Background: an optimization exercise with open tools, aiming at small area and a short achievable clock period. Do not read the settings as production practice.
The RTL was checked by simulation tests, not by an equivalence proof against the original design.
Some runs may be left out. An edit can pass the tests and still lose a function that they never use.

[design/flow/run.sh]
#!/bin/bash
# synth_recipe.tcl (not shown) runs the flow's synth.tcl, then flattens the netlist and writes it again
# the make line also repeats each setting of config.mk as NAME=value (left out here)
make -C /OpenROAD-flow-scripts/flow DESIGN_CONFIG=/design/flow/config.mk WORK_HOME=/design/flow/orfs CLKGATE_MAP_FILE= SYNTH_SCRIPT=/design/flow/synth_recipe.tcl finish
[design/flow/design.v]
module barrel_shifter
	(
		data_in,
		shift_number_in,
		data_after_shift_out
	);
input	[31 : 0]			data_in;
input	[4 : 0]				shift_number_in;
output	reg	[31 : 0]		data_after_shift_out;
always@(*)
	case(shift_number_in)
		5'b0_0000:	data_after_shift_out	<=	 data_in;
		5'b0_0001:	data_after_shift_out	<=	{data_in[31 - 1  : 0], data_in[31 : 31  - 1  + 1]};
		5'b0_0010:	data_after_shift_out	<=	{data_in[31 - 2  : 0], data_in[31 : 31  - 2  + 1]};
		5'b0_0011:	data_after_shift_out	<=	{data_in[31 - 3  : 0], data_in[31 : 31  - 3  + 1]};
		5'b0_0100:	data_after_shift_out	<=	{data_in[31 - 4  : 0], data_in[31 : 31  - 4  + 1]};
		5'b0_0101:	data_after_shift_out	<=	{data_in[31 - 5  : 0], data_in[31 : 31  - 5  + 1]};
		5'b0_0110:	data_after_shift_out	<=	{data_in[31 - 6  : 0], data_in[31 : 31  - 6  + 1]};
		5'b0_0111:	data_after_shift_out	<=	{data_in[31 - 7  : 0], data_in[31 : 31  - 7  + 1]};
		5'b0_1000:	data_after_shift_out	<=	{data_in[31 - 8  : 0], data_in[31 : 31  - 8  + 1]};
		5'b0_1001:	data_after_shift_out	<=	{data_in[31 - 9  : 0], data_in[31 : 31  - 9  + 1]};
		5'b0_1010:	data_after_shift_out	<=	{data_in[31 - 10 : 0], data_in[31 : 31  - 10 + 1]};
		5'b0_1011:	data_after_shift_out	<=	{data_in[31 - 11 : 0], data_in[31 : 31  - 11 + 1]};
		5'b0_1100:	data_after_shift_out	<=	{data_in[31 - 12 : 0], data_in[31 : 31  - 12 + 1]};
		5'b0_1101:	data_after_shift_out	<=	{data_in[31 - 13 : 0], data_in[31 : 31  - 13 + 1]};
		5'b0_1110:	data_after_shift_out	<=	{data_in[31 - 14 : 0], data_in[31 : 31  - 14 + 1]};
		5'b0_1111:	data_after_shift_out	<=	{data_in[31 - 15 : 0], data_in[31 : 31  - 15 + 1]};
		5'b1_0000:	data_after_shift_out	<=	{data_in[31 - 16 : 0], data_in[31 : 31  - 16 + 1]};
		5'b1_0001:	data_after_shift_out	<=	{data_in[31 - 17 : 0], data_in[31 : 31  - 17 + 1]};
		5'b1_0010:	data_after_shift_out	<=	{data_in[31 - 18 : 0], data_in[31 : 31  - 18 + 1]};
		5'b1_0011:	data_after_shift_out	<=	{data_in[31 - 19 : 0], data_in[31 : 31  - 19 + 1]};
		5'b1_0100:	data_after_shift_out	<=	{data_in[31 - 20 : 0], data_in[31 : 31  - 20 + 1]};
		5'b1_0101:	data_after_shift_out	<=	{data_in[31 - 21 : 0], data_in[31 : 31  - 21 + 1]};
		5'b1_0110:	data_after_shift_out	<=	{data_in[31 - 22 : 0], data_in[31 : 31  - 22 + 1]};
		5'b1_0111:	data_after_shift_out	<=	{data_in[31 - 23 : 0], data_in[31 : 31  - 23 + 1]};
		5'b1_1000:	data_after_shift_out	<=	{data_in[31 - 24 : 0], data_in[31 : 31  - 24 + 1]};
		5'b1_1001:	data_after_shift_out	<=	{data_in[31 - 25 : 0], data_in[31 : 31  - 25 + 1]};
		5'b1_1010:	data_after_shift_out	<=	{data_in[31 - 26 : 0], data_in[31 : 31  - 26 + 1]};
		5'b1_1011:	data_after_shift_out	<=	{data_in[31 - 27 : 0], data_in[31 : 31  - 27 + 1]};
		5'b1_1100:	data_after_shift_out	<=	{data_in[31 - 28 : 0], data_in[31 : 31  - 28 + 1]};
		5'b1_1101:	data_after_shift_out	<=	{data_in[31 - 29 : 0], data_in[31 : 31  - 29 + 1]};
		5'b1_1110:	data_after_shift_out	<=	{data_in[31 - 30 : 0], data_in[31 : 31  - 30 + 1]};
		5'b1_1111:	data_after_shift_out	<=	{data_in[31 - 31 : 0], data_in[31 : 31  - 31 + 1]}; 
	endcase
endmodule	
module msg_padding
#(
	parameter	WIDTH = 32
)
	(
		clk_in,
		reset_n_in,
		SM3_en_in,
		padding_en_in,
		msg_in,
		msg_valid_in,
		is_last_word_in,
		last_word_byte_in,
		is_1st_msg_block_out,
		msg_padded_out,
		padding_1_block_finished_out,
		padding_all_finished_out
	);
input					clk_in,
						reset_n_in,
						SM3_en_in,
						padding_en_in;
input	[WIDTH - 1 : 0]	msg_in;
input					msg_valid_in;
input					is_last_word_in;
input	[1:0]			last_word_byte_in;	 
output	reg	[511:0]		msg_padded_out;
output	reg				padding_1_block_finished_out;
output	reg				padding_all_finished_out;
output					is_1st_msg_block_out;
reg		[511:0]			buffer;			 
reg		[3:0]			count;
reg		[54:0]			block_count;
reg		[8:0]			bit_count;
reg						first_block;
reg						data_done;		 
reg						final_block;	 
reg						extra_pending;	 
reg						extra_80;		 
wire					accept;
wire	[31:0]			word_in;
wire	[9:0]			last_bits;
wire	[63:0]			msg_length;
assign	is_1st_msg_block_out = first_block;
assign	accept		=	padding_en_in && msg_valid_in && !data_done && !padding_1_block_finished_out;
assign	word_in		=	!is_last_word_in			? msg_in :
						last_word_byte_in == 2'b00	? {msg_in[31:24], 8'h80, 16'h0} :
						last_word_byte_in == 2'b01	? {msg_in[31:16], 8'h80, 8'h0} :
						last_word_byte_in == 2'b10	? {msg_in[31:8],  8'h80} :
													  msg_in;
assign	last_bits	=	{1'b0, count, 5'd0} + {6'd0, last_word_byte_in, 3'd0} + 10'd8;
assign	msg_length	=	{block_count, bit_count};
always@(*)
	if(extra_80)
		msg_padded_out	=	{32'h8000_0000, 416'd0, msg_length};
	else if(final_block)
		msg_padded_out	=	{buffer[511:64], msg_length};
	else
		msg_padded_out	=	buffer;
always@(posedge clk_in)
	if(!reset_n_in || !SM3_en_in)
		begin
			buffer							<=	512'd0;
			count							<=	4'd0;
			block_count						<=	55'd0;
			bit_count						<=	9'd0;
			first_block						<=	1'b1;
			data_done						<=	1'b0;
			final_block						<=	1'b0;
			extra_pending					<=	1'b0;
			extra_80						<=	1'b0;
			padding_1_block_finished_out	<=	1'b0;
			padding_all_finished_out		<=	1'b0;
		end
	else if(padding_1_block_finished_out)
		begin
			buffer							<=	512'd0;
			count							<=	4'd0;
			first_block						<=	1'b0;
			final_block						<=	1'b0;
			extra_80						<=	1'b0;
			padding_1_block_finished_out	<=	1'b0;
		end
	else if(accept)
		begin
			buffer[511 - 32 * count -: 32]	<=	word_in;
			count							<=	count + 1'b1;
			if(is_last_word_in)
				begin
					data_done		<=	1'b1;
					bit_count		<=	last_bits[8:0];
					if(last_bits[9])
						block_count	<=	block_count + 1'b1;
					if(last_word_byte_in == 2'b11 && count != 4'd15)
						buffer[511 - 32 * (count + 1'b1) -: 32]	<=	32'h8000_0000;
					if(count < 4'd13 || (count == 4'd13 && last_word_byte_in != 2'b11))
						begin
							final_block					<=	1'b1;
							padding_all_finished_out	<=	1'b1;
						end
					else
						begin
							extra_pending	<=	1'b1;
							extra_80		<=	1'b0;
						end
					padding_1_block_finished_out	<=	1'b1;
				end
			else if(count == 4'd15)
				begin
					block_count						<=	block_count + 1'b1;
					padding_1_block_finished_out	<=	1'b1;
				end
		end
	else if(extra_pending && padding_en_in)
		begin
			buffer							<=	512'd0;
			extra_pending					<=	1'b0;
			extra_80						<=	(bit_count == 9'd0);
			final_block						<=	1'b1;
			padding_1_block_finished_out	<=	1'b1;
			padding_all_finished_out		<=	1'b1;
		end
endmodule
module msg_expansion
	(
		clk_in,
		reset_n_in,
		message_in,
		start_in,
		index_j_in,
		word_p_out,
		word_out,
		msg_exp_finished_out
	);
input				clk_in;
input				reset_n_in;	
input	[511 : 0]	message_in;			
input				start_in;		
input	[5:0]		index_j_in;		
output	reg[31 : 0]	word_p_out;			
output	reg[31 : 0]	word_out;			
output				msg_exp_finished_out;
reg					working_en;
reg					msg_exp_finished_out;
reg		[1:0]		current_state,
					next_state;
reg		[31 : 0]	w0;
reg		[31 : 0]	w1;
reg		[31 : 0]	w2;
reg		[31 : 0]	w3;
reg		[31 : 0]	w4;
reg		[31 : 0]	w5;
reg		[31 : 0]	w6;
reg		[31 : 0]	w7;
reg		[31 : 0]	w8;
reg		[31 : 0]	w9;
reg		[31 : 0]	w10;
reg		[31 : 0]	w11;
reg		[31 : 0]	w12;
reg		[31 : 0]	w13;
reg		[31 : 0]	w14;
reg		[31 : 0]	w15;
wire	[31 : 0]	tmp_shift_15;	
wire	[31 : 0]	tmp_shift_7;	
wire	[31 : 0]	data_for_p1;
wire	[31 : 0]	data_after_p1;
wire	[31 : 0]	word_update;
assign	tmp_shift_15	=	{w13[31-15:0], w13[31:31-15+1]};
assign	tmp_shift_7		=	{w3[31-7:0],   w3[31:31-7+1]};
assign	data_for_p1		=	w0 ^ w7 ^ tmp_shift_15;
assign	data_after_p1	=	data_for_p1 ^ {data_for_p1[31-15:0], data_for_p1[31:31-15+1]} ^ {data_for_p1[31-23:0], data_for_p1[31:31-23+1]};
assign	word_update		=	data_after_p1 ^ tmp_shift_7 ^ w10;
always@(posedge clk_in)
	if(!reset_n_in)
		{w0, w1,  w2, w3, w4, w5, w6, w7, w8, w9, w10, w11, w12, w13, w14, w15}	<=	512'd0;
	else if(start_in)
		{w0, w1,  w2, w3, w4, w5, w6, w7, w8, w9, w10, w11, w12, w13, w14, w15}	<=	message_in;
	else if(working_en)
		{w0, w1,  w2, w3, w4, w5, w6, w7, w8, w9, w10, w11, w12, w13, w14, w15}	<=	{w1,  w2, w3, w4, w5, w6, w7, w8, w9, w10, w11, w12, w13, w14, w15, word_update};
	else
		{w0, w1,  w2, w3, w4, w5, w6, w7, w8, w9, w10, w11, w12, w13, w14, w15}	<=	{w0, w1,  w2, w3, w4, w5, w6, w7, w8, w9, w10, w11, w12, w13, w14, w15};	
always@(posedge clk_in)
	if(!reset_n_in)
		begin
			word_p_out	<=	32'd0;
			word_out	<=	32'd0;
		end
	else if(working_en)
		begin
			word_p_out	<=	w0 ^ w4;
			word_out	<=	w0;
		end
	else
		begin
			word_p_out	<=	word_p_out;
			word_out	<=	word_out;
		end
always@(posedge clk_in)					
	if(!reset_n_in)
		current_state	<=	2'b00;
	else
		current_state	<=	next_state;
always@(*)
	begin	
		next_state	=	2'b00;
		case(current_state)
			2'b00:
					if(start_in)
						next_state = 2'b01;
					else
						next_state = 2'b00;
			2'b01:
					if(index_j_in == 'd63)
						next_state = 2'b00;
					else
						next_state = 2'b01;
			default:
					next_state = 2'b00;
		endcase
	end
always@(posedge clk_in)
	if(!reset_n_in)
		begin
			working_en				<=	1'b0;
			msg_exp_finished_out	<=	1'b0;
		end
	else 
		begin
			if(next_state == 2'b01)
				working_en <= 1'b1;
			else
				working_en	<=	1'b0;	
			if(current_state == 2'b01 && next_state == 2'b00)
				msg_exp_finished_out	<=	'd1;
			else
				msg_exp_finished_out	<=	'd0;
		end
endmodule
module compression_function
	(
		clk_in,
		reset_n_in,
		start_in,
		index_j_in,
		is_1st_msg_block_in,
		word_expanded_p_in,
		word_expanded_in,		
		data_after_cf_out
	);
input					clk_in;
input					reset_n_in;
input					start_in;
input	[5  : 0]		index_j_in;
input	[31 : 0]		word_expanded_p_in;
input	[31 : 0]		word_expanded_in;
input					is_1st_msg_block_in;
output	reg[255: 0]		data_after_cf_out;
reg						msg_cf_finished;
reg		[31 : 0]	reg_a;
reg		[31 : 0]	reg_b;
reg		[31 : 0]	reg_c;
reg		[31 : 0]	reg_d;
reg		[31 : 0]	reg_e;
reg		[31 : 0]	reg_f;
reg		[31 : 0]	reg_g;
reg		[31 : 0]	reg_h;
wire	[31 : 0]	tmp_for_ss1_0;
wire	[31 : 0]	TJ;
wire	[5  : 0]	J_mod;
wire	[31 : 0]	tmp_for_ss1_1;
wire	[31 : 0]	tmp_for_ss1_2;
wire	[31 : 0]	ss1;
wire	[31 : 0]	ss2;
wire	[31 : 0]	tmp_for_tt1_0;
wire	[31 : 0]	tmp_for_tt1_1;
wire	[31 : 0]	tt1;
wire	[31 : 0]	tmp_for_tt2_0;
wire	[31 : 0]	tmp_for_tt2_1;
wire	[31 : 0]	tt2;
wire	[31 : 0]	tt2_after_p0;
wire	[255:0]		data;
reg		[1:0]		current_state,
					next_state;
reg					working_en;	
reg					load_en;		
wire	[31:0]		tmp_a,
					tmp_b,
					tmp_c,
					tmp_d,
					tmp_e,
					tmp_f,
					tmp_g,
					tmp_h;
reg					reg_is_1st_msg_block2;
reg					reg_is_1st_msg_block;
always@(posedge clk_in)					
	if(!reset_n_in)
		reg_is_1st_msg_block2	<= 1'b0;
	else
		reg_is_1st_msg_block2	<=	is_1st_msg_block_in;
always@(posedge clk_in)					
	if(!reset_n_in)
		reg_is_1st_msg_block	<= 1'b0;
	else
		reg_is_1st_msg_block	<=	reg_is_1st_msg_block2;
assign	tmp_for_ss1_0	=	{reg_a[31-12:0], reg_a[31:31-12+1]} + reg_e;
assign	TJ				=	index_j_in < 16 ? 32'h79cc4519  : 32'h7a879d8a;
assign	J_mod			=	index_j_in < 6'd32 ? index_j_in	:  index_j_in - 6'd32;
assign	tmp_for_ss1_2	=	tmp_for_ss1_0 + tmp_for_ss1_1;
assign	ss1				=	{tmp_for_ss1_2[31 - 7 : 0], tmp_for_ss1_2[31 : 31 - 7 + 1]};
assign	ss2				=	ss1 ^ {reg_a[31 - 12 : 0], reg_a[31 : 31 - 12 + 1]};
assign	tmp_for_tt1_0	=	index_j_in < 16 ? reg_a ^ reg_b ^ reg_c : (reg_a & reg_b | reg_a & reg_c | reg_b & reg_c);
assign	tmp_for_tt1_1	=	reg_d + ss2 + word_expanded_p_in;
assign	tt1				=	tmp_for_tt1_0 + tmp_for_tt1_1;
assign	tmp_for_tt2_0	=	index_j_in < 16 ? reg_e ^ reg_f ^ reg_g : (reg_e & reg_f | ~reg_e & reg_g);
assign	tmp_for_tt2_1	=	reg_h + ss1 + word_expanded_in;
assign	tt2				=	tmp_for_tt2_0 + tmp_for_tt2_1;
assign	tt2_after_p0	=	tt2 ^ {tt2[31-9:0], tt2[31:31-9+1]} ^ {tt2[31-17:0], tt2[31:31-17+1]};
assign	is_1st_data_block	=	load_en == 1'b1 && index_j_in == 'd0;
assign	data	=	is_1st_data_block 
					? data_after_cf_out 
					: {reg_a,reg_b,reg_c,reg_d,reg_e,reg_f,reg_g,reg_h};
assign	{tmp_a, tmp_b, tmp_c, tmp_d, tmp_e, tmp_f, tmp_g, tmp_h} = data;
always@(posedge clk_in)
	if(!reset_n_in)
		begin
			reg_a	<=	'd0;
			reg_b	<=	'd0;
			reg_c	<=	'd0;
			reg_d	<=	'd0;
			reg_e	<=	'd0;
			reg_f	<=	'd0;
			reg_g	<=	'd0;
			reg_h	<=	'd0;
		end
	else if(load_en && reg_is_1st_msg_block)
		begin
			reg_a	<=	32'h7380166f;
			reg_b	<=	32'h4914b2b9;
			reg_c	<=	32'h172442d7;
			reg_d	<=	32'hda8a0600;
			reg_e	<=	32'ha96f30bc;
			reg_f	<=	32'h163138aa;
			reg_g	<=	32'he38dee4d;
			reg_h	<=	32'hb0fb0e4e;		
		end
	else if(load_en &&!reg_is_1st_msg_block)
		begin
			reg_a	<=	tmp_a;
			reg_b	<=	tmp_b;
			reg_c	<=	tmp_c;
			reg_d	<=	tmp_d;
			reg_e	<=	tmp_e;
			reg_f	<=	tmp_f;
			reg_g	<=	tmp_g;
			reg_h	<=	tmp_h;
		end	
	else if(working_en)
		begin
			reg_d	<=	reg_c;
			reg_c	<=	{reg_b[31 - 9 : 0], reg_b[31 : 31 - 9 + 1]};
			reg_b 	<=	reg_a;
			reg_a	<=	tt1;
			reg_h	<=	reg_g;
			reg_g	<=	{reg_f[31 - 19 : 0], reg_f[31 : 31 - 19 + 1]};
			reg_f	<=	reg_e;
			reg_e	<=	tt2_after_p0;
		end
	else
		begin
			reg_a	<=	reg_a;
			reg_b	<=	reg_b;
			reg_c	<=	reg_c;
			reg_d	<=	reg_d;
			reg_e	<=	reg_e;
			reg_f	<=	reg_f;
			reg_g	<=	reg_g;
			reg_h	<=	reg_h;
		end			
always@(posedge clk_in)
	if(!reset_n_in)
		data_after_cf_out	<=	'd0;
	else if(is_1st_data_block && reg_is_1st_msg_block)
		data_after_cf_out	<=	{32'h7380166f, 32'h4914b2b9, 32'h172442d7, 32'hda8a0600, 32'ha96f30bc, 32'h163138aa, 32'he38dee4d, 32'hb0fb0e4e};
	else if(msg_cf_finished == 1'b1)
		data_after_cf_out	<=	{reg_a,reg_b,reg_c,reg_d,reg_e,reg_f,reg_g,reg_h} ^ data_after_cf_out;
	else
		data_after_cf_out	<=	data_after_cf_out;
barrel_shifter u_barrel_shifter
	(
		.data_in(TJ),
		.shift_number_in(J_mod[4:0]),
		.data_after_shift_out(tmp_for_ss1_1)
	);
always@(posedge clk_in)					
	if(!reset_n_in)
		current_state	<=	2'b00;
	else
		current_state	<=	next_state;
always@(*)
	begin	
		next_state	=	2'b00;
		case(current_state)
			2'b00:
					if(start_in)
						next_state = 2'b01;
					else
						next_state = 2'b00;
			2'b01:
					next_state = 2'b10;
			2'b10:
					if(index_j_in == 'd63)
						next_state = 2'b00;
					else
						next_state = 2'b10;
			default:
					next_state = 2'b00;
		endcase
	end
always@(posedge clk_in)
	if(!reset_n_in)
		begin
			working_en				<=	1'b0;
			msg_cf_finished	<=	1'b0;
		end
	else 
		begin
			if(current_state == 2'b00 && next_state == 2'b01)
				load_en	<=	1'b1;
			else
				load_en	<=	1'b0;
			if(next_state == 2'b10)
				working_en <= 1'b1;
			else
				working_en	<=	1'b0;	
			if(current_state == 2'b10 && next_state == 2'b00)
				msg_cf_finished	<=	'd1;
			else
				msg_cf_finished	<=	'd0;
		end
endmodule
module SM3_top
	(
		clk_in,
		reset_n_in,
		SM3_en_in,
		msg_in,
		msg_valid_in,
		is_last_word_in,
		last_word_byte_in,
		sm3_result_out,
		sm3_finished_out
	);
localparam	WIDTH = 32;	
input					clk_in,
						reset_n_in,
						SM3_en_in;
input	[WIDTH - 1 : 0]	msg_in;	
input					msg_valid_in;
input					is_last_word_in;	
input	[1:0]			last_word_byte_in;	
output	[255 : 0]		sm3_result_out;		
output					sm3_finished_out;	
reg						padding_en,
						iteration_en;
reg						sm3_finished_out;
reg		[1:0]			current_state,
						next_state;		
reg		[5:0]			index_j;
wire					padding_1_block_finished;
wire	[511:0]			msg_padded;
wire					padding_all_finished;
wire	[31:0]			word_expanded_p;
wire	[31:0]			word_expanded;
wire					msg_exp_finished;
reg						is_last_block;
wire					is_1st_msg_block;
always@(posedge clk_in)
	if(!reset_n_in)
		is_last_block 	<=	1'b0;
	else if(padding_all_finished)	
		is_last_block	<=	1'b1;
	else if(SM3_en_in == 1'b0)
		is_last_block	<=	1'b0;
	else
		is_last_block	<=	is_last_block;
always@(posedge clk_in)					
	if(!reset_n_in)
		current_state	<=	2'b00;
	else
		current_state	<=	next_state;
always@(*)
	begin	
		next_state	=	2'b00;
		case(current_state)
			2'b00:
				if(SM3_en_in == 1'b1 && is_last_block != 1'b1)	
					next_state = 2'b01;
				else
					next_state = 2'b00;
			2'b01:
				if(padding_1_block_finished)
					next_state = 2'b10;
				else
					next_state = 2'b01;
			2'b10:
				if(msg_exp_finished)
					next_state = 2'b00;
				else
					next_state = 2'b10;
			default:
					next_state = 2'b00;
		endcase
	end
always@(posedge clk_in)
	if(!reset_n_in)
		begin
			padding_en			<=	1'b0;
			iteration_en		<=	1'b0;
			sm3_finished_out	<=	1'b0;
		end
	else
		begin
			if(next_state == 2'b01)
				padding_en		<=	1'b1;
			else
				padding_en		<=	1'b0;
			if(current_state == 2'b10)
				iteration_en	<=	1'b1;
			else
				iteration_en	<=	1'b0;
			if(current_state == 2'b10 && next_state == 2'b00 && is_last_block ==  1'b1)
				sm3_finished_out	<=	1'b1;
			else
				sm3_finished_out	<=	1'b0;								
		end
always@(posedge clk_in)
	if(!reset_n_in)
		index_j	<=	'd0;
	else if(iteration_en)
		index_j	<=	index_j	+	1'b1;
	else
		index_j	<=	'd0;
msg_padding #(WIDTH) U_pad
	(
		.clk_in(						clk_in),
		.reset_n_in(					reset_n_in),
		.SM3_en_in(						SM3_en_in),
		.padding_en_in(					padding_en),
		.msg_in(						msg_in),
		.msg_valid_in(					msg_valid_in),
		.is_last_word_in(				is_last_word_in),
		.last_word_byte_in(				last_word_byte_in),
		.is_1st_msg_block_out(			is_1st_msg_block),
		.msg_padded_out(				msg_padded),
		.padding_1_block_finished_out(	padding_1_block_finished),
		.padding_all_finished_out(		padding_all_finished)
	);
msg_expansion U_exp
	(
		.clk_in(						clk_in),
		.reset_n_in(					reset_n_in),
		.start_in(						padding_1_block_finished),
		.index_j_in(					index_j),
		.message_in(					msg_padded),
		.word_p_out(					word_expanded_p),
		.word_out(						word_expanded),
		.msg_exp_finished_out(			msg_exp_finished)
	);	
compression_function U_cf
	(
		.clk_in(						clk_in),
		.reset_n_in(					reset_n_in),
		.start_in(						padding_1_block_finished),
		.index_j_in(					index_j),
		.is_1st_msg_block_in(			is_1st_msg_block),
		.word_expanded_p_in(			word_expanded_p),
		.word_expanded_in(				word_expanded),		
		.data_after_cf_out(				sm3_result_out)
	);	
endmodule		
[design/flow/config.mk]
export PLATFORM = sky130hd
export DESIGN_NAME = SM3_top
export DESIGN_NICKNAME = SM3_top
export VERILOG_FILES = /design/flow/design.v
export SDC_FILE = /design/flow/constraint.sdc
export NUM_CORES = 4
export LEC_CHECK = 0
export CAP_MARGIN = 20
export CORE_MARGIN = 2
export CORE_UTILIZATION = 40
export SLEW_MARGIN = 20
[design/flow/constraint.sdc]
create_clock -name core_clock -period 9.5 [get_ports {clk_in}]
set_input_delay 1.9000 -clock core_clock [delete_from_list [all_inputs] [get_ports {clk_in}]]
set_output_delay 1.9000 -clock core_clock [all_outputs]
set_load 0.01 [all_outputs]
run_1/top_view.png
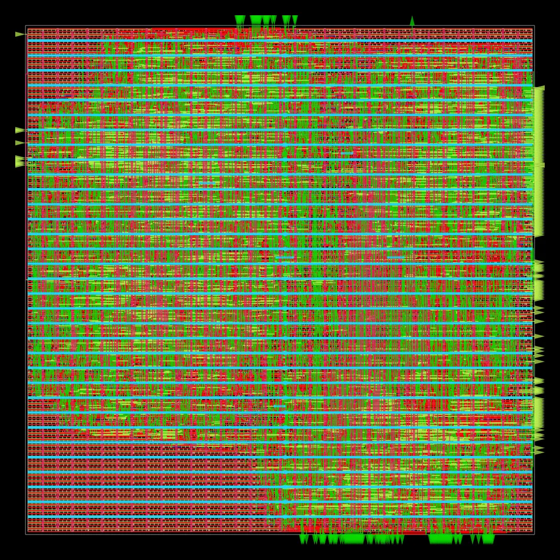
Die Area: 216,500 um2
post-route cell area: 99,490 um2
row count: 169
Die W: 465.3 um

run_1/port_trees.png
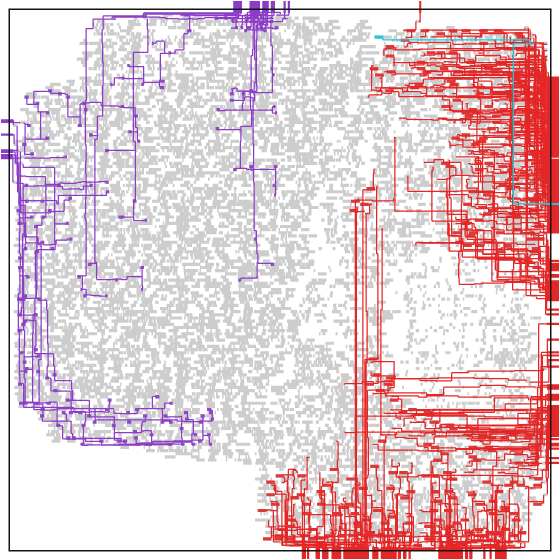
colour	port	direction	end cells	buffers	wire
red	`sm3_result_out`	output	256	256	27.8 mm
cyan	`sm3_finished_out`	output	1	1	319 um
purple	`msg_in`	input	173	34	6,300 um
# IOs: 296
I/O Buffers: 295

run_1/sizing.png
The bar under the picture is 100 um long.
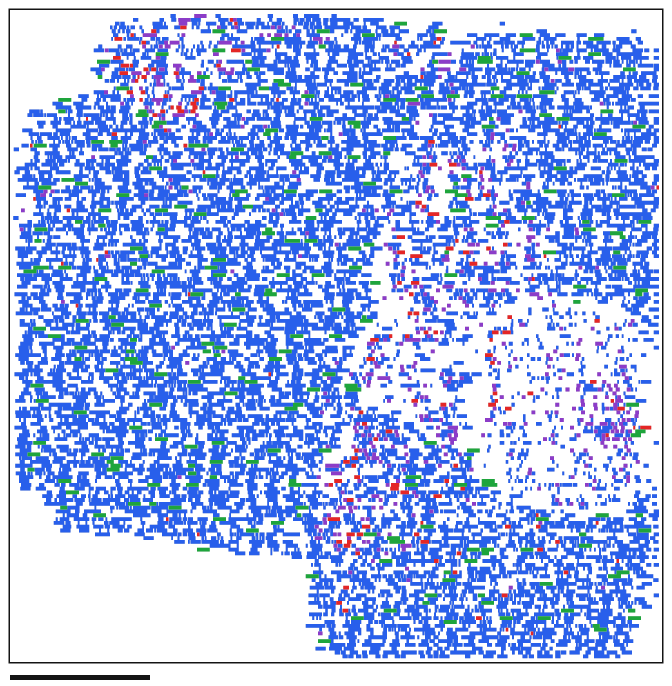
colour	size	cells	share
purple	x3 and x4	558	5.4%
green	x6 and larger	279	2.7%
blue	x1 and smaller	9,362	90%
red	x2	161	1.6%
non-clock buffer count: 811
synth-to-layout area growth: 16.86%
post-route worst setup slack: 0.4146 ns

==> run 1: cells by family (layout without fill, tap and decap cells) <==
| logic type | Yosys count | count (layout) |
|---|---|---|
| AOI/OAI and AO/OA | 2294 | 2294 |
| xor gates and xnor gates | 755 | 755 |
| adders and majority gates | 303 | 303 |
| buffers and inverters | 1067 | 1421 |
| DFF | 1693 | 1693 |
| muxes | 560 | 560 |
| other | 0 | 4 |
| and+or+nand+nor | 3334 | 3334 |
==> run 1: critical path, delay by kind of cell (launching register included) <==
kind | cells | cell delay [ns]
and+or+nand+nor | 9 | 2.07
adders and majority gates | 6 | 2.11
xor gates and xnor gates | 2 | 0.68
AOI/OAI and AO/OA | 14 | 2.27
DFF | 1 | 0.34
buffers and inverters | 10 | 1.46
==> run 1: worst min path at each step <==
stage | from | to | slack, ns
final | U_pad.first_block$_SDFFE_PP1P_ | U_cf.reg_is_1st_msg_block2$_SDFF_PN0_ | 0.43
after global routing | U_pad.first_block$_SDFFE_PP1P_ | U_cf.reg_is_1st_msg_block2$_SDFF_PN0_ | 0.46
after CTS | U_pad.first_block$_SDFFE_PP1P_ | U_cf.reg_is_1st_msg_block2$_SDFF_PN0_ | 0.44
after detailed placement | U_pad.first_block$_SDFFE_PP1P_ | U_cf.reg_is_1st_msg_block2$_SDFF_PN0_ | 0.43
after global placement | U_cf.reg_is_1st_msg_block2$_SDFF_PN0_ | U_cf.reg_is_1st_msg_block$_SDFF_PN0_ | 0.42
after floorplan | U_pad.first_block$_SDFFE_PP1P_ | U_cf.reg_is_1st_msg_block2$_SDFF_PN0_ | 0.41
==> run 1: metal layers <==
layer  GRT usage  vias to the layer above
met5           0                        -
met4      0.2012                       10
met3     0.06717                      880
met2      0.5323                     4077
met1      0.4545                    38790
li1            -                    34920
==> run 1: cell usage in the layout, fill, tap and decap left out, types with 23 or more instances in the layout <==
| cell | synthesis | layout |
|---|---|---|
| nor3_1 | 71 | 57 |
| and2_1 | 40 | 39 |
| and3_1 | 42 | 42 |
| a22o_1 | 97 | 97 |
| or3_1 | 111 | 111 |
| nand2_1 | 1127 | 1118 |
| nor2b_1 | 51 | 48 |
| xor2_1 | 413 | 413 |
| a22oi_1 | 232 | 232 |
| clkbuf_16 | 0 | 190 |
| xnor2_1 | 331 | 325 |
| a32o_1 | 91 | 91 |
| a32oi_1 | 85 | 85 |
| a221oi_1 | 37 | 36 |
| fa_1 | 188 | 187 |
| inv_1 | 265 | 262 |
| buf_4 | 3 | 504 |
| o211ai_1 | 116 | 116 |
| o22a_1 | 151 | 151 |
| a21oi_1 | 758 | 744 |
| clkinv_2 | 0 | 23 |
| a31oi_1 | 44 | 44 |
| dfxtp_1 | 1692 | 1686 |
| clkbuf_8 | 0 | 47 |
| nor2_1 | 1705 | 1694 |
| nand3_1 | 74 | 73 |
| a311oi_1 | 140 | 140 |
| o21ai_0 | 211 | 201 |
| clkdlybuf4s50_1 | 0 | 294 |
| mux2i_1 | 552 | 552 |
| clkbuf_1 | 637 | 42 |
| o221ai_1 | 23 | 23 |
| ha_1 | 115 | 114 |
| a211oi_1 | 97 | 96 |
| a21o_1 | 46 | 46 |
==> run 1: cell usage after synthesis (all sizes together), types with 111 or more instances <==
| library cell | n |
|---|---|
| nand2 | 1128 |
| nor2 | 1709 |
| fa | 188 |
| clkbuf | 637 |
| inv | 268 |
| xnor2 | 335 |
| o21ai | 226 |
| o22a | 151 |
| a21oi | 761 |
| ha | 115 |
| or3 | 111 |
| xor2 | 415 |
| mux2i | 552 |
| buf | 161 |
| o211ai | 119 |
| a311oi | 143 |
| a22oi | 232 |
| dfxtp | 1692 |
==> run 1: repair_timing <==
item / in CTS / in global routing
endpoints found under the setup margin: 25 / 49
resized for setup: 4 / 49
setup buffers: 0 / 2
hold endpoints to repair: 0 / 0
pin swaps: 0 / 12
==> run 1: final cells by class <==
class	count	area share
inverters	269	0.01024
well taps	2821	0.03548
diodes	4	0.0001006
repair buffers	811	0.06990
clock inverters	62	0.007973
clock buffers	279	0.05588
flip-flops and latches	1693	0.3410
multi-input cells	7246	0.4795
==> reports/qor.yml, run 1 <==
antenna_found_initial: 12
clock_latency_ns: 0.88
avgSynthCellArea_um2: 8.508
vias: 78680
routed.top_layer: "met5"
reg2reg_slack_ns: 0.41
regMostFlops: "U_pad.buffer"
fillers: 20540
worstMarginPinSlew_ns: 1.181
ant_nets: 0
synth.distinct_cells: 104
place_congestion: 0.9844
multi_input_area_um2: 47700
core_um2: 211900
clock-sinks: 1693
gr-usage-all-layers: 0.3471
regToRegStartpoint: "index_j[0]$_SDFF_PN0_"
numCtsBuffers: 187
cts_tree: "built"
hold_viol: 0
cp.required_ns: 10.16
synth_flop_cell: "dfxtp_1"
rr_endpoint: "U_cf.reg_e[15]$_SDFFE_PP0P_"
met1Wirelength_um: 157200
cpMostUsedCell: "buf_4"
synth_top_area_frac: 0.3979
synth_edf_count: 1
largest_register_ff_count: 512
cp.arrival_ns: 9.75
dp_hpwl_um: 272300
dpl-instance-area_um2: 92900
yosys_warnings: 6
cap_violations: 0
fin_tns_setup_ns: 0
pre_cts_ws_ns: -0.1933
initial_core_util: 0.4018
synth-simple-area-share: 0.1612
synth_xor_area_frac: 0.07914
min_period_ns: 9.085
postCtsHoldBufs: 0
wl_met2_um: 170400
clk_pin_slew_ns: 0.06
wl_um: 389800
stdcell_count: 13190
cp-endpoint: "U_cf.reg_e[15]$_SDFFE_PP0P_"
seq_area_um2: 33920
grt_first_pass_wirelength_um: 550300
first_pass_iters: 6
end_kind: "flip-flop"
synth_seq_cells: 1693
drc: 0
status: "timing/DRC/antenna clean"
synthArstFlopShare: 0
synth_top_family_by_area: "compound AO/OA/AOI/OAI gates"
wl_met3_um: 35990
drt_iter0_drc: 9368
fin_crit_sh: 0.9564
critical_path.slowest_cell: "xor2_1"
cts_max_path_buffers: 3
holdPathStages: 2
grt_overflow: 0
relSlewSlack: 0.2043
clock.fmax_ghz: 0.1101
finalClockSkew_ns: 0.06696
min_path_type: "flip-flop to flip-flop"
cts-root-buf: "clkbuf_16"
seq_area_frac_synth: 0.3982
post-route-util: 0.4696
startpoint_type: "flip-flop"
yosysTopAreaCell: "dfxtp_1"
reg2reg_depth: 41
post_drt_wl_per_cell_um: 29.56
crit_type: "flip-flop to flip-flop"
top_regs: "U_pad.buffer x512, U_cf.data_after_cf_out x256, U_pad.block_count x55"
muxShareOfSynthArea: 0.06596
synth_fa_ha_area_frac: 0.06111
postSynthCellCount: 10010
holdWs_ns: 0.4350
netlist_top_cells_area: "dfxtp_1 (40%), nor2_1 (7.5%), mux2i_1 (6.5%)"
h-tree-depth: 4
grt_max_degree: 199
slew_viol_final: 0
setup_violations: 0
synth_compound_area_frac: 0.1863
critPathMaxStageDelay_ns: 0.54
drive_gt1_frac: 0.09633
crit_fanout: 10
fin_nets: 10550
syn_nets: 10350
synthesis.area_um2: 85130
vias_per_cell: 5.967
dp.cells: 12840
grt_pass1_vias: 73170
crit_start: "index_j[0]$_SDFF_PN0_"
## Run 2: files that changed since run 1, shown whole
==> design/flow/design.v <==
module SM3_top
	(
		clk_in,
		reset_n_in,
		SM3_en_in,
		msg_in,
		msg_valid_in,
		is_last_word_in,
		last_word_byte_in,
		sm3_result_out,
		sm3_finished_out
	);
input				clk_in,
					reset_n_in,
					SM3_en_in;
input	[31:0]		msg_in;
input				msg_valid_in;
input				is_last_word_in;
input	[1:0]		last_word_byte_in;
output	[255:0]		sm3_result_out;
output	reg			sm3_finished_out;
localparam [255:0]	IV = {32'h7380166f, 32'h4914b2b9, 32'h172442d7, 32'hda8a0600,
						  32'ha96f30bc, 32'h163138aa, 32'he38dee4d, 32'hb0fb0e4e};
localparam [31:0]	T0 = 32'h79cc4519;
localparam [31:0]	T1 = 32'h7a879d8a;
function [31:0] rotl;
	input [31:0] x;
	input integer n;
	rotl = (x << n) | (x >> (32 - n));
endfunction
wire		clr = !reset_n_in || !SM3_en_in;
reg	[6:0]	cyc;
reg			started;	 
reg			dmode;		 
reg			fin;		 
reg			pend80;		 
reg			done;		 
reg			upd;		 
reg	[54:0]	blk;		 
reg	[5:0]	lenq;		 
wire		at0		= (cyc == 7'd0);
wire		start	= at0 && !done && (dmode ? (msg_valid_in && started) : 1'b1);
wire		inw		= (cyc < 7'd16);					 
wire		dw		= dmode && inw && (!at0 || start);	 
wire		lastw	= dw && is_last_word_in;
wire		pw		= !dmode && inw && (!at0 || start);	 
wire		ld		= (cyc < 7'd4);
wire		early	= (cyc < 7'd20);					 
always @(posedge clk_in)
	if (clr)
		begin
			cyc					<= 7'd0;
			started				<= 1'b0;
			dmode				<= 1'b1;
			fin					<= 1'b0;
			pend80				<= 1'b0;
			done				<= 1'b0;
			upd					<= 1'b0;
			sm3_finished_out	<= 1'b0;
			blk					<= 55'd0;
			lenq				<= 6'd0;
		end
	else
		begin
			started				<= 1'b1;
			upd					<= (cyc == 7'd67);
			sm3_finished_out	<= (cyc == 7'd67) && fin;
			if (start)
				cyc	<= 7'd1;
			else if (cyc == 7'd68)
				cyc	<= 7'd0;
			else if (!at0)
				cyc	<= cyc + 7'd1;
			if (dw && cyc[3:0] == 4'd15 && (!is_last_word_in || last_word_byte_in == 2'b11))
				blk	<= blk + 55'd1;
			if (lastw)
				begin
					dmode	<= 1'b0;
					lenq	<= {cyc[3:0], 2'b00} + {4'd0, last_word_byte_in} + 6'd1;
					pend80	<= (last_word_byte_in == 2'b11);
					fin		<= (cyc[3:0] < 4'd13) || (cyc[3:0] == 4'd13 && last_word_byte_in != 2'b11);
				end
			else if (pw)
				pend80	<= 1'b0;
			if (cyc == 7'd68)
				begin
					if (fin)
						done	<= 1'b1;
					else if (!dmode)
						fin		<= 1'b1;	 
				end
		end
reg	[31:0]	w0, w1, w2, w3, w4, w5, w6, w7, w8, w9, w10, w11, w12, w13, w14, w15;
wire [31:0]	fmt		= !is_last_word_in				? msg_in :
					  last_word_byte_in == 2'b00	? {msg_in[31:24], 8'h80, 16'h0} :
					  last_word_byte_in == 2'b01	? {msg_in[31:16], 8'h80, 8'h0} :
					  last_word_byte_in == 2'b10	? {msg_in[31:8],  8'h80} :
													  msg_in;
wire [31:0]	padw	= (pend80 ? 32'h8000_0000 : 32'd0) |
					  ((fin && cyc[3:0] == 4'd14) ? blk[54:23] : 32'd0) |
					  ((fin && cyc[3:0] == 4'd15) ? {blk[22:0], lenq, 3'b000} : 32'd0);
wire [31:0]	xp		= w0 ^ w7 ^ rotl(w13, 15);
wire [31:0]	expw	= xp ^ rotl(xp, 15) ^ rotl(xp, 23) ^ rotl(w3, 7) ^ w10;
wire [31:0]	wnew	= !inw ? expw : dmode ? fmt : padw;
always @(posedge clk_in)
	{w0, w1, w2, w3, w4, w5, w6, w7, w8, w9, w10, w11, w12, w13, w14, w15} <=
	{w1, w2, w3, w4, w5, w6, w7, w8, w9, w10, w11, w12, w13, w14, w15, wnew};
reg	[31:0]	ra, rb, rc, rd, re, rf, rg, rh;
reg	[255:0]	V;
reg	[31:0]	T;
wire [31:0]	va = V[255:224], vb = V[223:192], vc = V[191:160], vd = V[159:128];
wire [31:0]	ve = V[127:96],  vf = V[95:64],   vg = V[63:32],   vh = V[31:0];
wire [31:0]	a12		= rotl(ra, 12);
wire [31:0]	s1		= a12 + re + T;
wire [31:0]	ss1		= rotl(s1, 7);
wire [31:0]	ss2		= ss1 ^ a12;
wire [31:0]	ff		= early ? (ra ^ rb ^ rc) : ((ra & rb) | (ra & rc) | (rb & rc));
wire [31:0]	gg		= early ? (re ^ rf ^ rg) : ((re & rf) | (~re & rg));
wire [31:0]	tt1		= ff + rd + ss2 + (w12 ^ wnew);
wire [31:0]	tt2		= gg + rh + ss1 + w12;
wire [31:0]	p0		= tt2 ^ rotl(tt2, 9) ^ rotl(tt2, 17);
wire [31:0]	a_ld	= cyc[1:0] == 2'd0 ? rotl(vd, 23) :
					  cyc[1:0] == 2'd1 ? rotl(vc, 23) :
					  cyc[1:0] == 2'd2 ? vb : va;
wire [31:0]	e_ld	= cyc[1:0] == 2'd0 ? rotl(vh, 13) :
					  cyc[1:0] == 2'd1 ? rotl(vg, 13) :
					  cyc[1:0] == 2'd2 ? vf : ve;
always @(posedge clk_in)
	begin
		ra	<= ld ? a_ld : tt1;
		rb	<= ra;
		rc	<= rotl(rb, 9);
		rd	<= rc;
		re	<= ld ? e_ld : p0;
		rf	<= re;
		rg	<= rotl(rf, 19);
		rh	<= rg;
		T	<= ld ? T0 : (cyc == 7'd19) ? rotl(T1, 16) : rotl(T, 1);
	end
wire [255:0] vnext = V ^ ({ra, rb, rc, rd, re, rf, rg, rh} & {256{upd}});
always @(posedge clk_in)
	V	<= clr ? IV : vnext;
assign	sm3_result_out	= vnext;
endmodule
run_2/gates.png
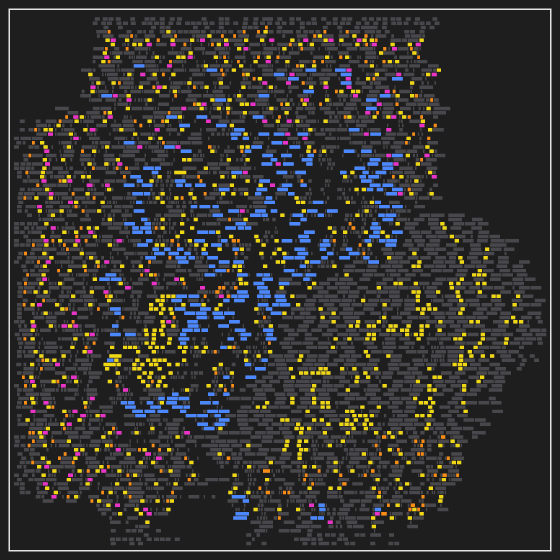
colour	family	cells	most used
orange	and/or cells	235	and2_1
yellow	xor and xnor cells	751	xnor2_1
blue	fa/ha/maj cells	289	fa_1
magenta	mux cells	130	mux2i_1

run_2/clock_wires.png
The bar under the picture is 100 um long.
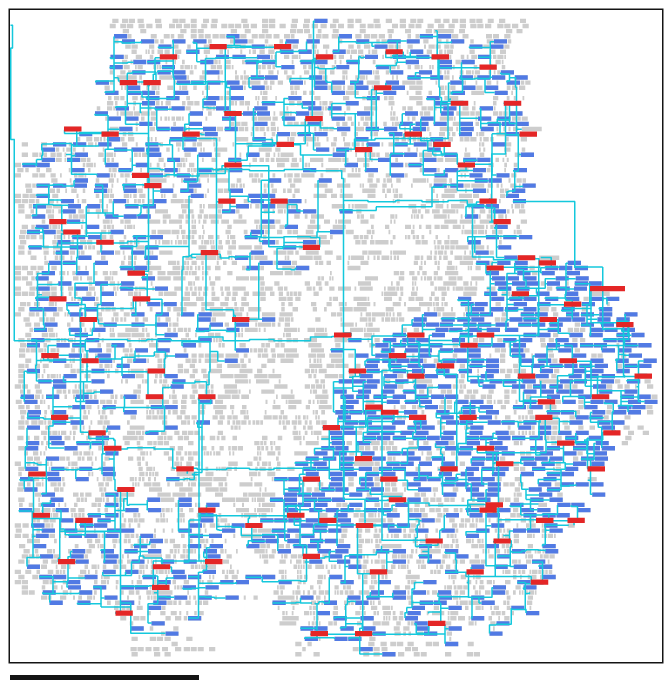
[blue] flip-flops | count: 1,131
[cyan] clock wires | length: 13,600 um
[red] clock-net drivers | count: 114
flops lie	all over the die
routed clock nets	115
worst skew pair latency: 0.73 ns

==> run 2 against run 1 <==
Net effect: still clean; clock skew fell by 0.013 ns; critical path depth fell by 12; cell count fell by 52%; design area fell by 45%; area after synthesis fell by 46%; wire length fell by 61%; via count fell by 60%; worst hold slack got worse by 0.15 ns; sequential cell count fell by 562; critical endpoint is now ra[31]$_DFF_P_; highest routed layer is now met4.
==> reports/qor.yml, run 2 <==
yosysTopAreaCell: "dfxtp_1"
met1Wirelength_um: 66550
io_pins: 296
synthesis.area_um2: 46340
yosys_warnings: 1
vias_per_cell: 5.046
fin_nets: 5036
wl_met2_um: 68690
end_kind: "flip-flop"
avgSynthCellArea_um2: 10.48
netlist_top_cells_area: "dfxtp_1 (49%), xnor2_1 (10%), fa_1 (8.1%)"
setup_violations: 0
cp.arrival_ns: 9.06
fin_crit_sh: 0.8923
synth_fa_ha_area_frac: 0.1085
slew_viol_final: 0
vias: 31850
antenna_found_initial: 3
io_buffers: 295
drt_iter0_drc: 2563
synth_seq_cells: 1131
holdWs_ns: 0.2835
num_antenna_cells: 0
layout_commonest_cell: "dfxtp_1"
cp.required_ns: 10.08
grt_max_degree: 182
synth_edf_count: 0
critical_path.slowest_cell: "o311ai_0"
min_path_type: "flip-flop to flip-flop"
clock-sinks: 1131
crit_type: "flip-flop to flip-flop"
rsz0062_at_grt: "no"
fin_area_um2: 55020
synthArstFlopShare: 0
cts_max_path_buffers: 3
hold_viol: 0
clk_pin_slew_ns: 0.06
initial_core_util: 0.4041
routed.top_layer: "met4"
core_um2: 114700
dp.cells: 6103
relSlewSlack: 0.1283
post-cts-setup-buffers: 0
muxShareOfSynthArea: 0.02838
fp.dieH_um: 344.4
cpMostUsedCell: "fa_1"
path_buf_inv: 3
startpoint_type: "flip-flop"
pre_cts_ws_ns: 1.133
drc: 0
final_cell_mix: "dfxtp_1 (1,130), xnor2_1 (549), nand2_1 (424)"
synth_flop_cell: "dfxtp_1"
worstMarginPinSlew_ns: 1.308
top_regs: "V x256, blk x55"
cap_violations: 0
post-route-util: 0.4798
fin_ws_ns: 1.023
postSynthCellCount: 4420
dpl-instance-area_um2: 50930
wl_met3_um: 9135
wl_um: 152000
largest_register_ff_count: 256
status: "timing/DRC/antenna clean"
synth_commonest_cells: "dfxtp_1 (1,131), xnor2_1 (549), nand2_1 (427)"
place_congestion: 0.9486
cts_tree: "built"
min_period_ns: 8.477
h-tree-depth: 3
die_area_um2: 118600
synth.distinct_cells: 73
synth_top_family_by_area: "XOR/XNOR gates"
cp_top_family: "compound AO/OA/AOI/OAI gates"
synth_top_area_frac: 0.4886
grt_first_pass_wirelength_um: 213700
crit_fanout: 5
numCtsBuffers: 114
synth.most_common_cell: "dfxtp_1"
cts_resized: 0
clock.fmax_ghz: 0.1180
regMostFlops: "V"
ant_nets: 0
row_count: 124
synth-simple-area-share: 0.1235
die_x_um: 344.4
first_pass_iters: 5
grt_overflow: 0
synth_compound_area_frac: 0.08066
stdcell_count: 6312
cts-root-buf: "clkbuf_16"
critPathMaxStageDelay_ns: 0.59
finalClockSkew_ns: 0.05421
syn_nets: 4748
post_drt_wl_per_cell_um: 24.08
gr-usage-all-layers: 0.2519
dp_hpwl_um: 118200
drive_gt1_frac: 0.05500
postCtsHoldBufs: 0
seq_area_frac_synth: 0.4886
area_delta_synth_final_pct: 18.73
fin_tns_setup_ns: 0
grt_pass1_vias: 30940
synth_xor_area_frac: 0.1428
==> run 2: cells by family (layout without fill, tap and decap cells) <==
kind of cell / Yosys count / in the layout
buf+inv: 334 / 714
fa+ha+maj: 289 / 289
simple gates: 1174 / 1174
xor+xnor: 751 / 751
compound gates: 611 / 611
mux: 130 / 130
flops: 1131 / 1131
==> run 2: cell type report <==
cell class,instances,area [um2]
inverter,176,665.6
clock inverter,46,802.0
fill,10550,59640
sequential,1131,22650
timing repair buffer,330,3238
multi-input combinational,2955,22490
tap,1512,1892
clock buffer,162,3284
==> run 2: worst register-to-register path: cells and delay by family, from the launching register on <==
| kind | cells | cell delay [ns] |
|---|---|---|
| XOR/XNOR | 4 | 1.01 |
| AO/OA/AOI/OAI | 15 | 4.02 |
| flip-flops | 1 | 0.48 |
| buffers and inverters | 3 | 0.17 |
| adder cells (fa/ha/maj) | 6 | 2.54 |
| AND/OR/NAND/NOR | 1 | 0.10 |
==> run 2: worst paths after layout <==
kind / slack [ns] / depth (start not counted) / to / from
setup / recovery: 1.02 / 29 / ra[31]$_DFF_P_ / ra[21]$_DFF_P_
hold reg to reg: 0.28 / 0 / w8[21]$_DFF_P_ / w9[21]$_DFF_P_
hold / removal: 0.28 / 0 / w8[21]$_DFF_P_ / w9[21]$_DFF_P_
setup reg to reg: 1.02 / 29 / ra[31]$_DFF_P_ / ra[21]$_DFF_P_
==> run 2: layer usage <==
metal | GRT usage | vias to the layer above
met5 | 0 | -
met3 | 0.04382 | 260
met1 | 0.3372 | 15520
met4 | 0.1166 | 0
met2 | 0.3969 | 1046
li1 | - | 15030
--- run 3 (changed files replaced; the others as in run 2) ---
==> design/flow/design.v <==
module SM3_top
	(
		clk_in,
		reset_n_in,
		SM3_en_in,
		msg_in,
		msg_valid_in,
		is_last_word_in,
		last_word_byte_in,
		sm3_result_out,
		sm3_finished_out
	);
input				clk_in,
					reset_n_in,
					SM3_en_in;
input	[31:0]		msg_in;
input				msg_valid_in;
input				is_last_word_in;
input	[1:0]		last_word_byte_in;
output	[255:0]		sm3_result_out;
output	reg			sm3_finished_out;
localparam [255:0]	IV = {32'h7380166f, 32'h4914b2b9, 32'h172442d7, 32'hda8a0600,
						  32'ha96f30bc, 32'h163138aa, 32'he38dee4d, 32'hb0fb0e4e};
localparam [31:0]	T0 = 32'h79cc4519;
localparam [31:0]	T1 = 32'h7a879d8a;
function [31:0] rotl;
	input [31:0] x;
	input integer n;
	rotl = (x << n) | (x >> (32 - n));
endfunction
function [31:0] add32;
	input [31:0] a;
	input [31:0] b;
	reg [31:0] g, p, pg, pp;
	integer i, d;
	begin
		g = a & b;
		p = a ^ b;
		pg = g;
		pp = p;
		for (d = 1; d < 32; d = d * 2)
			for (i = 31; i >= d; i = i - 1)
				begin
					pg[i] = pg[i] | (pp[i] & pg[i - d]);
					pp[i] = pp[i] & pp[i - d];
				end
		add32 = p ^ {pg[30:0], 1'b0};
	end
endfunction
function [31:0] maj;
	input [31:0] a;
	input [31:0] b;
	input [31:0] c;
	maj = (a & b) | (a & c) | (b & c);
endfunction
wire		clr = !reset_n_in || !SM3_en_in;
reg	[6:0]	cyc;
reg			slow;		 
reg			started;	 
reg			dmode;		 
reg			fin;		 
reg			pend80;		 
reg			done;		 
reg			inw;		 
reg			ld;			 
reg			early;		 
reg			upd;		 
reg	[54:0]	blk;		 
reg	[5:0]	lenq;		 
wire		at0		= (cyc == 7'd0);
wire		start	= at0 && !done && (dmode ? (msg_valid_in && started) : 1'b1);
wire		dw		= dmode && inw && (!at0 || start);	 
wire		lastw	= dw && is_last_word_in;
wire		pw		= !dmode && inw && (!at0 || start);	 
wire [6:0]	cyc_end	= slow ? 7'd69 : 7'd68;
wire		at_end	= (cyc == cyc_end);
wire		slow_n	= start ? (dmode && !is_last_word_in) : slow;
wire [6:0]	cyc_n	= start ? 7'd1 : (at_end || at0) ? 7'd0 : cyc + 7'd1;
always @(posedge clk_in)
	if (clr)
		begin
			cyc					<= 7'd0;
			slow				<= 1'b0;
			started				<= 1'b0;
			dmode				<= 1'b1;
			fin					<= 1'b0;
			pend80				<= 1'b0;
			done				<= 1'b0;
			inw					<= 1'b1;
			ld					<= 1'b1;
			early				<= 1'b1;
			upd					<= 1'b0;
			sm3_finished_out	<= 1'b0;
			blk					<= 55'd0;
			lenq				<= 6'd0;
		end
	else
		begin
			cyc					<= cyc_n;
			slow				<= slow_n;
			started				<= 1'b1;
			inw					<= (cyc_n < 7'd16);
			ld					<= (cyc_n < {6'd2, slow_n});
			early				<= (cyc_n < {6'd10, slow_n});
			upd					<= (cyc_n == {6'd34, slow_n});
			sm3_finished_out	<= (cyc_n == {6'd34, slow_n}) && fin;
			if (dw && cyc[3:0] == 4'd15 && (!is_last_word_in || last_word_byte_in == 2'b11))
				blk	<= blk + 55'd1;
			if (lastw)
				begin
					dmode	<= 1'b0;
					lenq	<= {cyc[3:0], 2'b00} + {4'd0, last_word_byte_in} + 6'd1;
					pend80	<= (last_word_byte_in == 2'b11);
					fin		<= (cyc[3:0] < 4'd13) || (cyc[3:0] == 4'd13 && last_word_byte_in != 2'b11);
				end
			else if (pw)
				pend80	<= 1'b0;
			if (at_end)
				begin
					if (fin)
						done	<= 1'b1;
					else if (!dmode)
						fin		<= 1'b1;	 
				end
		end
reg	[31:0]	w0, w1, w2, w3, w4, w5, w6, w7, w8, w9, w10, w11, w12, w13, w14, w15;
wire [31:0]	fmt		= !is_last_word_in				? msg_in :
					  last_word_byte_in == 2'b00	? {msg_in[31:24], 8'h80, 16'h0} :
					  last_word_byte_in == 2'b01	? {msg_in[31:16], 8'h80, 8'h0} :
					  last_word_byte_in == 2'b10	? {msg_in[31:8],  8'h80} :
													  msg_in;
wire [31:0]	padw	= (pend80 ? 32'h8000_0000 : 32'd0) |
					  ((fin && cyc[3:0] == 4'd14) ? blk[54:23] : 32'd0) |
					  ((fin && cyc[3:0] == 4'd15) ? {blk[22:0], lenq, 3'b000} : 32'd0);
wire [31:0]	xp		= w0 ^ w7 ^ rotl(w13, 15);
wire [31:0]	expw	= xp ^ rotl(xp, 15) ^ rotl(xp, 23) ^ rotl(w3, 7) ^ w10;
wire [31:0]	genw	= inw ? padw : expw;
wire [31:0]	wnew	= (inw && dmode) ? fmt : genw;
always @(posedge clk_in)
	{w0, w1, w2, w3, w4, w5, w6, w7, w8, w9, w10, w11, w12, w13, w14, w15} <=
	{w1, w2, w3, w4, w5, w6, w7, w8, w9, w10, w11, w12, w13, w14, w15, wnew};
wire [31:0]	wj		= slow ? w11 : w12;
wire [31:0]	wj4		= slow ? w15 : genw;
reg	[31:0]	ra, rb, rc, rd, re, rf, rg, rh;
reg	[255:0]	V;
reg	[31:0]	T;
wire [31:0]	va = V[255:224], vb = V[223:192], vc = V[191:160], vd = V[159:128];
wire [31:0]	ve = V[127:96],  vf = V[95:64],   vg = V[63:32],   vh = V[31:0];
wire [31:0]	a12		= rotl(ra, 12);
wire [31:0]	s1		= add32(a12 ^ re ^ T, {maj(a12, re, T), 1'b0} );
wire [31:0]	ss1		= rotl(s1, 7);
wire [31:0]	ff		= early ? (ra ^ rb ^ rc) : maj(ra, rb, rc);
wire [31:0]	gg		= early ? (re ^ rf ^ rg) : ((re & rf) | (~re & rg));
wire [31:0]	wp		= wj ^ wj4;
wire [31:0]	p1s		= ff ^ rd ^ wp;
wire [31:0]	p1c		= {maj(ff, rd, wp), 1'b0};
wire [31:0]	q1s		= p1s ^ p1c ^ a12;
wire [31:0]	q1c0	= maj(p1s, p1c, a12);			 
wire [31:0]	q1c1	= maj(p1s, p1c, ~a12);			 
wire [31:0]	c1s		= q1s ^ ss1;
wire [31:0]	c1c		= (ss1 & q1c1) | (~ss1 & q1c0);
wire [31:0]	tt1		= add32(c1s, {c1c[30:0], 1'b0});
wire [31:0]	p2s		= gg ^ rh ^ wj;
wire [31:0]	p2c		= {maj(gg, rh, wj), 1'b0};
wire [31:0]	c2s		= p2s ^ p2c ^ ss1;
wire [31:0]	c2c		= maj(p2s, p2c, ss1);
wire [31:0]	tt2		= add32(c2s, {c2c[30:0], 1'b0});
wire [31:0]	p0		= tt2 ^ rotl(tt2, 9) ^ rotl(tt2, 17);
wire [1:0]	lstep	= at0 ? 2'd0 : cyc[1:0] - {1'b0, slow};
wire [31:0]	a_ld	= lstep == 2'd0 ? rotl(vd, 23) :
					  lstep == 2'd1 ? rotl(vc, 23) :
					  lstep == 2'd2 ? vb : va;
wire [31:0]	e_ld	= lstep == 2'd0 ? rotl(vh, 13) :
					  lstep == 2'd1 ? rotl(vg, 13) :
					  lstep == 2'd2 ? vf : ve;
always @(posedge clk_in)
	begin
		ra	<= ld ? a_ld : tt1;
		rb	<= ra;
		rc	<= rotl(rb, 9);
		rd	<= rc;
		re	<= ld ? e_ld : p0;
		rf	<= re;
		rg	<= rotl(rf, 19);
		rh	<= rg;
		T	<= ld ? T0 : (cyc == (slow ? 7'd20 : 7'd19)) ? rotl(T1, 16) : rotl(T, 1);
	end
wire [255:0] vnext = V ^ ({ra, rb, rc, rd, re, rf, rg, rh} & {256{upd}});
always @(posedge clk_in)
	V	<= clr ? IV : vnext;
assign	sm3_result_out	= vnext;
endmodule
run_3/gates.png
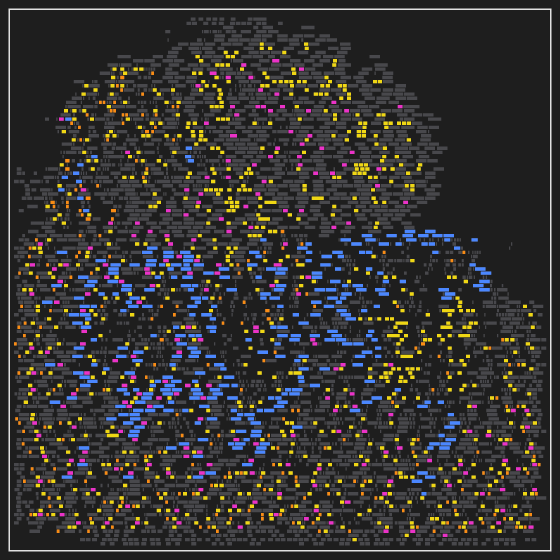
colour	family	cells	most used
magenta	mux cells	215	mux2i_1
orange	and/or cells	227	and2_1
blue	fa/ha/maj cells	324	fa_1
yellow	xor and xnor cells	724	xnor2_1

run_3/port_trees.png
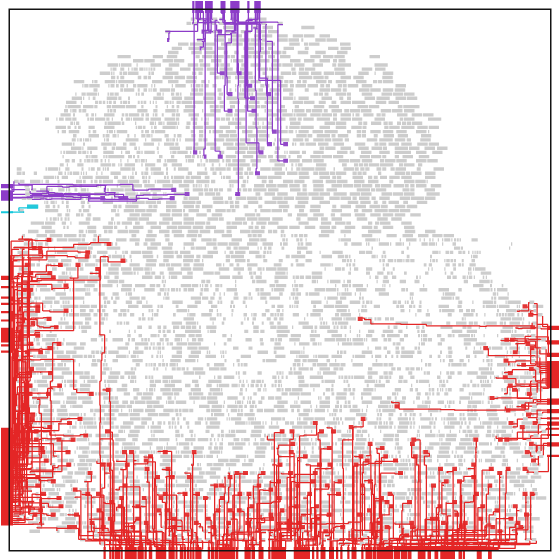
colour	port	direction	end cells	buffers	wire
cyan	`sm3_finished_out`	output	1	1	23.1 um
purple	`msg_in`	input	32	32	2,410 um
red	`sm3_result_out`	output	256	256	15,500 um

==> run 3 against run 2 <==
Net effect: maximum frequency is 4.6% higher; sequential share of layout area is 1.5 points lower; area after synthesis is 5.0% higher; first-iteration DRC count is 1.8% lower; critical path depth is 5 lower; wire length is 9.4% higher; sequential cell count is 4 higher; clock-buffer cell count is 11 higher; synthesized cell count is 6.0% higher; critical path type unchanged.
==> reports/qor.yml, run 3 <==
min_path_type: "flip-flop to flip-flop"
numCtsBuffers: 116
synth_top_area_frac: 0.4669
critical_path.slowest_cell: "nor3_1"
place_congestion: 0.9744
grt_pass1_vias: 33680
regMostFlops: "V"
fin_tns_setup_ns: 0
relSlewSlack: 0.1368
seq_area_um2: 22740
cap_violations: 0
drt_iter0_drc: 2516
status: "timing/DRC/antenna clean"
cp.required_ns: 10.18
top_regs: "V x256, blk x55"
dp_hpwl_um: 130800
fin_area_um2: 57400
io_buffers: 295
startpoint_type: "flip-flop"
row_count: 127
synth_flop_cell: "dfxtp_1"
die_area_um2: 124500
netlist_top_cells_area: "dfxtp_1 (47%), xnor2_1 (9.2%), fa_1 (8.9%)"
synth.most_common_cell: "dfxtp_1"
clk_pin_slew_ns: 0.06
yosys_warnings: 1
crit_fanout: 5
yosysTopAreaCell: "dfxtp_1"
fp.dieH_um: 352.8
cts_resized: 0
cp.arrival_ns: 8.78
synth_edf_count: 0
area_delta_synth_final_pct: 17.95
clock_latency_ns: 0.76
fin_nets: 5337
dpl-instance-area_um2: 53370
fin_crit_sh: 0.8534
synth_seq_cells: 1135
pre_cts_ws_ns: 1.706
vias: 34110
worstMarginPinSlew_ns: 1.259
cts_max_path_buffers: 3
crit_type: "flip-flop to flip-flop"
hold_viol: 0
cp_top_family: "compound AO/OA/AOI/OAI gates"
cpMostUsedCell: "fa_1"
multi_input_area_um2: 24570
grt_max_degree: 176
postCtsHoldBufs: 0
fillers: 11240
synth.distinct_cells: 81
ant_nets: 0
vias_per_cell: 5.098
end_kind: "flip-flop"
post-cts-setup-buffers: 0
slew_viol_final: 0
final_cell_mix: "dfxtp_1 (1,130), xnor2_1 (508), nand2_1 (466)"
largest_register_ff_count: 256
gr-usage-all-layers: 0.2624
h-tree-depth: 3
holdWs_ns: 0.2919
setup_violations: 0
first_pass_iters: 8
cts_tree: "built"
core_um2: 120300
drive_gt1_frac: 0.06880
syn_nets: 5049
rsz0062_at_grt: "no"
finalClockSkew_ns: 0.07343
cts-root-buf: "clkbuf_16"
synth_commonest_cells: "dfxtp_1 (1,135), xnor2_1 (509), nand2_1 (467)"
crit_chain: "inv_1 > fa_1 > inv_1 > ha_1 > fa_1 > a21oi_1 > nor2_1 > o211a_1 > o41a_1 > a211o_1 > a211oi_4 > nor2_2 > o311ai_4 > fa_1 > ha_1 > nand3_1 > o22ai_1 > o221ai_1 > o211a_1 > nor3_1 > o221ai_1 > xnor2_1 > xnor3_1 > o21ai_1"
path_buf_inv: 2
grt_first_pass_wirelength_um: 237400
drc: 0
io_pins: 296
avgSynthCellArea_um2: 10.38
antenna_found_initial: 2
clock-sinks: 1135
seq_area_frac_synth: 0.4669
grt_overflow: 0
postSynthCellCount: 4687
min_period_ns: 8.108
layout_commonest_cell: "dfxtp_1"
wl_um: 166300
clock.fmax_ghz: 0.1233
fin_ws_ns: 1.392
critPathMaxStageDelay_ns: 0.56
die_x_um: 352.8
post_drt_wl_per_cell_um: 24.86
synthesis.area_um2: 48660
initial_core_util: 0.4045
synthArstFlopShare: 0
run 3: changes by cell type in the layout (fill, tap and decap cells not counted), sizes merged, moves of 30 or more:
cell / delta
xnor2: -39
a221oi: -33
nand2: +39
a22oi: +30
mux2: +59
inv: +30
run 3: layout make-up:
| class | count | share of cell area |
|---|---|---|
| antenna | 6 | 0.0002616 |
| clock buffer | 173 | 0.06043 |
| clock inverter | 43 | 0.009308 |
| inverter | 205 | 0.01349 |
| multi-input combinational | 3179 | 0.4280 |
| sequential | 1135 | 0.3961 |
| tap | 1612 | 0.03514 |
| timing repair buffer | 338 | 0.05724 |
run 3: cells by family (layout without fill, tap and decap cells):
kind of cell | after synthesis | count (layout) | share of synthesized area
compound gates | 677 | 677 | 0.08490
xor+xnor | 724 | 724 | 0.1334
fa+ha+maj | 324 | 324 | 0.1167
buf+inv | 373 | 759 | 0.02939
flops | 1135 | 1135 | 0.4669
mux | 215 | 215 | 0.04610
other cells | 0 | 6 | 0
simple gates | 1239 | 1239 | 0.1225
run 3: metal layers:
metal	up-vias	GRT usage	part of all wire
li1	15970	-	-
met1	17010	0.3549	0.45
met2	941	0.4310	0.47
met3	188	0.03514	0.048
met4	0	0.09068	0.034
met5	-	0	0
run 3: worst paths after layout:
path | slack [ns] | startpoint | to | cells past startpoint
max | 1.39 | ra[21]$_DFF_P_ | re[7]$_DFF_P_ | 24
min | 0.29 | w5[20]$_DFF_P_ | w4[20]$_DFF_P_ | 0
max reg2reg | 1.39 | ra[21]$_DFF_P_ | re[7]$_DFF_P_ | 24
min reg2reg | 0.29 | w5[20]$_DFF_P_ | w4[20]$_DFF_P_ | 0
run 3: stage by stage:
step / util / instances
2_1_floorplan: - / 4687
3_3_place_gp: 0.4437 / 6468
3_5_place_dp: 0.4437 / 6468
4_1_cts: 0.4769 / 6684
5_1_grt: 0.4770 / 6685
6_report: 0.4772 / 6691
run 3: worst reg2reg max path, delay by kind of cell, from the launching register on:
kind            cells  cell delay (ns)
buf+inv             2             0.24
simple gates        4             0.88
xor+xnor            2             0.93
compound gates     11             3.46
flops               1             0.44
fa+ha+maj           5             2.07
## Run 4: what changed since run 3
--- a/design/flow/config.mk
+++ b/design/flow/config.mk
@@ -7,5 +7,6 @@
 export LEC_CHECK = 0
 export CAP_MARGIN = 20
 export CORE_MARGIN = 2
-export CORE_UTILIZATION = 40
+export CORE_UTILIZATION = 60
+export CTS_BUF_LIST = sky130_fd_sc_hd__clkbuf_8
 export SLEW_MARGIN = 20
run_4/clock_wires.png
The bar under the picture is 100 um long.
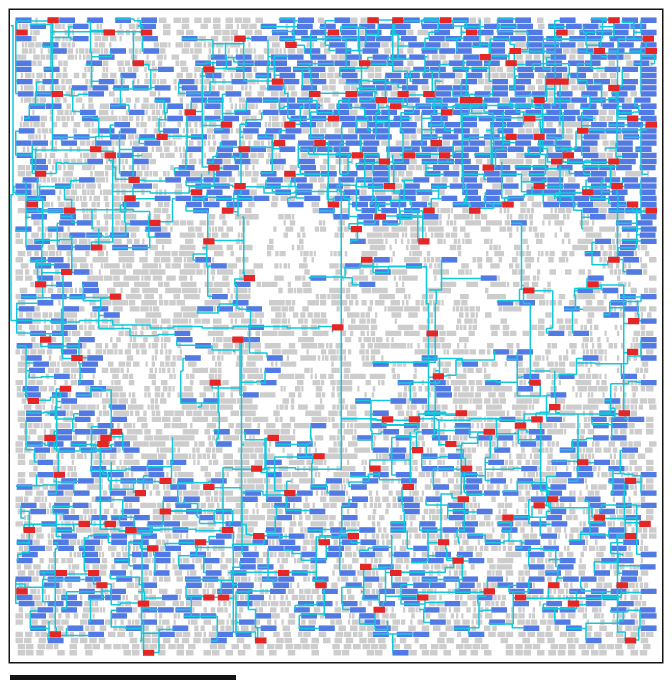
[red] clock-net drivers | count: 177
[cyan] clock wires | length: 13,400 um
[blue] flip-flops | count: 1,135
routed clock nets	178
flops lie	all over the die

run_4/top_view.png
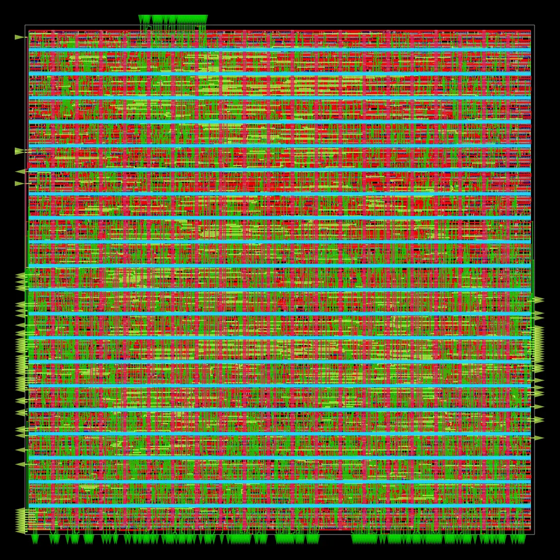
post-route cell area: 56,420 um2
row count: 104
total wire length: 157,400 um

==> run 4 against run 3 <==
Net effect: still clean on timing, DRC and antenna; sequential share of layout area grew 0.69 points; critical path depth is 2 higher; area after synthesis did not move; maximum frequency up 2.9%; register-to-register slack gained 0.23 ns; utilization is 22 points higher; clock skew shrank 0.0029 ns; clock-buffer cell count up 43; die area is 33% lower; critical endpoint is now re[0]$_DFF_P_; largest cell class unchanged.
==> reports/qor.yml, run 4 <==
synth_seq_cells: 1135
h-tree-depth: 4
fin_tns_setup_ns: 0
synth_commonest_cells: "dfxtp_1 (1,135), xnor2_1 (509), nand2_1 (467)"
fin_crit_sh: 0.8297
fp.dieH_um: 288.8
drt_iter0_drc: 3222
layout_commonest_cell: "dfxtp_1"
drive_gt1_frac: 0.07831
gr-usage-all-layers: 0.3747
area_delta_synth_final_pct: 15.94
status: "timing/DRC/antenna clean"
post_drt_wl_per_cell_um: 25.25
drc: 0
top_regs: "V x256, blk x55"
dpl-instance-area_um2: 52640
synth_flop_cell: "dfxtp_1"
synthesis.area_um2: 48660
first_pass_iters: 5
holdPathStages: 0
regToRegStartpoint: "ra[21]$_DFF_P_"
synth.distinct_cells: 81
cp.arrival_ns: 8.57
slew_viol_final: 0
crit_start: "ra[21]$_DFF_P_"
min_from: "w14[6]$_DFF_P_"
cts_resized: 0
min_path_type: "flip-flop to flip-flop"
post-route-util: 0.7016
io_buffers: 295
clock_latency_ns: 0.86
die_x_um: 288.8
avgSynthCellArea_um2: 10.38
critical_path.slowest_cell: "a211oi_1"
relSlewSlack: 0.1765
clk_pin_slew_ns: 0.06
vias_per_cell: 5.639
io_pins: 296
cts-root-buf: "clkbuf_8"
cts_max_path_buffers: 3
critPathMaxStageDelay_ns: 0.66
yosys_warnings: 1
grt_max_degree: 187
cp_top_family: "compound AO/OA/AOI/OAI gates"
final_cell_mix: "dfxtp_1 (1,130), xnor2_1 (509), nand2_1 (466)"
clock-sinks: 1135
postCtsHoldBufs: 0
setup_violations: 0
hold_viol: 0
regMostFlops: "V"
antenna_found_initial: 5
grt_first_pass_wirelength_um: 224000
syn_nets: 5049
clock.fmax_ghz: 0.1269
synth_edf_count: 0
worstMarginPinSlew_ns: 1.201
grt_overflow: 0
reg2reg_slack_ns: 1.62
synth.most_common_cell: "dfxtp_1"
reg2reg_depth: 26
synth_top_area_frac: 0.4669
core_um2: 80420
min_period_ns: 7.882
ant_nets: 0
-- run 4: stage by stage --
step	std cells	setup WS [ns]
2_1_floorplan	4687	2.933
3_3_place_gp	5909	1.930
3_5_place_dp	5910	1.733
4_1_cts	6231	1.754
5_1_grt	6233	1.307
6_report	6235	1.618
-- run 4: cells by family (layout without fill, tap and decap cells) --
logic type                 Yosys count  count (layout)  synth area share
and+or+nand+nor                   1239            1239            0.1225
DFF                               1135            1135            0.4669
xor gates and xnor gates           724             724            0.1334
AOI/OAI and AO/OA                  677             677           0.08490
buffers and inverters              373             858           0.02939
adders and majority gates          324             324            0.1167
muxes                              215             215           0.04610
other                                0               3                 0
-- run 4: worst max path at each step --
stage	endpoint	slack [ns]	cells past startpoint
after global placement	re[7]$_DFF_P_	1.93	24
after detailed placement	re[7]$_DFF_P_	1.73	24
after CTS	re[7]$_DFF_P_	1.75	24
after global routing	re[7]$_DFF_P_	1.31	24
after floorplan	re[7]$_DFF_P_	2.93	24
final	re[0]$_DFF_P_	1.62	26
-- run 4: layout make-up --
class | instances | area [um2]
fillers | 6256 | 24000
repair buffers | 332 | 3256
flip-flops and latches | 1135 | 22740
multi-input cells | 3179 | 24550
clock buffers | 216 | 2973
diodes | 3 | 7.507
well taps | 1060 | 1326
clock inverters | 105 | 794.5
inverters | 205 | 774.5
-- run 4: metal layers --
metal | wire length [um] | up-vias | GRT usage
met2 | 71340 | 1504 | 0.5843
li1 | - | 16110 | -
met5 | 0 | - | 0
met4 | 9151 | 0 | 0.2013
met1 | 64670 | 17220 | 0.4943
met3 | 12280 | 331 | 0.07259
## Run 5: what changed since run 4
--- a/design/flow/config.mk
+++ b/design/flow/config.mk
@@ -9,4 +9,5 @@
 export CORE_MARGIN = 2
 export CORE_UTILIZATION = 60
 export CTS_BUF_LIST = sky130_fd_sc_hd__clkbuf_8
+export SETUP_SLACK_MARGIN = 2.5
 export SLEW_MARGIN = 20
run_5/placed.png
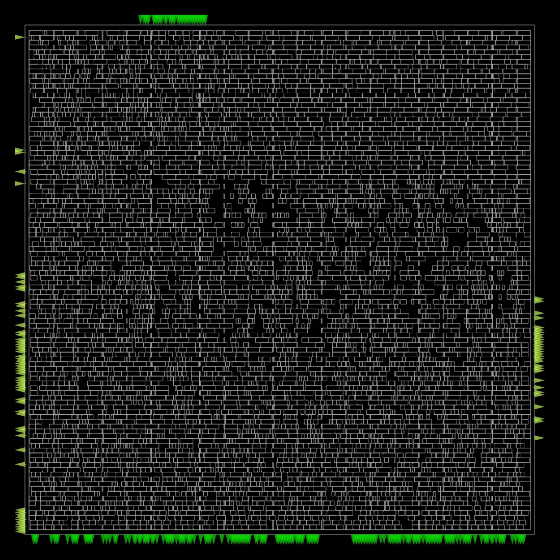
core footprint: 80,420 um2
Finished Layout Cells: 6,247

run_5/top_view.png
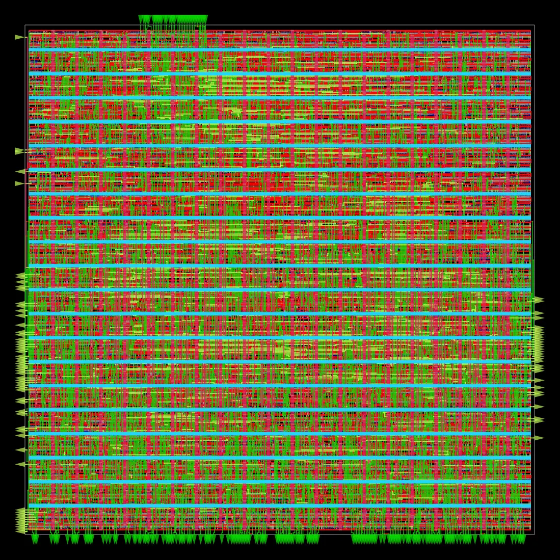
Die W: 288.8 um
Die H: 288.8 um
total wire length: 158,100 um

==> run 5 against run 4 <==
Net effect: worst hold slack gained 0.0069 ns; cell count is 0.19% higher; die area unchanged; sequential cell count stayed put; non-clock buffer count up 13; highest routed layer unchanged; via count barely moved; global-route usage is 0.072 points higher; synthesized cell count is the same; setup slack improved by 0.98 ns; largest cell class unchanged; critical endpoint is now re[25]$_DFF_P_; critical path type unchanged; still clean on timing, DRC and antenna; critical path depth decreased by 2; area after synthesis unchanged.
==> reports/qor.yml, run 5 <==
hold_viol: 0
crit_chain: "fa_1 > ha_1 > a21oi_1 > o21ai_1 > o21a_1 > o41a_1 > a211o_1 > a211oi_4 > nor2_4 > xnor2_2 > inv_1 > fa_1 > inv_1 > fa_1 > nor2b_1 > o31a_1 > o21bai_4 > a2111oi_4 > buf_4 > o21ai_0 > nand2_1 > xnor2_2 > xor3_1 > mux2i_1"
cts_tree: "built"
synth.distinct_cells: 81
top_regs: "V x256, blk x55"
clock.fmax_ghz: 0.1450
drt_iter0_drc: 3177
min_path_type: "flip-flop to flip-flop"
h-tree-depth: 4
vias_per_cell: 5.628
clock_latency_ns: 0.87
largest_register_ff_count: 256
seq_area_frac_synth: 0.4669
drc: 0
postSynthCellCount: 4687
met1_usage: 0.4950
synthesis.area_um2: 48660
startpoint_type: "flip-flop"
slew_viol_final: 0
dp_hpwl_um: 121900
io_buffers: 295
synth_commonest_cells: "dfxtp_1 (1,135), xnor2_1 (509), nand2_1 (467)"
synth_flop_cell: "dfxtp_1"
end_kind: "flip-flop"
fin_crit_sh: 0.7260
syn_nets: 5049
layout_commonest_cell: "dfxtp_1"
antenna_found_initial: 5
io_pins: 296
fin_nets: 5405
vias: 35160
status: "timing/DRC/antenna clean"
rsz0062_at_grt: "yes"
cap_violations: 0
regMostFlops: "V"
multi_input_area_um2: 24800
netlist_top_cells_area: "dfxtp_1 (47%), xnor2_1 (9.2%), fa_1 (8.9%)"
dpl-instance-area_um2: 52640
grt_max_degree: 187
row_count: 104
fillers: 6235
worstMarginPinSlew_ns: 1.219
crit_type: "flip-flop to flip-flop"
place_congestion: 1.036
synth_top_area_frac: 0.4669
cpMostUsedCell: "fa_1"
ant_nets: 0
synth_edf_count: 0
yosys_warnings: 1
cts-root-buf: "clkbuf_8"
final_cell_mix: "dfxtp_1 (1,122), xnor2_1 (494), nand2_1 (466)"
busiest_layer: "met2"
die_area_um2: 83400
critical_path.slowest_cell: "dfxtp_1"
grtUsageMet2: 0.5831
clk_pin_slew_ns: 0.07
grt_pass1_vias: 34150
fin_tns_setup_ns: 0
numCtsBuffers: 177
## run 5: cell counts after synthesis
No cell type changed its count.
## run 5: worst max-delay path: cells and delay by family (launching register included)
kind	cells	cell delay (ns)
mux	1	0.13
compound gates	10	2.59
xor+xnor	3	0.85
buf+inv	3	0.35
simple gates	3	0.43
flops	1	0.66
fa+ha+maj	4	1.81
## run 5: cell families after synthesis
family,after synthesis,synth area share
and+or+nand+nor,1239,0.1225
DFF,1135,0.4669
xor gates and xnor gates,724,0.1334
AOI/OAI and AO/OA,677,0.08490
buffers and inverters,373,0.02939
adders and majority gates,324,0.1167
muxes,215,0.04610
## run 5: metal layers
| layer | vias to the layer above | part of all wire |
|---|---|---|
| met3 | 349 | 0.077 |
| li1 | 16120 | - |
| met5 | - | 0 |
| met2 | 1462 | 0.45 |
| met1 | 17230 | 0.41 |
| met4 | 0 | 0.061 |
## run 5: path summary, 6_finish.rpt
| check | startpoint | slack (ns) | cells after the start | to |
|---|---|---|---|---|
| max | re[11]$_DFF_P_ | 2.60 | 24 | re[25]$_DFF_P_ |
| max reg2reg | re[11]$_DFF_P_ | 2.60 | 24 | re[25]$_DFF_P_ |
| min | w14[6]$_DFF_P_ | 0.29 | 0 | w13[6]$_DFF_P_ |
| min reg2reg | w14[6]$_DFF_P_ | 0.29 | 0 | w13[6]$_DFF_P_ |
## run 5: layout make-up
class / instances / share of cell area
diodes: 2 / 0.00008814
clock buffers: 216 / 0.05236
clock inverters: 105 / 0.01399
inverters: 205 / 0.01364
multi-input cells: 3179 / 0.4368
flip-flops and latches: 1135 / 0.4007
well taps: 1060 / 0.02336
repair buffers: 345 / 0.05906
## run 5: what timing repair did
item                       CTS  global route
hold buffers                 0             0
setup endpoints to repair   34            40
pin swaps                   10             7
gates resized for setup     18            33
setup buffers                9             4
## run 5: metrics by stage
step / hold WS (ns) / std cells / util
after detailed placement: 0.3121 / 5910 / 0.6546
after floorplan: 0.3096 / 4687 / -
after CTS: 0.2842 / 6240 / 0.7036
after global placement: 0.3095 / 5909 / 0.6544
after global routing: 0.2946 / 6246 / 0.7060
final: 0.2851 / 6247 / 0.7061
## Run 6: what changed since run 5
--- a/design/flow/config.mk
+++ b/design/flow/config.mk
@@ -9,5 +9,5 @@
 export CORE_MARGIN = 2
 export CORE_UTILIZATION = 60
 export CTS_BUF_LIST = sky130_fd_sc_hd__clkbuf_8
-export SETUP_SLACK_MARGIN = 2.5
+export SETUP_SLACK_MARGIN = 3.5
 export SLEW_MARGIN = 20
run_6/sizing.png
The bar under the picture is 100 um long.
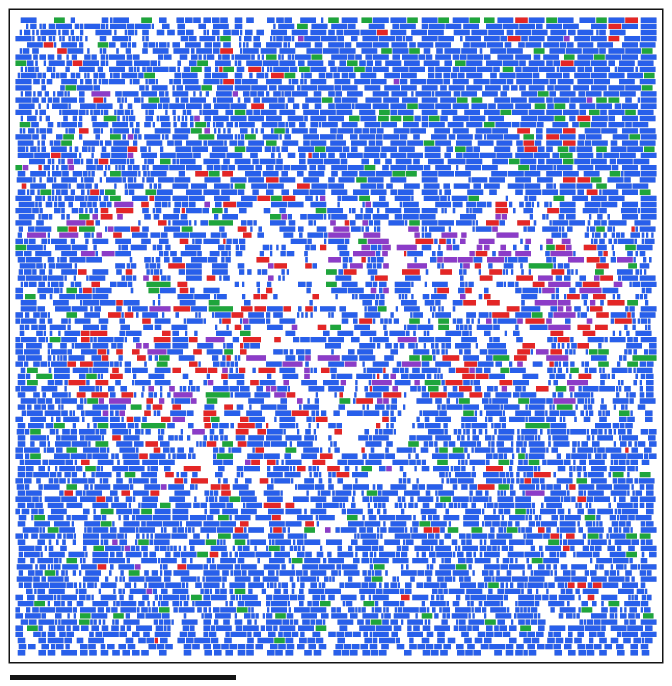
colour	size	cells	share
red	x2	274	5.2%
purple	x3 and x4	152	2.9%
blue	x1 and smaller	4,543	87%
green	x6 and larger	256	4.9%
synth-to-layout area growth: 20.05%
post-route worst setup slack: 2.992 ns
non-clock buffer count: 397
post-route cell area: 58,420 um2

run_6/port_trees.png
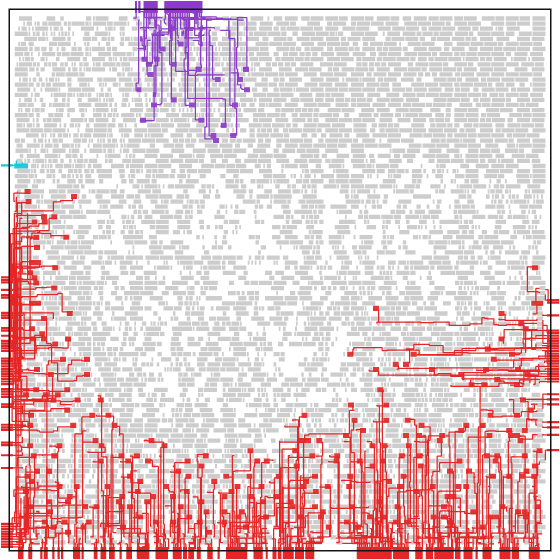
colour	port	direction	end cells	buffers	wire
purple	`msg_in`	input	32	32	1,500 um
cyan	`sm3_finished_out`	output	1	1	15.8 um
red	`sm3_result_out`	output	256	256	12,900 um

==> run 6 against run 5 <==
Net effect: design area is 2.9% higher; clock-buffer cell count is 5 higher; via count is 1.5% higher; wire length is 3.4% higher; utilization is 2.0 points higher; sequential share of layout area is 1.1 points lower; non-clock buffer count is 52 higher; global-route usage is 1.3 points higher; highest routed layer unchanged.
==> reports/qor.yml, run 6 <==
dp_hpwl_um: 125700
min_from: "w8[13]$_DFF_P_"
reg2reg_slack_ns: 2.99
finalClockSkew_ns: 0.06248
first_pass_iters: 6
cts_max_path_buffers: 3
synth_flop_cell: "dfxtp_1"
netlist_top_cells_area: "dfxtp_1 (47%), xnor2_1 (9.2%), fa_1 (8.9%)"
fin_nets: 5457
syn_nets: 5049
seq_area_frac_synth: 0.4669
ant_nets: 0
vias: 35690
grt_max_degree: 191
antenna_found_initial: 1
cts-root-buf: "clkbuf_8"
synth.distinct_cells: 81
gr-usage-all-layers: 0.3886
wl_um: 163500
largest_register_ff_count: 256
synth_commonest_cells: "dfxtp_1 (1,135), xnor2_1 (509), nand2_1 (467)"
place_congestion: 1.024
grt_overflow: 0
end_kind: "flip-flop"
h-tree-depth: 4
reg2reg_depth: 22
fp.dieH_um: 288.8
post_drt_wl_per_cell_um: 26.01
regToRegStartpoint: "ra[22]$_DFF_P_"
postSynthCellCount: 4687
cp.arrival_ns: 7.33
clk_pin_slew_ns: 0.07
drt_iter0_drc: 3242
crit_type: "flip-flop to flip-flop"
hold_viol: 0
stdcell_count: 6288
min_to: "w7[13]$_DFF_P_"
synthArstFlopShare: 0
synth_top_area_frac: 0.4669
layout_commonest_cell: "dfxtp_1"
cts_tree: "built"
clock-sinks: 1135
final_cell_mix: "dfxtp_1 (1,100), nand2_1 (465), xnor2_1 (451)"
regMostFlops: "V"
holdPathStages: 0
fillers: 5843
synth.most_common_cell: "dfxtp_1"
cap_violations: 0
slew_viol_final: 0
dp.cells: 5907
row_count: 104
cp.required_ns: 10.32
die_area_um2: 83400
yosysTopAreaCell: "dfxtp_1"
drive_gt1_frac: 0.1305
crit_start: "ra[22]$_DFF_P_"
drc: 0
rr_endpoint: "re[7]$_DFF_P_"
status: "timing/DRC/antenna clean"
synthesis.area_um2: 48660
min_path_type: "flip-flop to flip-flop"
worstMarginPinSlew_ns: 1.287
yosys_warnings: 1
relSlewSlack: 0.1173
avgSynthCellArea_um2: 10.38
die_x_um: 288.8
holdWs_ns: 0.3058
synth_seq_cells: 1135
synth_edf_count: 0
io_buffers: 295
grt_first_pass_wirelength_um: 232400
min_period_ns: 6.508
numCtsBuffers: 177
initial_core_util: 0.6051
dpl-instance-area_um2: 52710
top_regs: "V x256, blk x55"
crit_fanout: 6
fin_crit_sh: 0.6850
grt_pass1_vias: 35240
postCtsHoldBufs: 0
core_um2: 80420
clock.fmax_ghz: 0.1537
clock_latency_ns: 0.90
fin_tns_setup_ns: 0
rsz0062_at_grt: "yes"
vias_per_cell: 5.676
pre_cts_ws_ns: 2.226
startpoint_type: "flip-flop"
setup_violations: 0
post-route-util: 0.7264
-- run 6: cells by family (layout without fill, tap and decap cells) --
group,after synthesis,after routing,share of synthesized area
adder cells (fa/ha/maj),324,324,0.1167
multiplexers,215,215,0.04610
flip-flops,1135,1135,0.4669
other,0,3,0
AND/OR/NAND/NOR,1239,1239,0.1225
AO/OA/AOI/OAI,677,677,0.08490
buffers and inverters,373,911,0.02939
XOR/XNOR,724,724,0.1334
-- run 6: worst max-delay path, stage by stage (launching register included) --
cell and delay [ns]:
dfxtp_2 0.51, fa_1 0.53, ha_1 0.34, a211oi_1 0.31, o211ai_1 0.22, o211ai_1 0.17, a21oi_1 0.12, o21ai_0 0.32
a21oi_1 0.21, nor2b_2 0.40, inv_1 0.13, fa_1 0.57, inv_1 0.07, ha_1 0.40, a21o_1 0.21, a21o_1 0.17
a21o_1 0.20, a21oi_1 0.37, nand3b_1 0.15, o221ai_2 0.22, xnor2_2 0.15, xnor3_2 0.50, o21ai_2 0.17
-- run 6: area by class of cell --
cell class              instances  area, um2  share of cell area
repair buffers                397       3785             0.06479
clock buffers                 221       3042             0.05207
flip-flops and latches       1135      22790              0.3901
inverters                     205      777.0             0.01330
clock inverters                88      723.2             0.01238
well taps                    1060       1326             0.02270
multi-input cells            3179      25960              0.4445
diodes                          3      7.507           0.0001285
-- run 6: worst max path at each step --
stage | endpoint | cells after the start
after detailed placement | re[6]$_DFF_P_ | 23
final | re[7]$_DFF_P_ | 22
after global routing | re[8]$_DFF_P_ | 27
after CTS | re[6]$_DFF_P_ | 24
after global placement | re[6]$_DFF_P_ | 23
after floorplan | re[16]$_DFF_P_ | 26
-- run 6: repair_timing --
action,4_1_cts,5_1_grt
gates resized for setup,196,86
setup endpoints to repair,53,53
pin swaps,86,27
setup buffers,55,13
-- run 6: layer usage --
metal	share of wire	routed length [um]	GRT usage	vias to the layer above
met5	0	0	0	-
met4	0.070	11370	0.2424	0
met3	0.083	13550	0.08128	391
met2	0.45	73470	0.6004	1589
met1	0.40	65130	0.5001	17520
li1	-	-	-	16200
## Run 7: what changed since run 6
--- a/design/flow/config.mk
+++ b/design/flow/config.mk
@@ -5,6 +5,7 @@
 export SDC_FILE = /design/flow/constraint.sdc
 export NUM_CORES = 4
 export LEC_CHECK = 0
+export ABC_AREA = 1
 export CAP_MARGIN = 20
 export CORE_MARGIN = 2
 export CORE_UTILIZATION = 60
run_7/gates.png
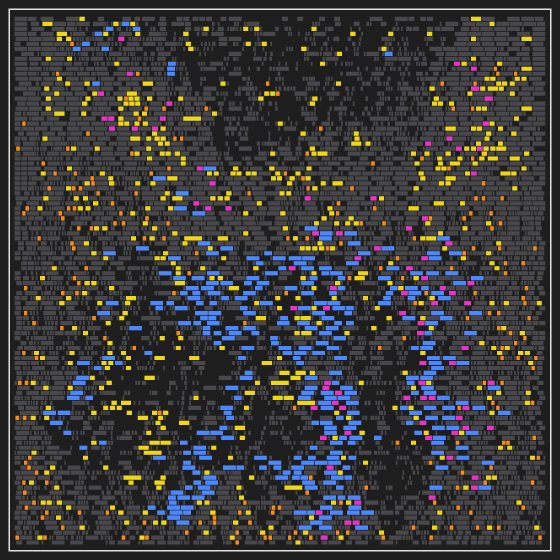
colour	family	cells	most used
orange	and/or cells	216	or2_2
magenta	mux cells	83	mux2_2
yellow	xor and xnor cells	487	xor2_1
blue	fa/ha/maj cells	323	fa_1

run_7/sizing.png
The bar under the picture is 100 um long.
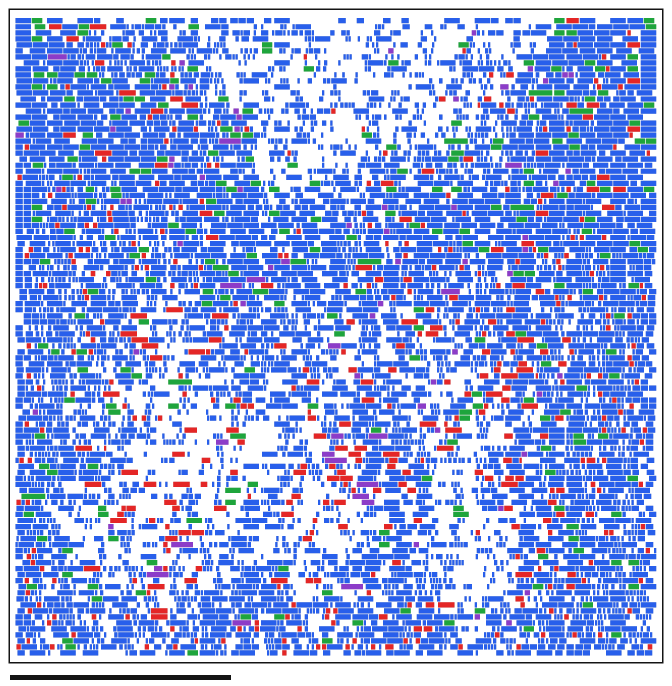
colour	size	cells	share
green	x6 and larger	245	3.9%
red	x2	453	7.2%
blue	x1 and smaller	5,477	88%
purple	x3 and x4	77	1.2%
post-route worst setup slack: 3.567 ns
synth-to-layout area growth: 16.76%
post-route cell area: 59,130 um2
non-clock buffer count: 348

==> run 7 against run 6 <==
Net effect: largest cell class unchanged; cell count up 17%; design area up 1.2%; critical endpoint is now ra[24]$_DFF_P_.
==> reports/qor.yml, run 7 <==
fin_tns_setup_ns: 0
status: "timing/DRC/antenna clean"
synth_seq_cells: 1135
clock_latency_ns: 0.92
antenna_found_initial: 10
gr-usage-all-layers: 0.4275
grt_max_degree: 190
critical_path.slowest_cell: "mux2i_1"
worstMarginPinSlew_ns: 1.262
die_area_um2: 86750
drc: 0
avgSynthCellArea_um2: 8.780
relSlewSlack: 0.1348
postCtsHoldBufs: 0
crit_fanout: 29
fp.dieH_um: 294.5
regMostFlops: "V"
yosys_warnings: 1
slew_viol_final: 0
numCtsBuffers: 175
io_buffers: 295
grt_pass1_vias: 40920
crit_chain: "buf_4 > mux2i_1 > xnor2_1 > fa_1 > fa_1 > xor2_1 > ha_1 > a21oi_1 > nand2_1 > nand2_1 > nand2_1 > a21boi_1 > o21ai_2 > a21oi_1 > nor2_1 > nand2_1 > nand2_1 > xor2_1 > nand2_1 > nand2_1"
synth_commonest_cells: "nand2_1 (1,226), dfxtp_1 (1,135), inv_1 (601)"
row_count: 106
synth_flop_cell: "dfxtp_1"
syn_nets: 6130
fillers: 6267
clock-sinks: 1135
grt_first_pass_wirelength_um: 267600
vias: 42520
yosysTopAreaCell: "dfxtp_1"
hold_viol: 0
cap_violations: 0
layout_commonest_cell: "nand2_1"
largest_register_ff_count: 256
crit_type: "flip-flop to flip-flop"
synthArstFlopShare: 0
clk_pin_slew_ns: 0.07
first_pass_iters: 9
place_congestion: 1.073
synthesis.area_um2: 50640
synth.most_common_cell: "nand2_1"
seq_area_frac_synth: 0.4487
dp_hpwl_um: 143500
grt_overflow: 0
min_period_ns: 5.933
rsz0062_at_grt: "yes"
final_cell_mix: "nand2_1 (1,217), dfxtp_1 (1,094), inv_1 (637)"
synth_edf_count: 0
io_pins: 296
wl_um: 188000
cts_max_path_buffers: 3
cp.arrival_ns: 6.69
cp.required_ns: 10.26
fin_nets: 6479
clock.fmax_ghz: 0.1686
critPathMaxStageDelay_ns: 1.08
cts-root-buf: "clkbuf_8"
core_um2: 83560
end_kind: "flip-flop"
setup_violations: 0
min_path_type: "flip-flop to flip-flop"
post_drt_wl_per_cell_um: 25.63
finalClockSkew_ns: 0.04452
startpoint_type: "flip-flop"
dpl-instance-area_um2: 54620
ant_nets: 0
postSynthCellCount: 5768
drt_iter0_drc: 4618
top_regs: "V x256, blk x55"
cts_tree: "built"
post-route-util: 0.7077
synth.distinct_cells: 63
drive_gt1_frac: 0.1240
synth_top_area_frac: 0.4487
initial_core_util: 0.6061
fin_crit_sh: 0.6245
cpMostUsedCell: "nand2_1"
netlist_top_cells_area: "dfxtp_1 (45%), nand2_1 (9.1%), fa_1 (8.6%)"
vias_per_cell: 5.795
run 7: worst max-delay path: cells and delay by family (launching register included):
kind	cells	cell delay (ns)
AO/OA/AOI/OAI	4	0.82
XOR/XNOR	3	0.78
AND/OR/NAND/NOR	8	0.72
adder cells (fa/ha/maj)	3	1.46
multiplexers	1	1.08
flip-flops	1	0.41
buffers and inverters	1	0.49
run 7: worst paths after layout:
check | end | cells past startpoint | from | slack [ns]
setup / recovery | ra[24]$_DFF_P_ | 20 | slow$_SDFF_PN0_ | 3.57
setup reg to reg | ra[24]$_DFF_P_ | 20 | slow$_SDFF_PN0_ | 3.57
hold / removal | w1[21]$_DFF_P_ | 0 | w2[21]$_DFF_P_ | 0.32
hold reg to reg | w1[21]$_DFF_P_ | 0 | w2[21]$_DFF_P_ | 0.32
run 7: metrics by stage:
step | hold slack (ns) | cells | setup WS [ns]
after floorplan | 0.3096 | 5768 | 4.492
after global placement | 0.3098 | 7007 | 3.237
after detailed placement | 0.3121 | 7008 | 3.148
after CTS | 0.3099 | 7321 | 3.522
after global routing | 0.3158 | 7335 | 3.398
final | 0.3155 | 7337 | 3.567
run 7: cells by family (layout without fill, tap and decap cells):
group	Yosys count	after routing	synth area share
AO/OA/AOI/OAI	947	947	0.1031
XOR/XNOR	487	487	0.08615
adder cells (fa/ha/maj)	323	323	0.1120
buffers and inverters	783	1267	0.05915
flip-flops	1135	1135	0.4487
multiplexers	83	83	0.01771
other	0	5	0
AND/OR/NAND/NOR	2010	2010	0.1733
run 7: cell type report:
cell class	count	area [um2]	share of cell area
multi-input combinational	3850	25530	0.4318
sequential	1135	22790	0.3854
timing repair buffer	348	3412	0.05770
clock buffer	218	3000	0.05074
inverter	607	2286	0.03866
tap	1080	1351	0.02285
clock inverter	94	748.2	0.01265
antenna	5	12.51	0.0002116
run 7: what timing repair did:
| item | CTS | global route |
|---|---|---|
| resized for setup | 27 | 115 |
| setup buffers | 1 | 11 |
| endpoints found under the setup margin | 37 | 49 |
| pin swaps | 0 | 4 |
run 7: metal layers:
metal / up-vias / track usage / wire, um
met5: - / 0 / 34
met4: 6 / 0.2578 / 12250
met3: 475 / 0.1049 / 21500
met2: 2459 / 0.6232 / 79320
met1: 20410 / 0.5746 / 74940
li1: 19170 / - / -
## Run 8: what changed since run 7
==> design/flow/config.mk (replaced) <==
export PLATFORM = sky130hd
export DESIGN_NAME = SM3_top
export DESIGN_NICKNAME = SM3_top
export VERILOG_FILES = /design/flow/design.v
export SDC_FILE = /design/flow/constraint.sdc
export NUM_CORES = 4
export LEC_CHECK = 0
export CAP_MARGIN = 20
export CORE_MARGIN = 2
export CORE_UTILIZATION = 60
export CTS_BUF_LIST = sky130_fd_sc_hd__clkbuf_8
export SETUP_SLACK_MARGIN = 5
export SLEW_MARGIN = 20
run_8/clock_wires.png
The bar under the picture is 100 um long.
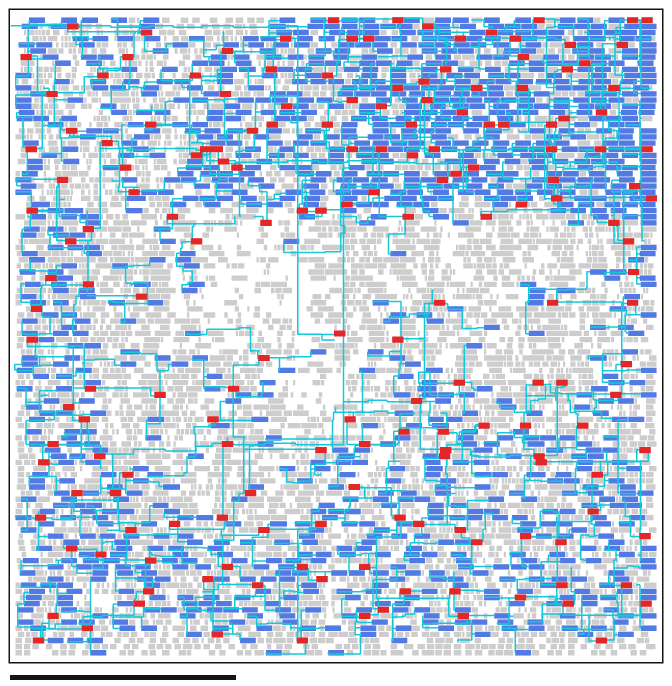
[blue] flip-flops | count: 1,135
[cyan] clock wires | length: 13,600 um
[red] clock-net drivers | count: 177
flops lie	all over the die
routed clock nets	178
Fin Clk Skew: 0.06199 ns
worst skew pair latency: 0.87 ns

run_8/gates.png
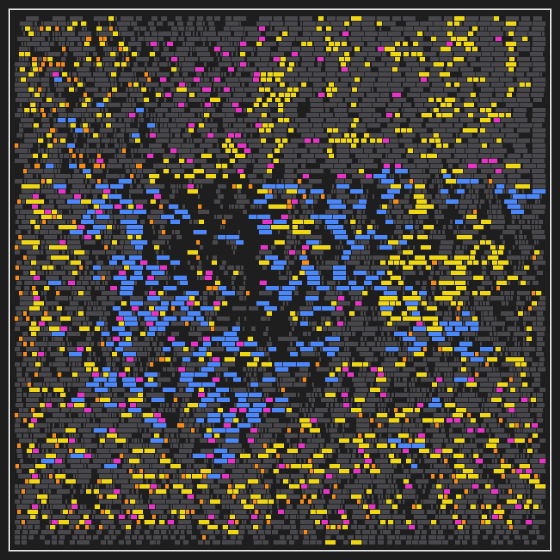
colour	family	cells	most used
yellow	xor and xnor cells	724	xnor2_1
magenta	mux cells	215	mux2i_1
orange	and/or cells	227	and2_1
blue	fa/ha/maj cells	324	fa_1

==> run 8 against run 7 <==
Net effect: die area is 3.9% lower; worst hold slack got worse by 0.0080 ns; non-clock buffer count is 68 higher; global-route usage fell by 3.0 points; setup slack worse by 0.55 ns; cell count decreased by 14%; clock-buffer cell count fell by 9; maximum frequency shrank 8.5%; critical path depth increased by 4; register-to-register slack worse by 0.55 ns; critical path type unchanged.
==> reports/qor.yml, run 8 <==
reg2reg_slack_ns: 3.02
cp-endpoint: "re[6]$_DFF_P_"
post_drt_wl_per_cell_um: 26.51
relSlewSlack: 0.1123
row_count: 104
netlist_top_cells_area: "dfxtp_1 (47%), xnor2_1 (9.2%), fa_1 (8.9%)"
end_kind: "flip-flop"
largest_register_ff_count: 256
yosysTopAreaCell: "dfxtp_1"
grt_first_pass_wirelength_um: 236000
vias: 36220
syn_nets: 5049
status: "timing/DRC/antenna clean"
cp.arrival_ns: 7.21
seq_area_frac_synth: 0.4669
synthesis.area_um2: 48660
grt_overflow: 0
yosys_warnings: 1
synth.distinct_cells: 81
synth-simple-area-share: 0.1225
seq_area_um2: 22790
fp.dieH_um: 288.8
hold_viol: 0
antenna_found_initial: 6
synth_flop_cell: "dfxtp_1"
drive_gt1_frac: 0.1683
min_path_type: "flip-flop to flip-flop"
muxShareOfSynthArea: 0.04610
fillers: 5631
synth_fa_ha_area_frac: 0.1167
worstMarginPinSlew_ns: 1.295
top_regs: "V x256, blk x55"
regToRegStartpoint: "ra[22]$_DFF_P_"
regMostFlops: "V"
cap_violations: 0
drc: 0
synth.most_common_cell: "dfxtp_1"
startpoint_type: "flip-flop"
post-route-util: 0.7477
synthArstFlopShare: 0
drt_iter0_drc: 3566
ant_nets: 0
core_um2: 80420
cts_max_path_buffers: 3
grt_pass1_vias: 35180
reg2reg_depth: 24
synth_commonest_cells: "dfxtp_1 (1,135), xnor2_1 (509), nand2_1 (467)"
grt_max_degree: 192
min_period_ns: 6.481
die_area_um2: 83400
cpMostUsedCell: "xnor2_2"
crit_chain: "fa_1 > fa_2 > a21oi_2 > nor2_2 > o211a_1 > o41a_1 > a211o_1 > a211oi_4 > nor2_4 > xnor2_2 > inv_1 > fa_1 > inv_2 > fa_2 > nor2b_4 > o31a_1 > o21bai_4 > a2111oi_4 > buf_4 > nor2_1 > xnor2_2 > xor2_2 > xnor2_2 > o21ai_1"
postSynthCellCount: 4687
fin_tns_setup_ns: 0
fin_nets: 5476
layout_commonest_cell: "dfxtp_1"
crit_start: "ra[22]$_DFF_P_"
clock.fmax_ghz: 0.1543
cts-root-buf: "clkbuf_8"
final_cell_mix: "dfxtp_1 (1,099), nand2_1 (449), xnor2_1 (299)"
synth_compound_area_frac: 0.08490
io_pins: 296
place_congestion: 1.008
numCtsBuffers: 177
rr_endpoint: "re[6]$_DFF_P_"
synth_xor_area_frac: 0.1334
gr-usage-all-layers: 0.3979
synth_top_family_by_area: "XOR/XNOR gates"
-- run 8: changes by cell type after synthesis, sizes merged, moves of 182 or more --
cell | before | now
o21ai | 349 | 167
xnor2 | 159 | 510
nand3 | 256 | 61
or2 | 213 | 6
inv | 607 | 204
nand2 | 1239 | 467
a21oi | 451 | 254
-- run 8: kinds of logic (layout without fill, tap and decap cells) --
| kind of cell | after synthesis | after routing |
|---|---|---|
| AO/OA/AOI/OAI | 677 | 677 |
| flip-flops | 1135 | 1135 |
| adder cells (fa/ha/maj) | 324 | 324 |
| other | 0 | 4 |
| AND/OR/NAND/NOR | 1239 | 1239 |
| buffers and inverters | 373 | 944 |
| multiplexers | 215 | 215 |
| XOR/XNOR | 724 | 724 |
-- run 8: critical path, delay by kind of cell (launching register included) --
family	cells	cell delay, ns
buffers and inverters	3	0.30
XOR/XNOR	4	0.99
AND/OR/NAND/NOR	4	0.34
adder cells (fa/ha/maj)	4	1.88
flip-flops	1	0.49
AO/OA/AOI/OAI	9	2.34
-- run 8: through the flow --
stage | cells | hold WS (ns) | setup slack (ns) | instance area [um2]
after floorplan | 4687 | 0.3096 | 3.491 | 48900
after global placement | 5908 | 0.3096 | 2.450 | 52850
after detailed placement | 5908 | 0.3121 | 2.368 | 52860
after CTS | 6293 | 0.2964 | 3.143 | 58970
after global routing | 6319 | 0.3000 | 2.851 | 60120
final | 6322 | 0.3075 | 3.019 | 60130
-- run 8: how the worst min path moves through the flow --
stage / slack, ns / startpoint / to / cells past startpoint
finish: 0.31 / w4[29]$_DFF_P_ / w3[29]$_DFF_P_ / 0
floorplan: 0.31 / w1[0]$_DFF_P_ / w0[0]$_DFF_P_ / 0
detailed placement: 0.31 / w2[4]$_DFF_P_ / w1[4]$_DFF_P_ / 0
CTS: 0.30 / w6[7]$_DFF_P_ / w5[7]$_DFF_P_ / 0
global placement: 0.31 / w2[3]$_DFF_P_ / w1[3]$_DFF_P_ / 0
global route: 0.30 / w6[7]$_DFF_P_ / w5[7]$_DFF_P_ / 0
-- run 8: area by class of cell --
type / count / area share
Multi-Input combinational cell: 3179 / 0.4569
Sequential cell: 1135 / 0.3791
Timing Repair Buffer: 416 / 0.06803
Clock buffer: 209 / 0.04784
Tap cell: 1060 / 0.02206
Clock inverter: 114 / 0.01301
Inverter: 205 / 0.01288
Antenna cell: 4 / 0.0001665
-- run 8: what timing repair did --
action                                  CTS  global route
gates resized for setup                 495           197
cloned                                    7             0
endpoints found under the setup margin  313           169
buffers inserted                         55            23
pin swaps                                98            71
hold buffers                              0             0
-- run 8: metal layers --
metal / global-route usage / vias to the layer above / wire (um)
met5: 0 / - / 13
met4: 0.2527 / 2 / 11700
met3: 0.08365 / 427 / 13880
met2: 0.6019 / 1613 / 74590
met1: 0.5216 / 17910 / 67430
li1: - / 16270 / -
## Run 9: what changed since run 8
--- a/design/flow/design.v
+++ b/design/flow/design.v
@@ -152,19 +152,10 @@
 wire [31:0]	ff		= early ? (ra ^ rb ^ rc) : maj(ra, rb, rc);
 wire [31:0]	gg		= early ? (re ^ rf ^ rg) : ((re & rf) | (~re & rg));
 wire [31:0]	wp		= wj ^ wj4;
-wire [31:0]	p1s		= ff ^ rd ^ wp;
-wire [31:0]	p1c		= {maj(ff, rd, wp), 1'b0};
-wire [31:0]	q1s		= p1s ^ p1c ^ a12;
-wire [31:0]	q1c0	= maj(p1s, p1c, a12);			 
-wire [31:0]	q1c1	= maj(p1s, p1c, ~a12);			 
-wire [31:0]	c1s		= q1s ^ ss1;
-wire [31:0]	c1c		= (ss1 & q1c1) | (~ss1 & q1c0);
-wire [31:0]	tt1		= add32(c1s, {c1c[30:0], 1'b0});
-wire [31:0]	p2s		= gg ^ rh ^ wj;
-wire [31:0]	p2c		= {maj(gg, rh, wj), 1'b0};
-wire [31:0]	c2s		= p2s ^ p2c ^ ss1;
-wire [31:0]	c2c		= maj(p2s, p2c, ss1);
-wire [31:0]	tt2		= add32(c2s, {c2c[30:0], 1'b0});
+wire [31:0]	x1		= ff + rd + wp;
+wire [31:0]	x2		= gg + rh + wj;
+wire [31:0]	tt1		= add32(x1, ss1 ^ a12);
+wire [31:0]	tt2		= add32(x2, ss1);
 wire [31:0]	p0		= tt2 ^ rotl(tt2, 9) ^ rotl(tt2, 17);
 wire [1:0]	lstep	= at0 ? 2'd0 : cyc[1:0] - {1'b0, slow};
 wire [31:0]	a_ld	= lstep == 2'd0 ? rotl(vd, 23) :
--- a/design/flow/config.mk
+++ b/design/flow/config.mk
@@ -9,5 +9,5 @@
 export CORE_MARGIN = 2
 export CORE_UTILIZATION = 60
 export CTS_BUF_LIST = sky130_fd_sc_hd__clkbuf_8
-export SETUP_SLACK_MARGIN = 5
+export SETUP_SLACK_MARGIN = 3.5
 export SLEW_MARGIN = 20
run_9/top_view.png
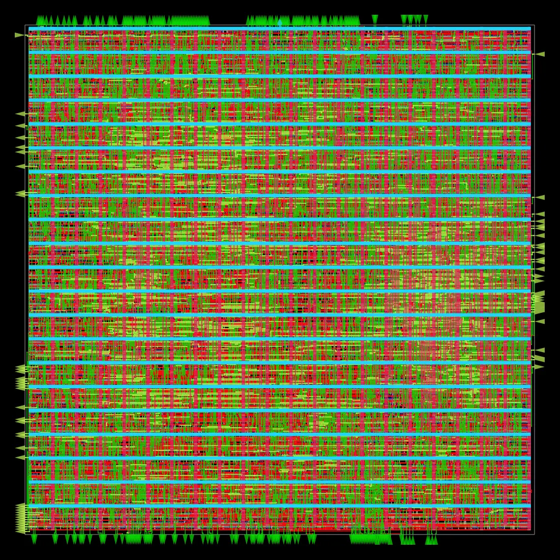
post-layout util: 0.7660
Die H: 290.3 um
row count: 105

run_9/port_trees.png
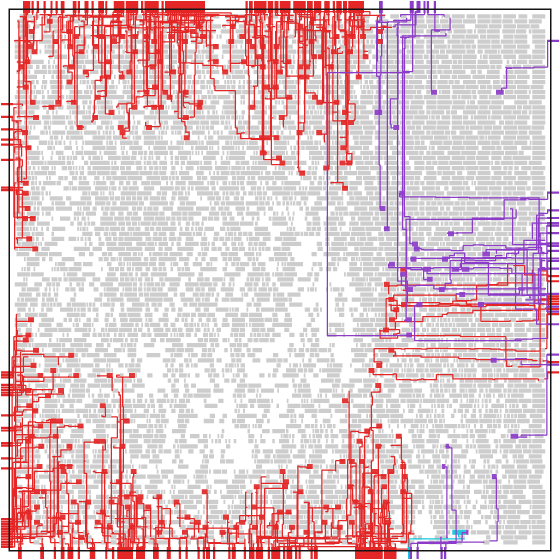
colour	port	direction	end cells	buffers	wire
purple	`msg_in`	input	32	32	3,230 um
cyan	`sm3_finished_out`	output	1	1	40.9 um
red	`sm3_result_out`	output	256	256	13,400 um

==> run 9 against run 8 <==
Net effect: register-to-register slack improved by 0.02 ns; sequential cell count unchanged; cell count grew 5.9%; setup slack better by 0.023 ns; synthesized cell count increased by 5.4%; wire length grew 7.8%; non-clock buffer count increased by 123; worst hold slack lost 0.010 ns.
==> reports/qor.yml, run 9 <==
end_kind: "flip-flop"
first_pass_iters: 6
postCtsHoldBufs: 0
wl_um: 180700
synth.most_common_cell: "dfxtp_1"
relSlewSlack: 0.1845
fin_nets: 5816
initial_core_util: 0.6030
synth_edf_count: 0
io_pins: 296
finalClockSkew_ns: 0.06494
largest_register_ff_count: 256
synth_commonest_cells: "dfxtp_1 (1,135), xnor2_1 (565), nand2_1 (465)"
h-tree-depth: 4
antenna_found_initial: 4
clock_latency_ns: 0.91
min_period_ns: 6.458
top_regs: "V x256, blk x55"
drive_gt1_frac: 0.1959
syn_nets: 5273
post_drt_wl_per_cell_um: 27.01
holdPathStages: 0
die_x_um: 290.3
grt_max_degree: 154
postSynthCellCount: 4940
vias_per_cell: 5.867
synthArstFlopShare: 0
drc: 0
grt_overflow: 0
setup_violations: 0
min_path_type: "flip-flop to flip-flop"
reg2reg_slack_ns: 3.04
ant_nets: 0
worstMarginPinSlew_ns: 1.223
layout_commonest_cell: "dfxtp_1"
grt_first_pass_wirelength_um: 248000
rr_endpoint: "re[8]$_DFF_P_"
synth_seq_cells: 1135
status: "timing/DRC/antenna clean"
cap_violations: 0
reg2reg_depth: 25
yosysTopAreaCell: "dfxtp_1"
clk_pin_slew_ns: 0.08
cts_tree: "built"
min_from: "w14[9]$_DFF_P_"
yosys_warnings: 1
synth.distinct_cells: 88
clock-sinks: 1135
rsz0062_at_grt: "yes"
hold_viol: 0
avgSynthCellArea_um2: 9.958
dp_hpwl_um: 125500
regMostFlops: "V"
regToRegStartpoint: "slow$_SDFF_PN0_"
min_to: "w13[9]$_DFF_P_"
startpoint_type: "flip-flop"
synthesis.area_um2: 49190
place_congestion: 1.019
crit_start: "slow$_SDFF_PN0_"
cts_max_path_buffers: 3
numCtsBuffers: 176
crit_type: "flip-flop to flip-flop"
final_cell_mix: "dfxtp_1 (1,068), nand2_1 (457), xnor2_1 (453)"
seq_area_frac_synth: 0.4619
cp.required_ns: 10.22
grt_pass1_vias: 37620
io_buffers: 295
fin_tns_setup_ns: 0
gr-usage-all-layers: 0.4015
slew_viol_final: 0
holdWs_ns: 0.2972
netlist_top_cells_area: "dfxtp_1 (46%), xnor2_1 (10%), fa_1 (5.3%)"
area_delta_synth_final_pct: 27.05
core_um2: 81580
vias: 39260
cp.arrival_ns: 7.18
die_area_um2: 84290
crit_fanout: 6
synth_top_area_frac: 0.4619
cts-root-buf: "clkbuf_8"
fin_crit_sh: 0.6797
drt_iter0_drc: 4013
synth_flop_cell: "dfxtp_1"
clock.fmax_ghz: 0.1549
[run 9: cell count changes in the layout (fill, tap and decap cells not counted), sizes merged, moves of 26 or more]
cell / delta
clkdlybuf4s50: +194
dlygate4sd2: -158
buf: +121
fa: -87
ha: +58
xnor2: +55
mux2: -49
o21ai: +41
dlymetal6s2s: -36
a31oi: +34
nor2: +33
a21o: +29
a211oi: +27
o21a: +26
[run 9: what timing repair did]
action	4_1_cts	5_1_grt
endpoints found under the hold margin	0	0
cloned	6	0
pin swaps	134	184
gates resized for setup	373	339
setup buffers	111	96
setup endpoints to repair	55	53
[run 9: worst max-delay path: stages (launching register included)]
cell and delay [ns]:
dfxtp_4 0.42, buf_4 0.17, buf_4 0.23, mux2i_4 0.52, fa_1 0.50, inv_1 0.08, ha_2 0.31, a21o_1 0.18
a31oi_2 0.28, nand3_2 0.14, a211oi_4 0.34, o21bai_4 0.12, a21o_1 0.18, a21oi_2 0.17, xnor2_2 0.18, ha_4 0.28
nand2_4 0.11, inv_1 0.11, a32oi_4 0.28, a31oi_4 0.08, a211oi_4 0.34, xnor2_2 0.13, xnor2_1 0.31, xnor3_1 0.51
xor2_1 0.19, mux2i_1 0.11
[run 9: worst max path at each step]
stage                           to  slack [ns]
floorplan            re[6]$_DFF_P_        3.49
global placement     re[8]$_DFF_P_        2.04
detailed placement  re[31]$_DFF_P_        1.95
CTS                 ra[31]$_DFF_P_        3.28
global route         re[8]$_DFF_P_        2.89
finish               re[8]$_DFF_P_        3.04
[run 9: logic make-up after synthesis]
family                     synth area share
AOI/OAI and AO/OA                    0.1051
xor gates and xnor gates             0.1430
adders and majority gates           0.09462
buffers and inverters               0.03202
DFF                                  0.4619
muxes                               0.03635
and+or+nand+nor                      0.1270
[run 9: per-stage QoR]
step                instances  instance area (um2)  setup WS (ns)  utilization
floorplan                4940                49280          3.486            -
global placement         6162                53180          2.042       0.6519
detailed placement       6162                53180          1.945       0.6519
CTS                      6593                59860          3.282       0.7337
global route             6690                62490          2.888       0.7660
finish                   6692                62500          3.043       0.7660
[run 9: area by class of cell]
class                   count  area (um2)
multi-input cells        3396       28430
well taps                1070        1339
clock inverters           103       975.9
flip-flops and latches   1135       22860
repair buffers            539        5100
fillers                  5467       19090
inverters                 235       889.6
clock buffers             211        2904
diodes                      3       7.507
[run 9: layer usage]
metal  vias up  track usage  share of wire
met5         -            0              0
li1      17430            -              -
met4         0       0.2160          0.066
met2      2052       0.6361           0.45
met1     19200       0.5162           0.39
met3       580      0.08489          0.092
## Run 10: what changed since run 9
--- a/design/flow/design.v
+++ b/design/flow/design.v
@@ -152,10 +152,19 @@
 wire [31:0]	ff		= early ? (ra ^ rb ^ rc) : maj(ra, rb, rc);
 wire [31:0]	gg		= early ? (re ^ rf ^ rg) : ((re & rf) | (~re & rg));
 wire [31:0]	wp		= wj ^ wj4;
-wire [31:0]	x1		= ff + rd + wp;
-wire [31:0]	x2		= gg + rh + wj;
-wire [31:0]	tt1		= add32(x1, ss1 ^ a12);
-wire [31:0]	tt2		= add32(x2, ss1);
+wire [31:0]	p1s		= ff ^ rd ^ wp;
+wire [31:0]	p1c		= {maj(ff, rd, wp), 1'b0};
+wire [31:0]	q1s		= p1s ^ p1c ^ a12;
+wire [31:0]	q1c0	= maj(p1s, p1c, a12);			 
+wire [31:0]	q1c1	= maj(p1s, p1c, ~a12);			 
+wire [31:0]	c1s		= q1s ^ ss1;
+wire [31:0]	c1c		= (ss1 & q1c1) | (~ss1 & q1c0);
+wire [31:0]	tt1		= add32(c1s, {c1c[30:0], 1'b0});
+wire [31:0]	p2s		= gg ^ rh ^ wj;
+wire [31:0]	p2c		= {maj(gg, rh, wj), 1'b0};
+wire [31:0]	c2s		= p2s ^ p2c ^ ss1;
+wire [31:0]	c2c		= maj(p2s, p2c, ss1);
+wire [31:0]	tt2		= add32(c2s, {c2c[30:0], 1'b0});
 wire [31:0]	p0		= tt2 ^ rotl(tt2, 9) ^ rotl(tt2, 17);
 wire [1:0]	lstep	= at0 ? 2'd0 : cyc[1:0] - {1'b0, slow};
 wire [31:0]	a_ld	= lstep == 2'd0 ? rotl(vd, 23) :
==> design/flow/flow/run.sh (new file) <==
#!/bin/bash
# Layout flow: the standard ORFS flow (standard.sh, standard synthesis
# unchanged), with two placement/CTS choices changed:
#  - the input and output port buffers are sky130_fd_sc_hd__buf_1 (the
#    smallest buffer) instead of the cell buffer_ports picks by default;
#  - clock tree synthesis adds no dummy loads; its buffers are clkbuf_8.
# The output of the whole run goes to flow_run.log in the work folder; the
# ORFS tools keep their own logs under orfs/logs/.
set -euo pipefail
export BUFFER_PORTS_ARGS="-buffer_cell sky130_fd_sc_hd__buf_1"
export CTS_ARGS="-sink_clustering_enable -repair_clock_nets -dont_use_dummy_load -buf_list sky130_fd_sc_hd__clkbuf_8"
bash standard.sh > flow_run.log 2>&1
==> design/flow/standard.sh (new file) <==
#!/bin/bash
# synth_recipe.tcl (not shown) runs the flow's synth.tcl, then flattens the netlist and writes it again
# the make line also repeats each setting of config.mk as NAME=value (left out here)
make -C /OpenROAD-flow-scripts/flow DESIGN_CONFIG=/design/flow/config.mk WORK_HOME=/design/flow/orfs CLKGATE_MAP_FILE= SYNTH_SCRIPT=/design/flow/synth_recipe.tcl "${@:-finish}"
removed: design/flow/run.sh
run_10/gates.png
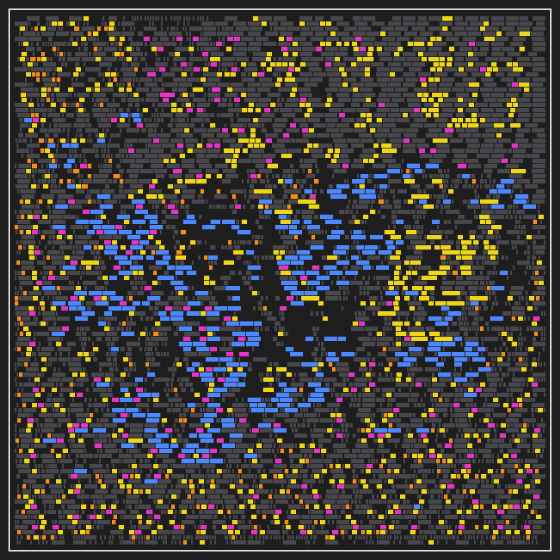
colour	family	cells	most used
blue	fa/ha/maj cells	324	fa_1
orange	and/or cells	227	and2_1
magenta	mux cells	215	mux2i_1
yellow	xor and xnor cells	724	xnor2_1
commonest non-fill, non-tap cell in the layout: dfxtp_1
Finished Layout Cells: 6,168
multi-input combinational area share: 0.4691

run_10/clock_wires.png
The bar under the picture is 100 um long.
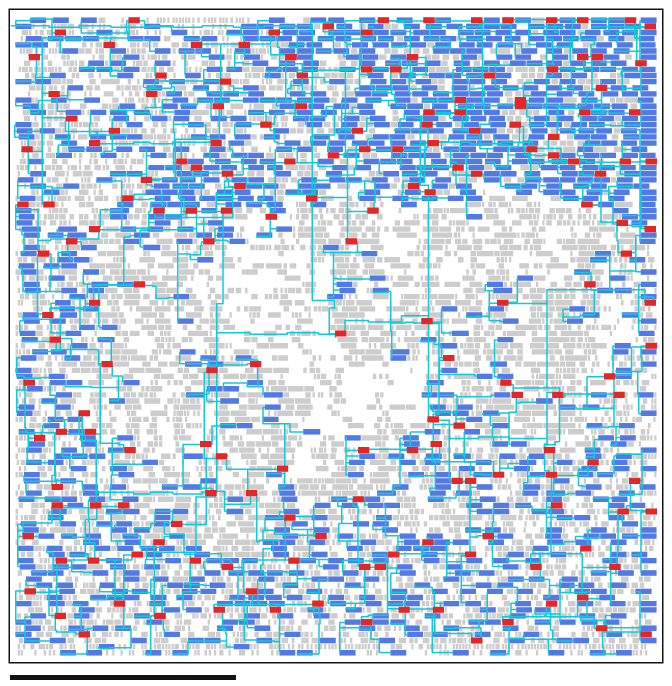
[red] clock-net drivers | count: 178
[blue] flip-flops | count: 1,135
[cyan] clock wires | length: 13,100 um
flops lie	all over the die
routed clock nets	179

==> run 10 against run 9 <==
Net effect: clock skew increased by 0.044 ns; register-to-register slack gained 0.08 ns; worst hold slack got worse by 0.030 ns; utilization is 7.8 points lower; critical path depth decreased by 4; non-clock buffer count fell by 130; sequential share of layout area rose by 4.6 points; area after synthesis decreased by 1.1%; die area shrank 1.1%; via count shrank 10%; sequential cell count is the same; still clean; largest cell class unchanged.
==> reports/qor.yml, run 10 <==
ant_nets: 0
synth_commonest_cells: "dfxtp_1 (1,135), xnor2_1 (509), nand2_1 (467)"
synthesis.area_um2: 48660
drive_gt1_frac: 0.1195
clock-sinks: 1135
cts-root-buf: "clkbuf_8"
rsz0062_at_grt: "yes"
vias_per_cell: 5.725
initial_core_util: 0.6051
fillers: 6290
drc: 0
postSynthCellCount: 4687
min_path_type: "flip-flop to flip-flop"
grt_first_pass_wirelength_um: 225700
fin_area_um2: 55350
core_um2: 80420
fp.dieH_um: 288.8
crit_fanout: 6
cp.required_ns: 10.19
final_cell_mix: "dfxtp_1 (1,095), nand2_1 (464), xnor2_1 (458)"
cts_max_path_buffers: 3
seq_area_um2: 22810
synth_seq_cells: 1135
setup_violations: 0
cap_violations: 0
clk_pin_slew_ns: 0.06
area_delta_synth_final_pct: 13.75
top_regs: "V x256, blk x55"
relSlewSlack: 0.1892
hold_viol: 0
grt_pass1_vias: 33750
fin_tns_setup_ns: 0
place_congestion: 1.031
gr-usage-all-layers: 0.3811
die_area_um2: 83400
slew_viol_final: 0
clock.fmax_ghz: 0.1569
finalClockSkew_ns: 0.1089
die_x_um: 288.8
row_count: 104
largest_register_ff_count: 256
syn_nets: 5049
crit_type: "flip-flop to flip-flop"
seq_area_frac_synth: 0.4669
dp_hpwl_um: 125900
grt_max_degree: 130
yosys_warnings: 1
status: "timing/DRC/antenna clean"
yosysTopAreaCell: "dfxtp_1"
synth_top_area_frac: 0.4669
grt_overflow: 0
synth_flop_cell: "dfxtp_1"
h-tree-depth: 4
avgSynthCellArea_um2: 10.38
vias: 35310
wl_um: 161600
first_pass_iters: 6
holdWs_ns: 0.2676
synthArstFlopShare: 0
synth.distinct_cells: 81
worstMarginPinSlew_ns: 1.182
antenna_found_initial: 5
clock_latency_ns: 0.87
postCtsHoldBufs: 0
netlist_top_cells_area: "dfxtp_1 (47%), xnor2_1 (9.2%), fa_1 (8.9%)"
synth_edf_count: 0
min_period_ns: 6.374
startpoint_type: "flip-flop"
drt_iter0_drc: 3082
fin_nets: 5470
dpl-instance-area_um2: 50910
io_pins: 296
multi_input_area_um2: 25970
synth.most_common_cell: "dfxtp_1"
io_buffers: 295
regMostFlops: "V"
fin_crit_sh: 0.6709
end_kind: "flip-flop"
cp.arrival_ns: 7.07
cts_tree: "built"
numCtsBuffers: 178
post_drt_wl_per_cell_um: 26.20
-- run 10: changes by cell type after synthesis, sizes merged, moves of 21 or more --
cell / change
fa: +87
ha: -58
inv: -30
xnor2: -55
a21o: -29
a31oi: -34
nand3: -21
o21ai: -41
o21a: -26
mux2: +49
a211oi: -27
nor2: -33
-- run 10: what timing repair did --
action                     in CTS  in global routing
buffers inserted               40                 31
setup endpoints to repair      53                 51
pin swaps                      58                 62
resized for setup             126                158
-- run 10: layout make-up --
class	count	share of cell area
inverter	205	0.01404
antenna	2	0.00009041
clock buffer	178	0.04426
timing repair buffer	409	0.03650
tap	1060	0.02396
multi-input combinational	3179	0.4691
sequential	1135	0.4121
-- run 10: path summary, 6_finish.rpt --
path,from,to,slack (ns),cells past startpoint
min,w1[0]$_DFF_P_,w0[0]$_DFF_P_,0.27,0
max,re[9]$_DFF_P_,re[1]$_DFF_P_,3.13,21
max reg2reg,re[9]$_DFF_P_,re[1]$_DFF_P_,3.13,21
min reg2reg,w1[0]$_DFF_P_,w0[0]$_DFF_P_,0.27,0
-- run 10: critical path, stage by stage, from the launching register on --
cell,delay (ns)
dfxtp_4,0.42
fa_1,0.44
ha_1,0.37
a21oi_1,0.20
o21ai_1,0.14
o21a_1,0.25
o41a_1,0.46
a211o_1,0.34
a211oi_4,0.36
nor2_4,0.10
o311ai_4,0.28
fa_2,0.51
ha_4,0.31
a21oi_1,0.11
o22ai_4,0.19
o221ai_2,0.15
o211a_1,0.29
or2_4,0.26
o21bai_4,0.13
xor2_2,0.23
xor3_2,0.52
mux2i_1,0.17
-- run 10: cell families after synthesis --
| logic type | share of synthesized area |
|---|---|
| buffers and inverters | 0.02939 |
| adder cells (fa/ha/maj) | 0.1167 |
| multiplexers | 0.04610 |
| XOR/XNOR | 0.1334 |
| AO/OA/AOI/OAI | 0.08490 |
| flip-flops | 0.4669 |
| AND/OR/NAND/NOR | 0.1225 |
-- run 10: layer usage --
layer	vias to the layer above	global-route usage	part of all wire
li1	16100	-	-
met1	17400	0.5038	0.41
met2	1441	0.5757	0.44
met3	374	0.07788	0.078
met4	2	0.2358	0.067
met5	-	0	0.000080
-- run 10: through the flow --
stage | utilization | worst slack, ns | instances
floorplan | - | 3.488 | 4687
global placement | 0.6331 | 2.525 | 5916
detailed placement | 0.6331 | 2.488 | 5916
CTS | 0.6758 | 3.045 | 6134
global route | 0.6883 | 3.040 | 6167
finish | 0.6883 | 3.126 | 6168

## static timing again, ports no longer ideal
In the flow no input, the clock included, has a driving cell. The finished layouts below were timed again as built, in two steps. Step 1: set_driving_cell puts a clkbuf_16 on clk_in and a buf_2 on each other input, an assumption about the parent block. Step 2 adds t to the input delays and takes it off the output delays; t is the mean of the earliest and latest rising clock arrival at the registers after step 1. Input paths then give back, and output paths get back, about the clock's delay inside the block. a / b / c = no drivers / after step 1 / after step 2; a / b = the first two.
| run | t (ns) | setup slack, ns | latest minus earliest clock arrival (ns) | worst slew at a driven data input, ns |
|---|---|---|---|---|
| run 1 | 0.940 | 0.415 / 0.415 / 0.415 | 0.071 / 0.072 | 0.17 |
| run 2 | 0.785 | 1.023 / 1.023 / 1.023 | 0.054 / 0.054 | 0.05 |
| run 3 | 0.806 | 1.392 / 1.392 / 1.392 | 0.074 / 0.074 | 0.05 |
| run 4 | 0.893 | 1.618 / 1.618 / 1.618 | 0.072 / 0.073 | 0.04 |
| run 5 | 0.898 | 2.603 / 2.603 / 2.603 | 0.068 / 0.068 | 0.04 |
| run 6 | 0.935 | 2.992 / 2.992 / 2.992 | 0.065 / 0.065 | 0.07 |
| run 7 | 0.972 | 3.567 / 3.562 / 3.567 | 0.051 / 0.051 | 0.16 |
| run 8 | 0.914 | 3.019 / 3.019 / 3.019 | 0.064 / 0.064 | 0.06 |
| run 9 | 0.948 | 3.042 / 3.042 / 3.042 | 0.066 / 0.065 | 0.07 |
| run 10 | 0.884 | 3.126 / 3.126 / 3.126 | 0.114 / 0.113 | 0.05 |
After both steps every run listed still meets setup and hold.
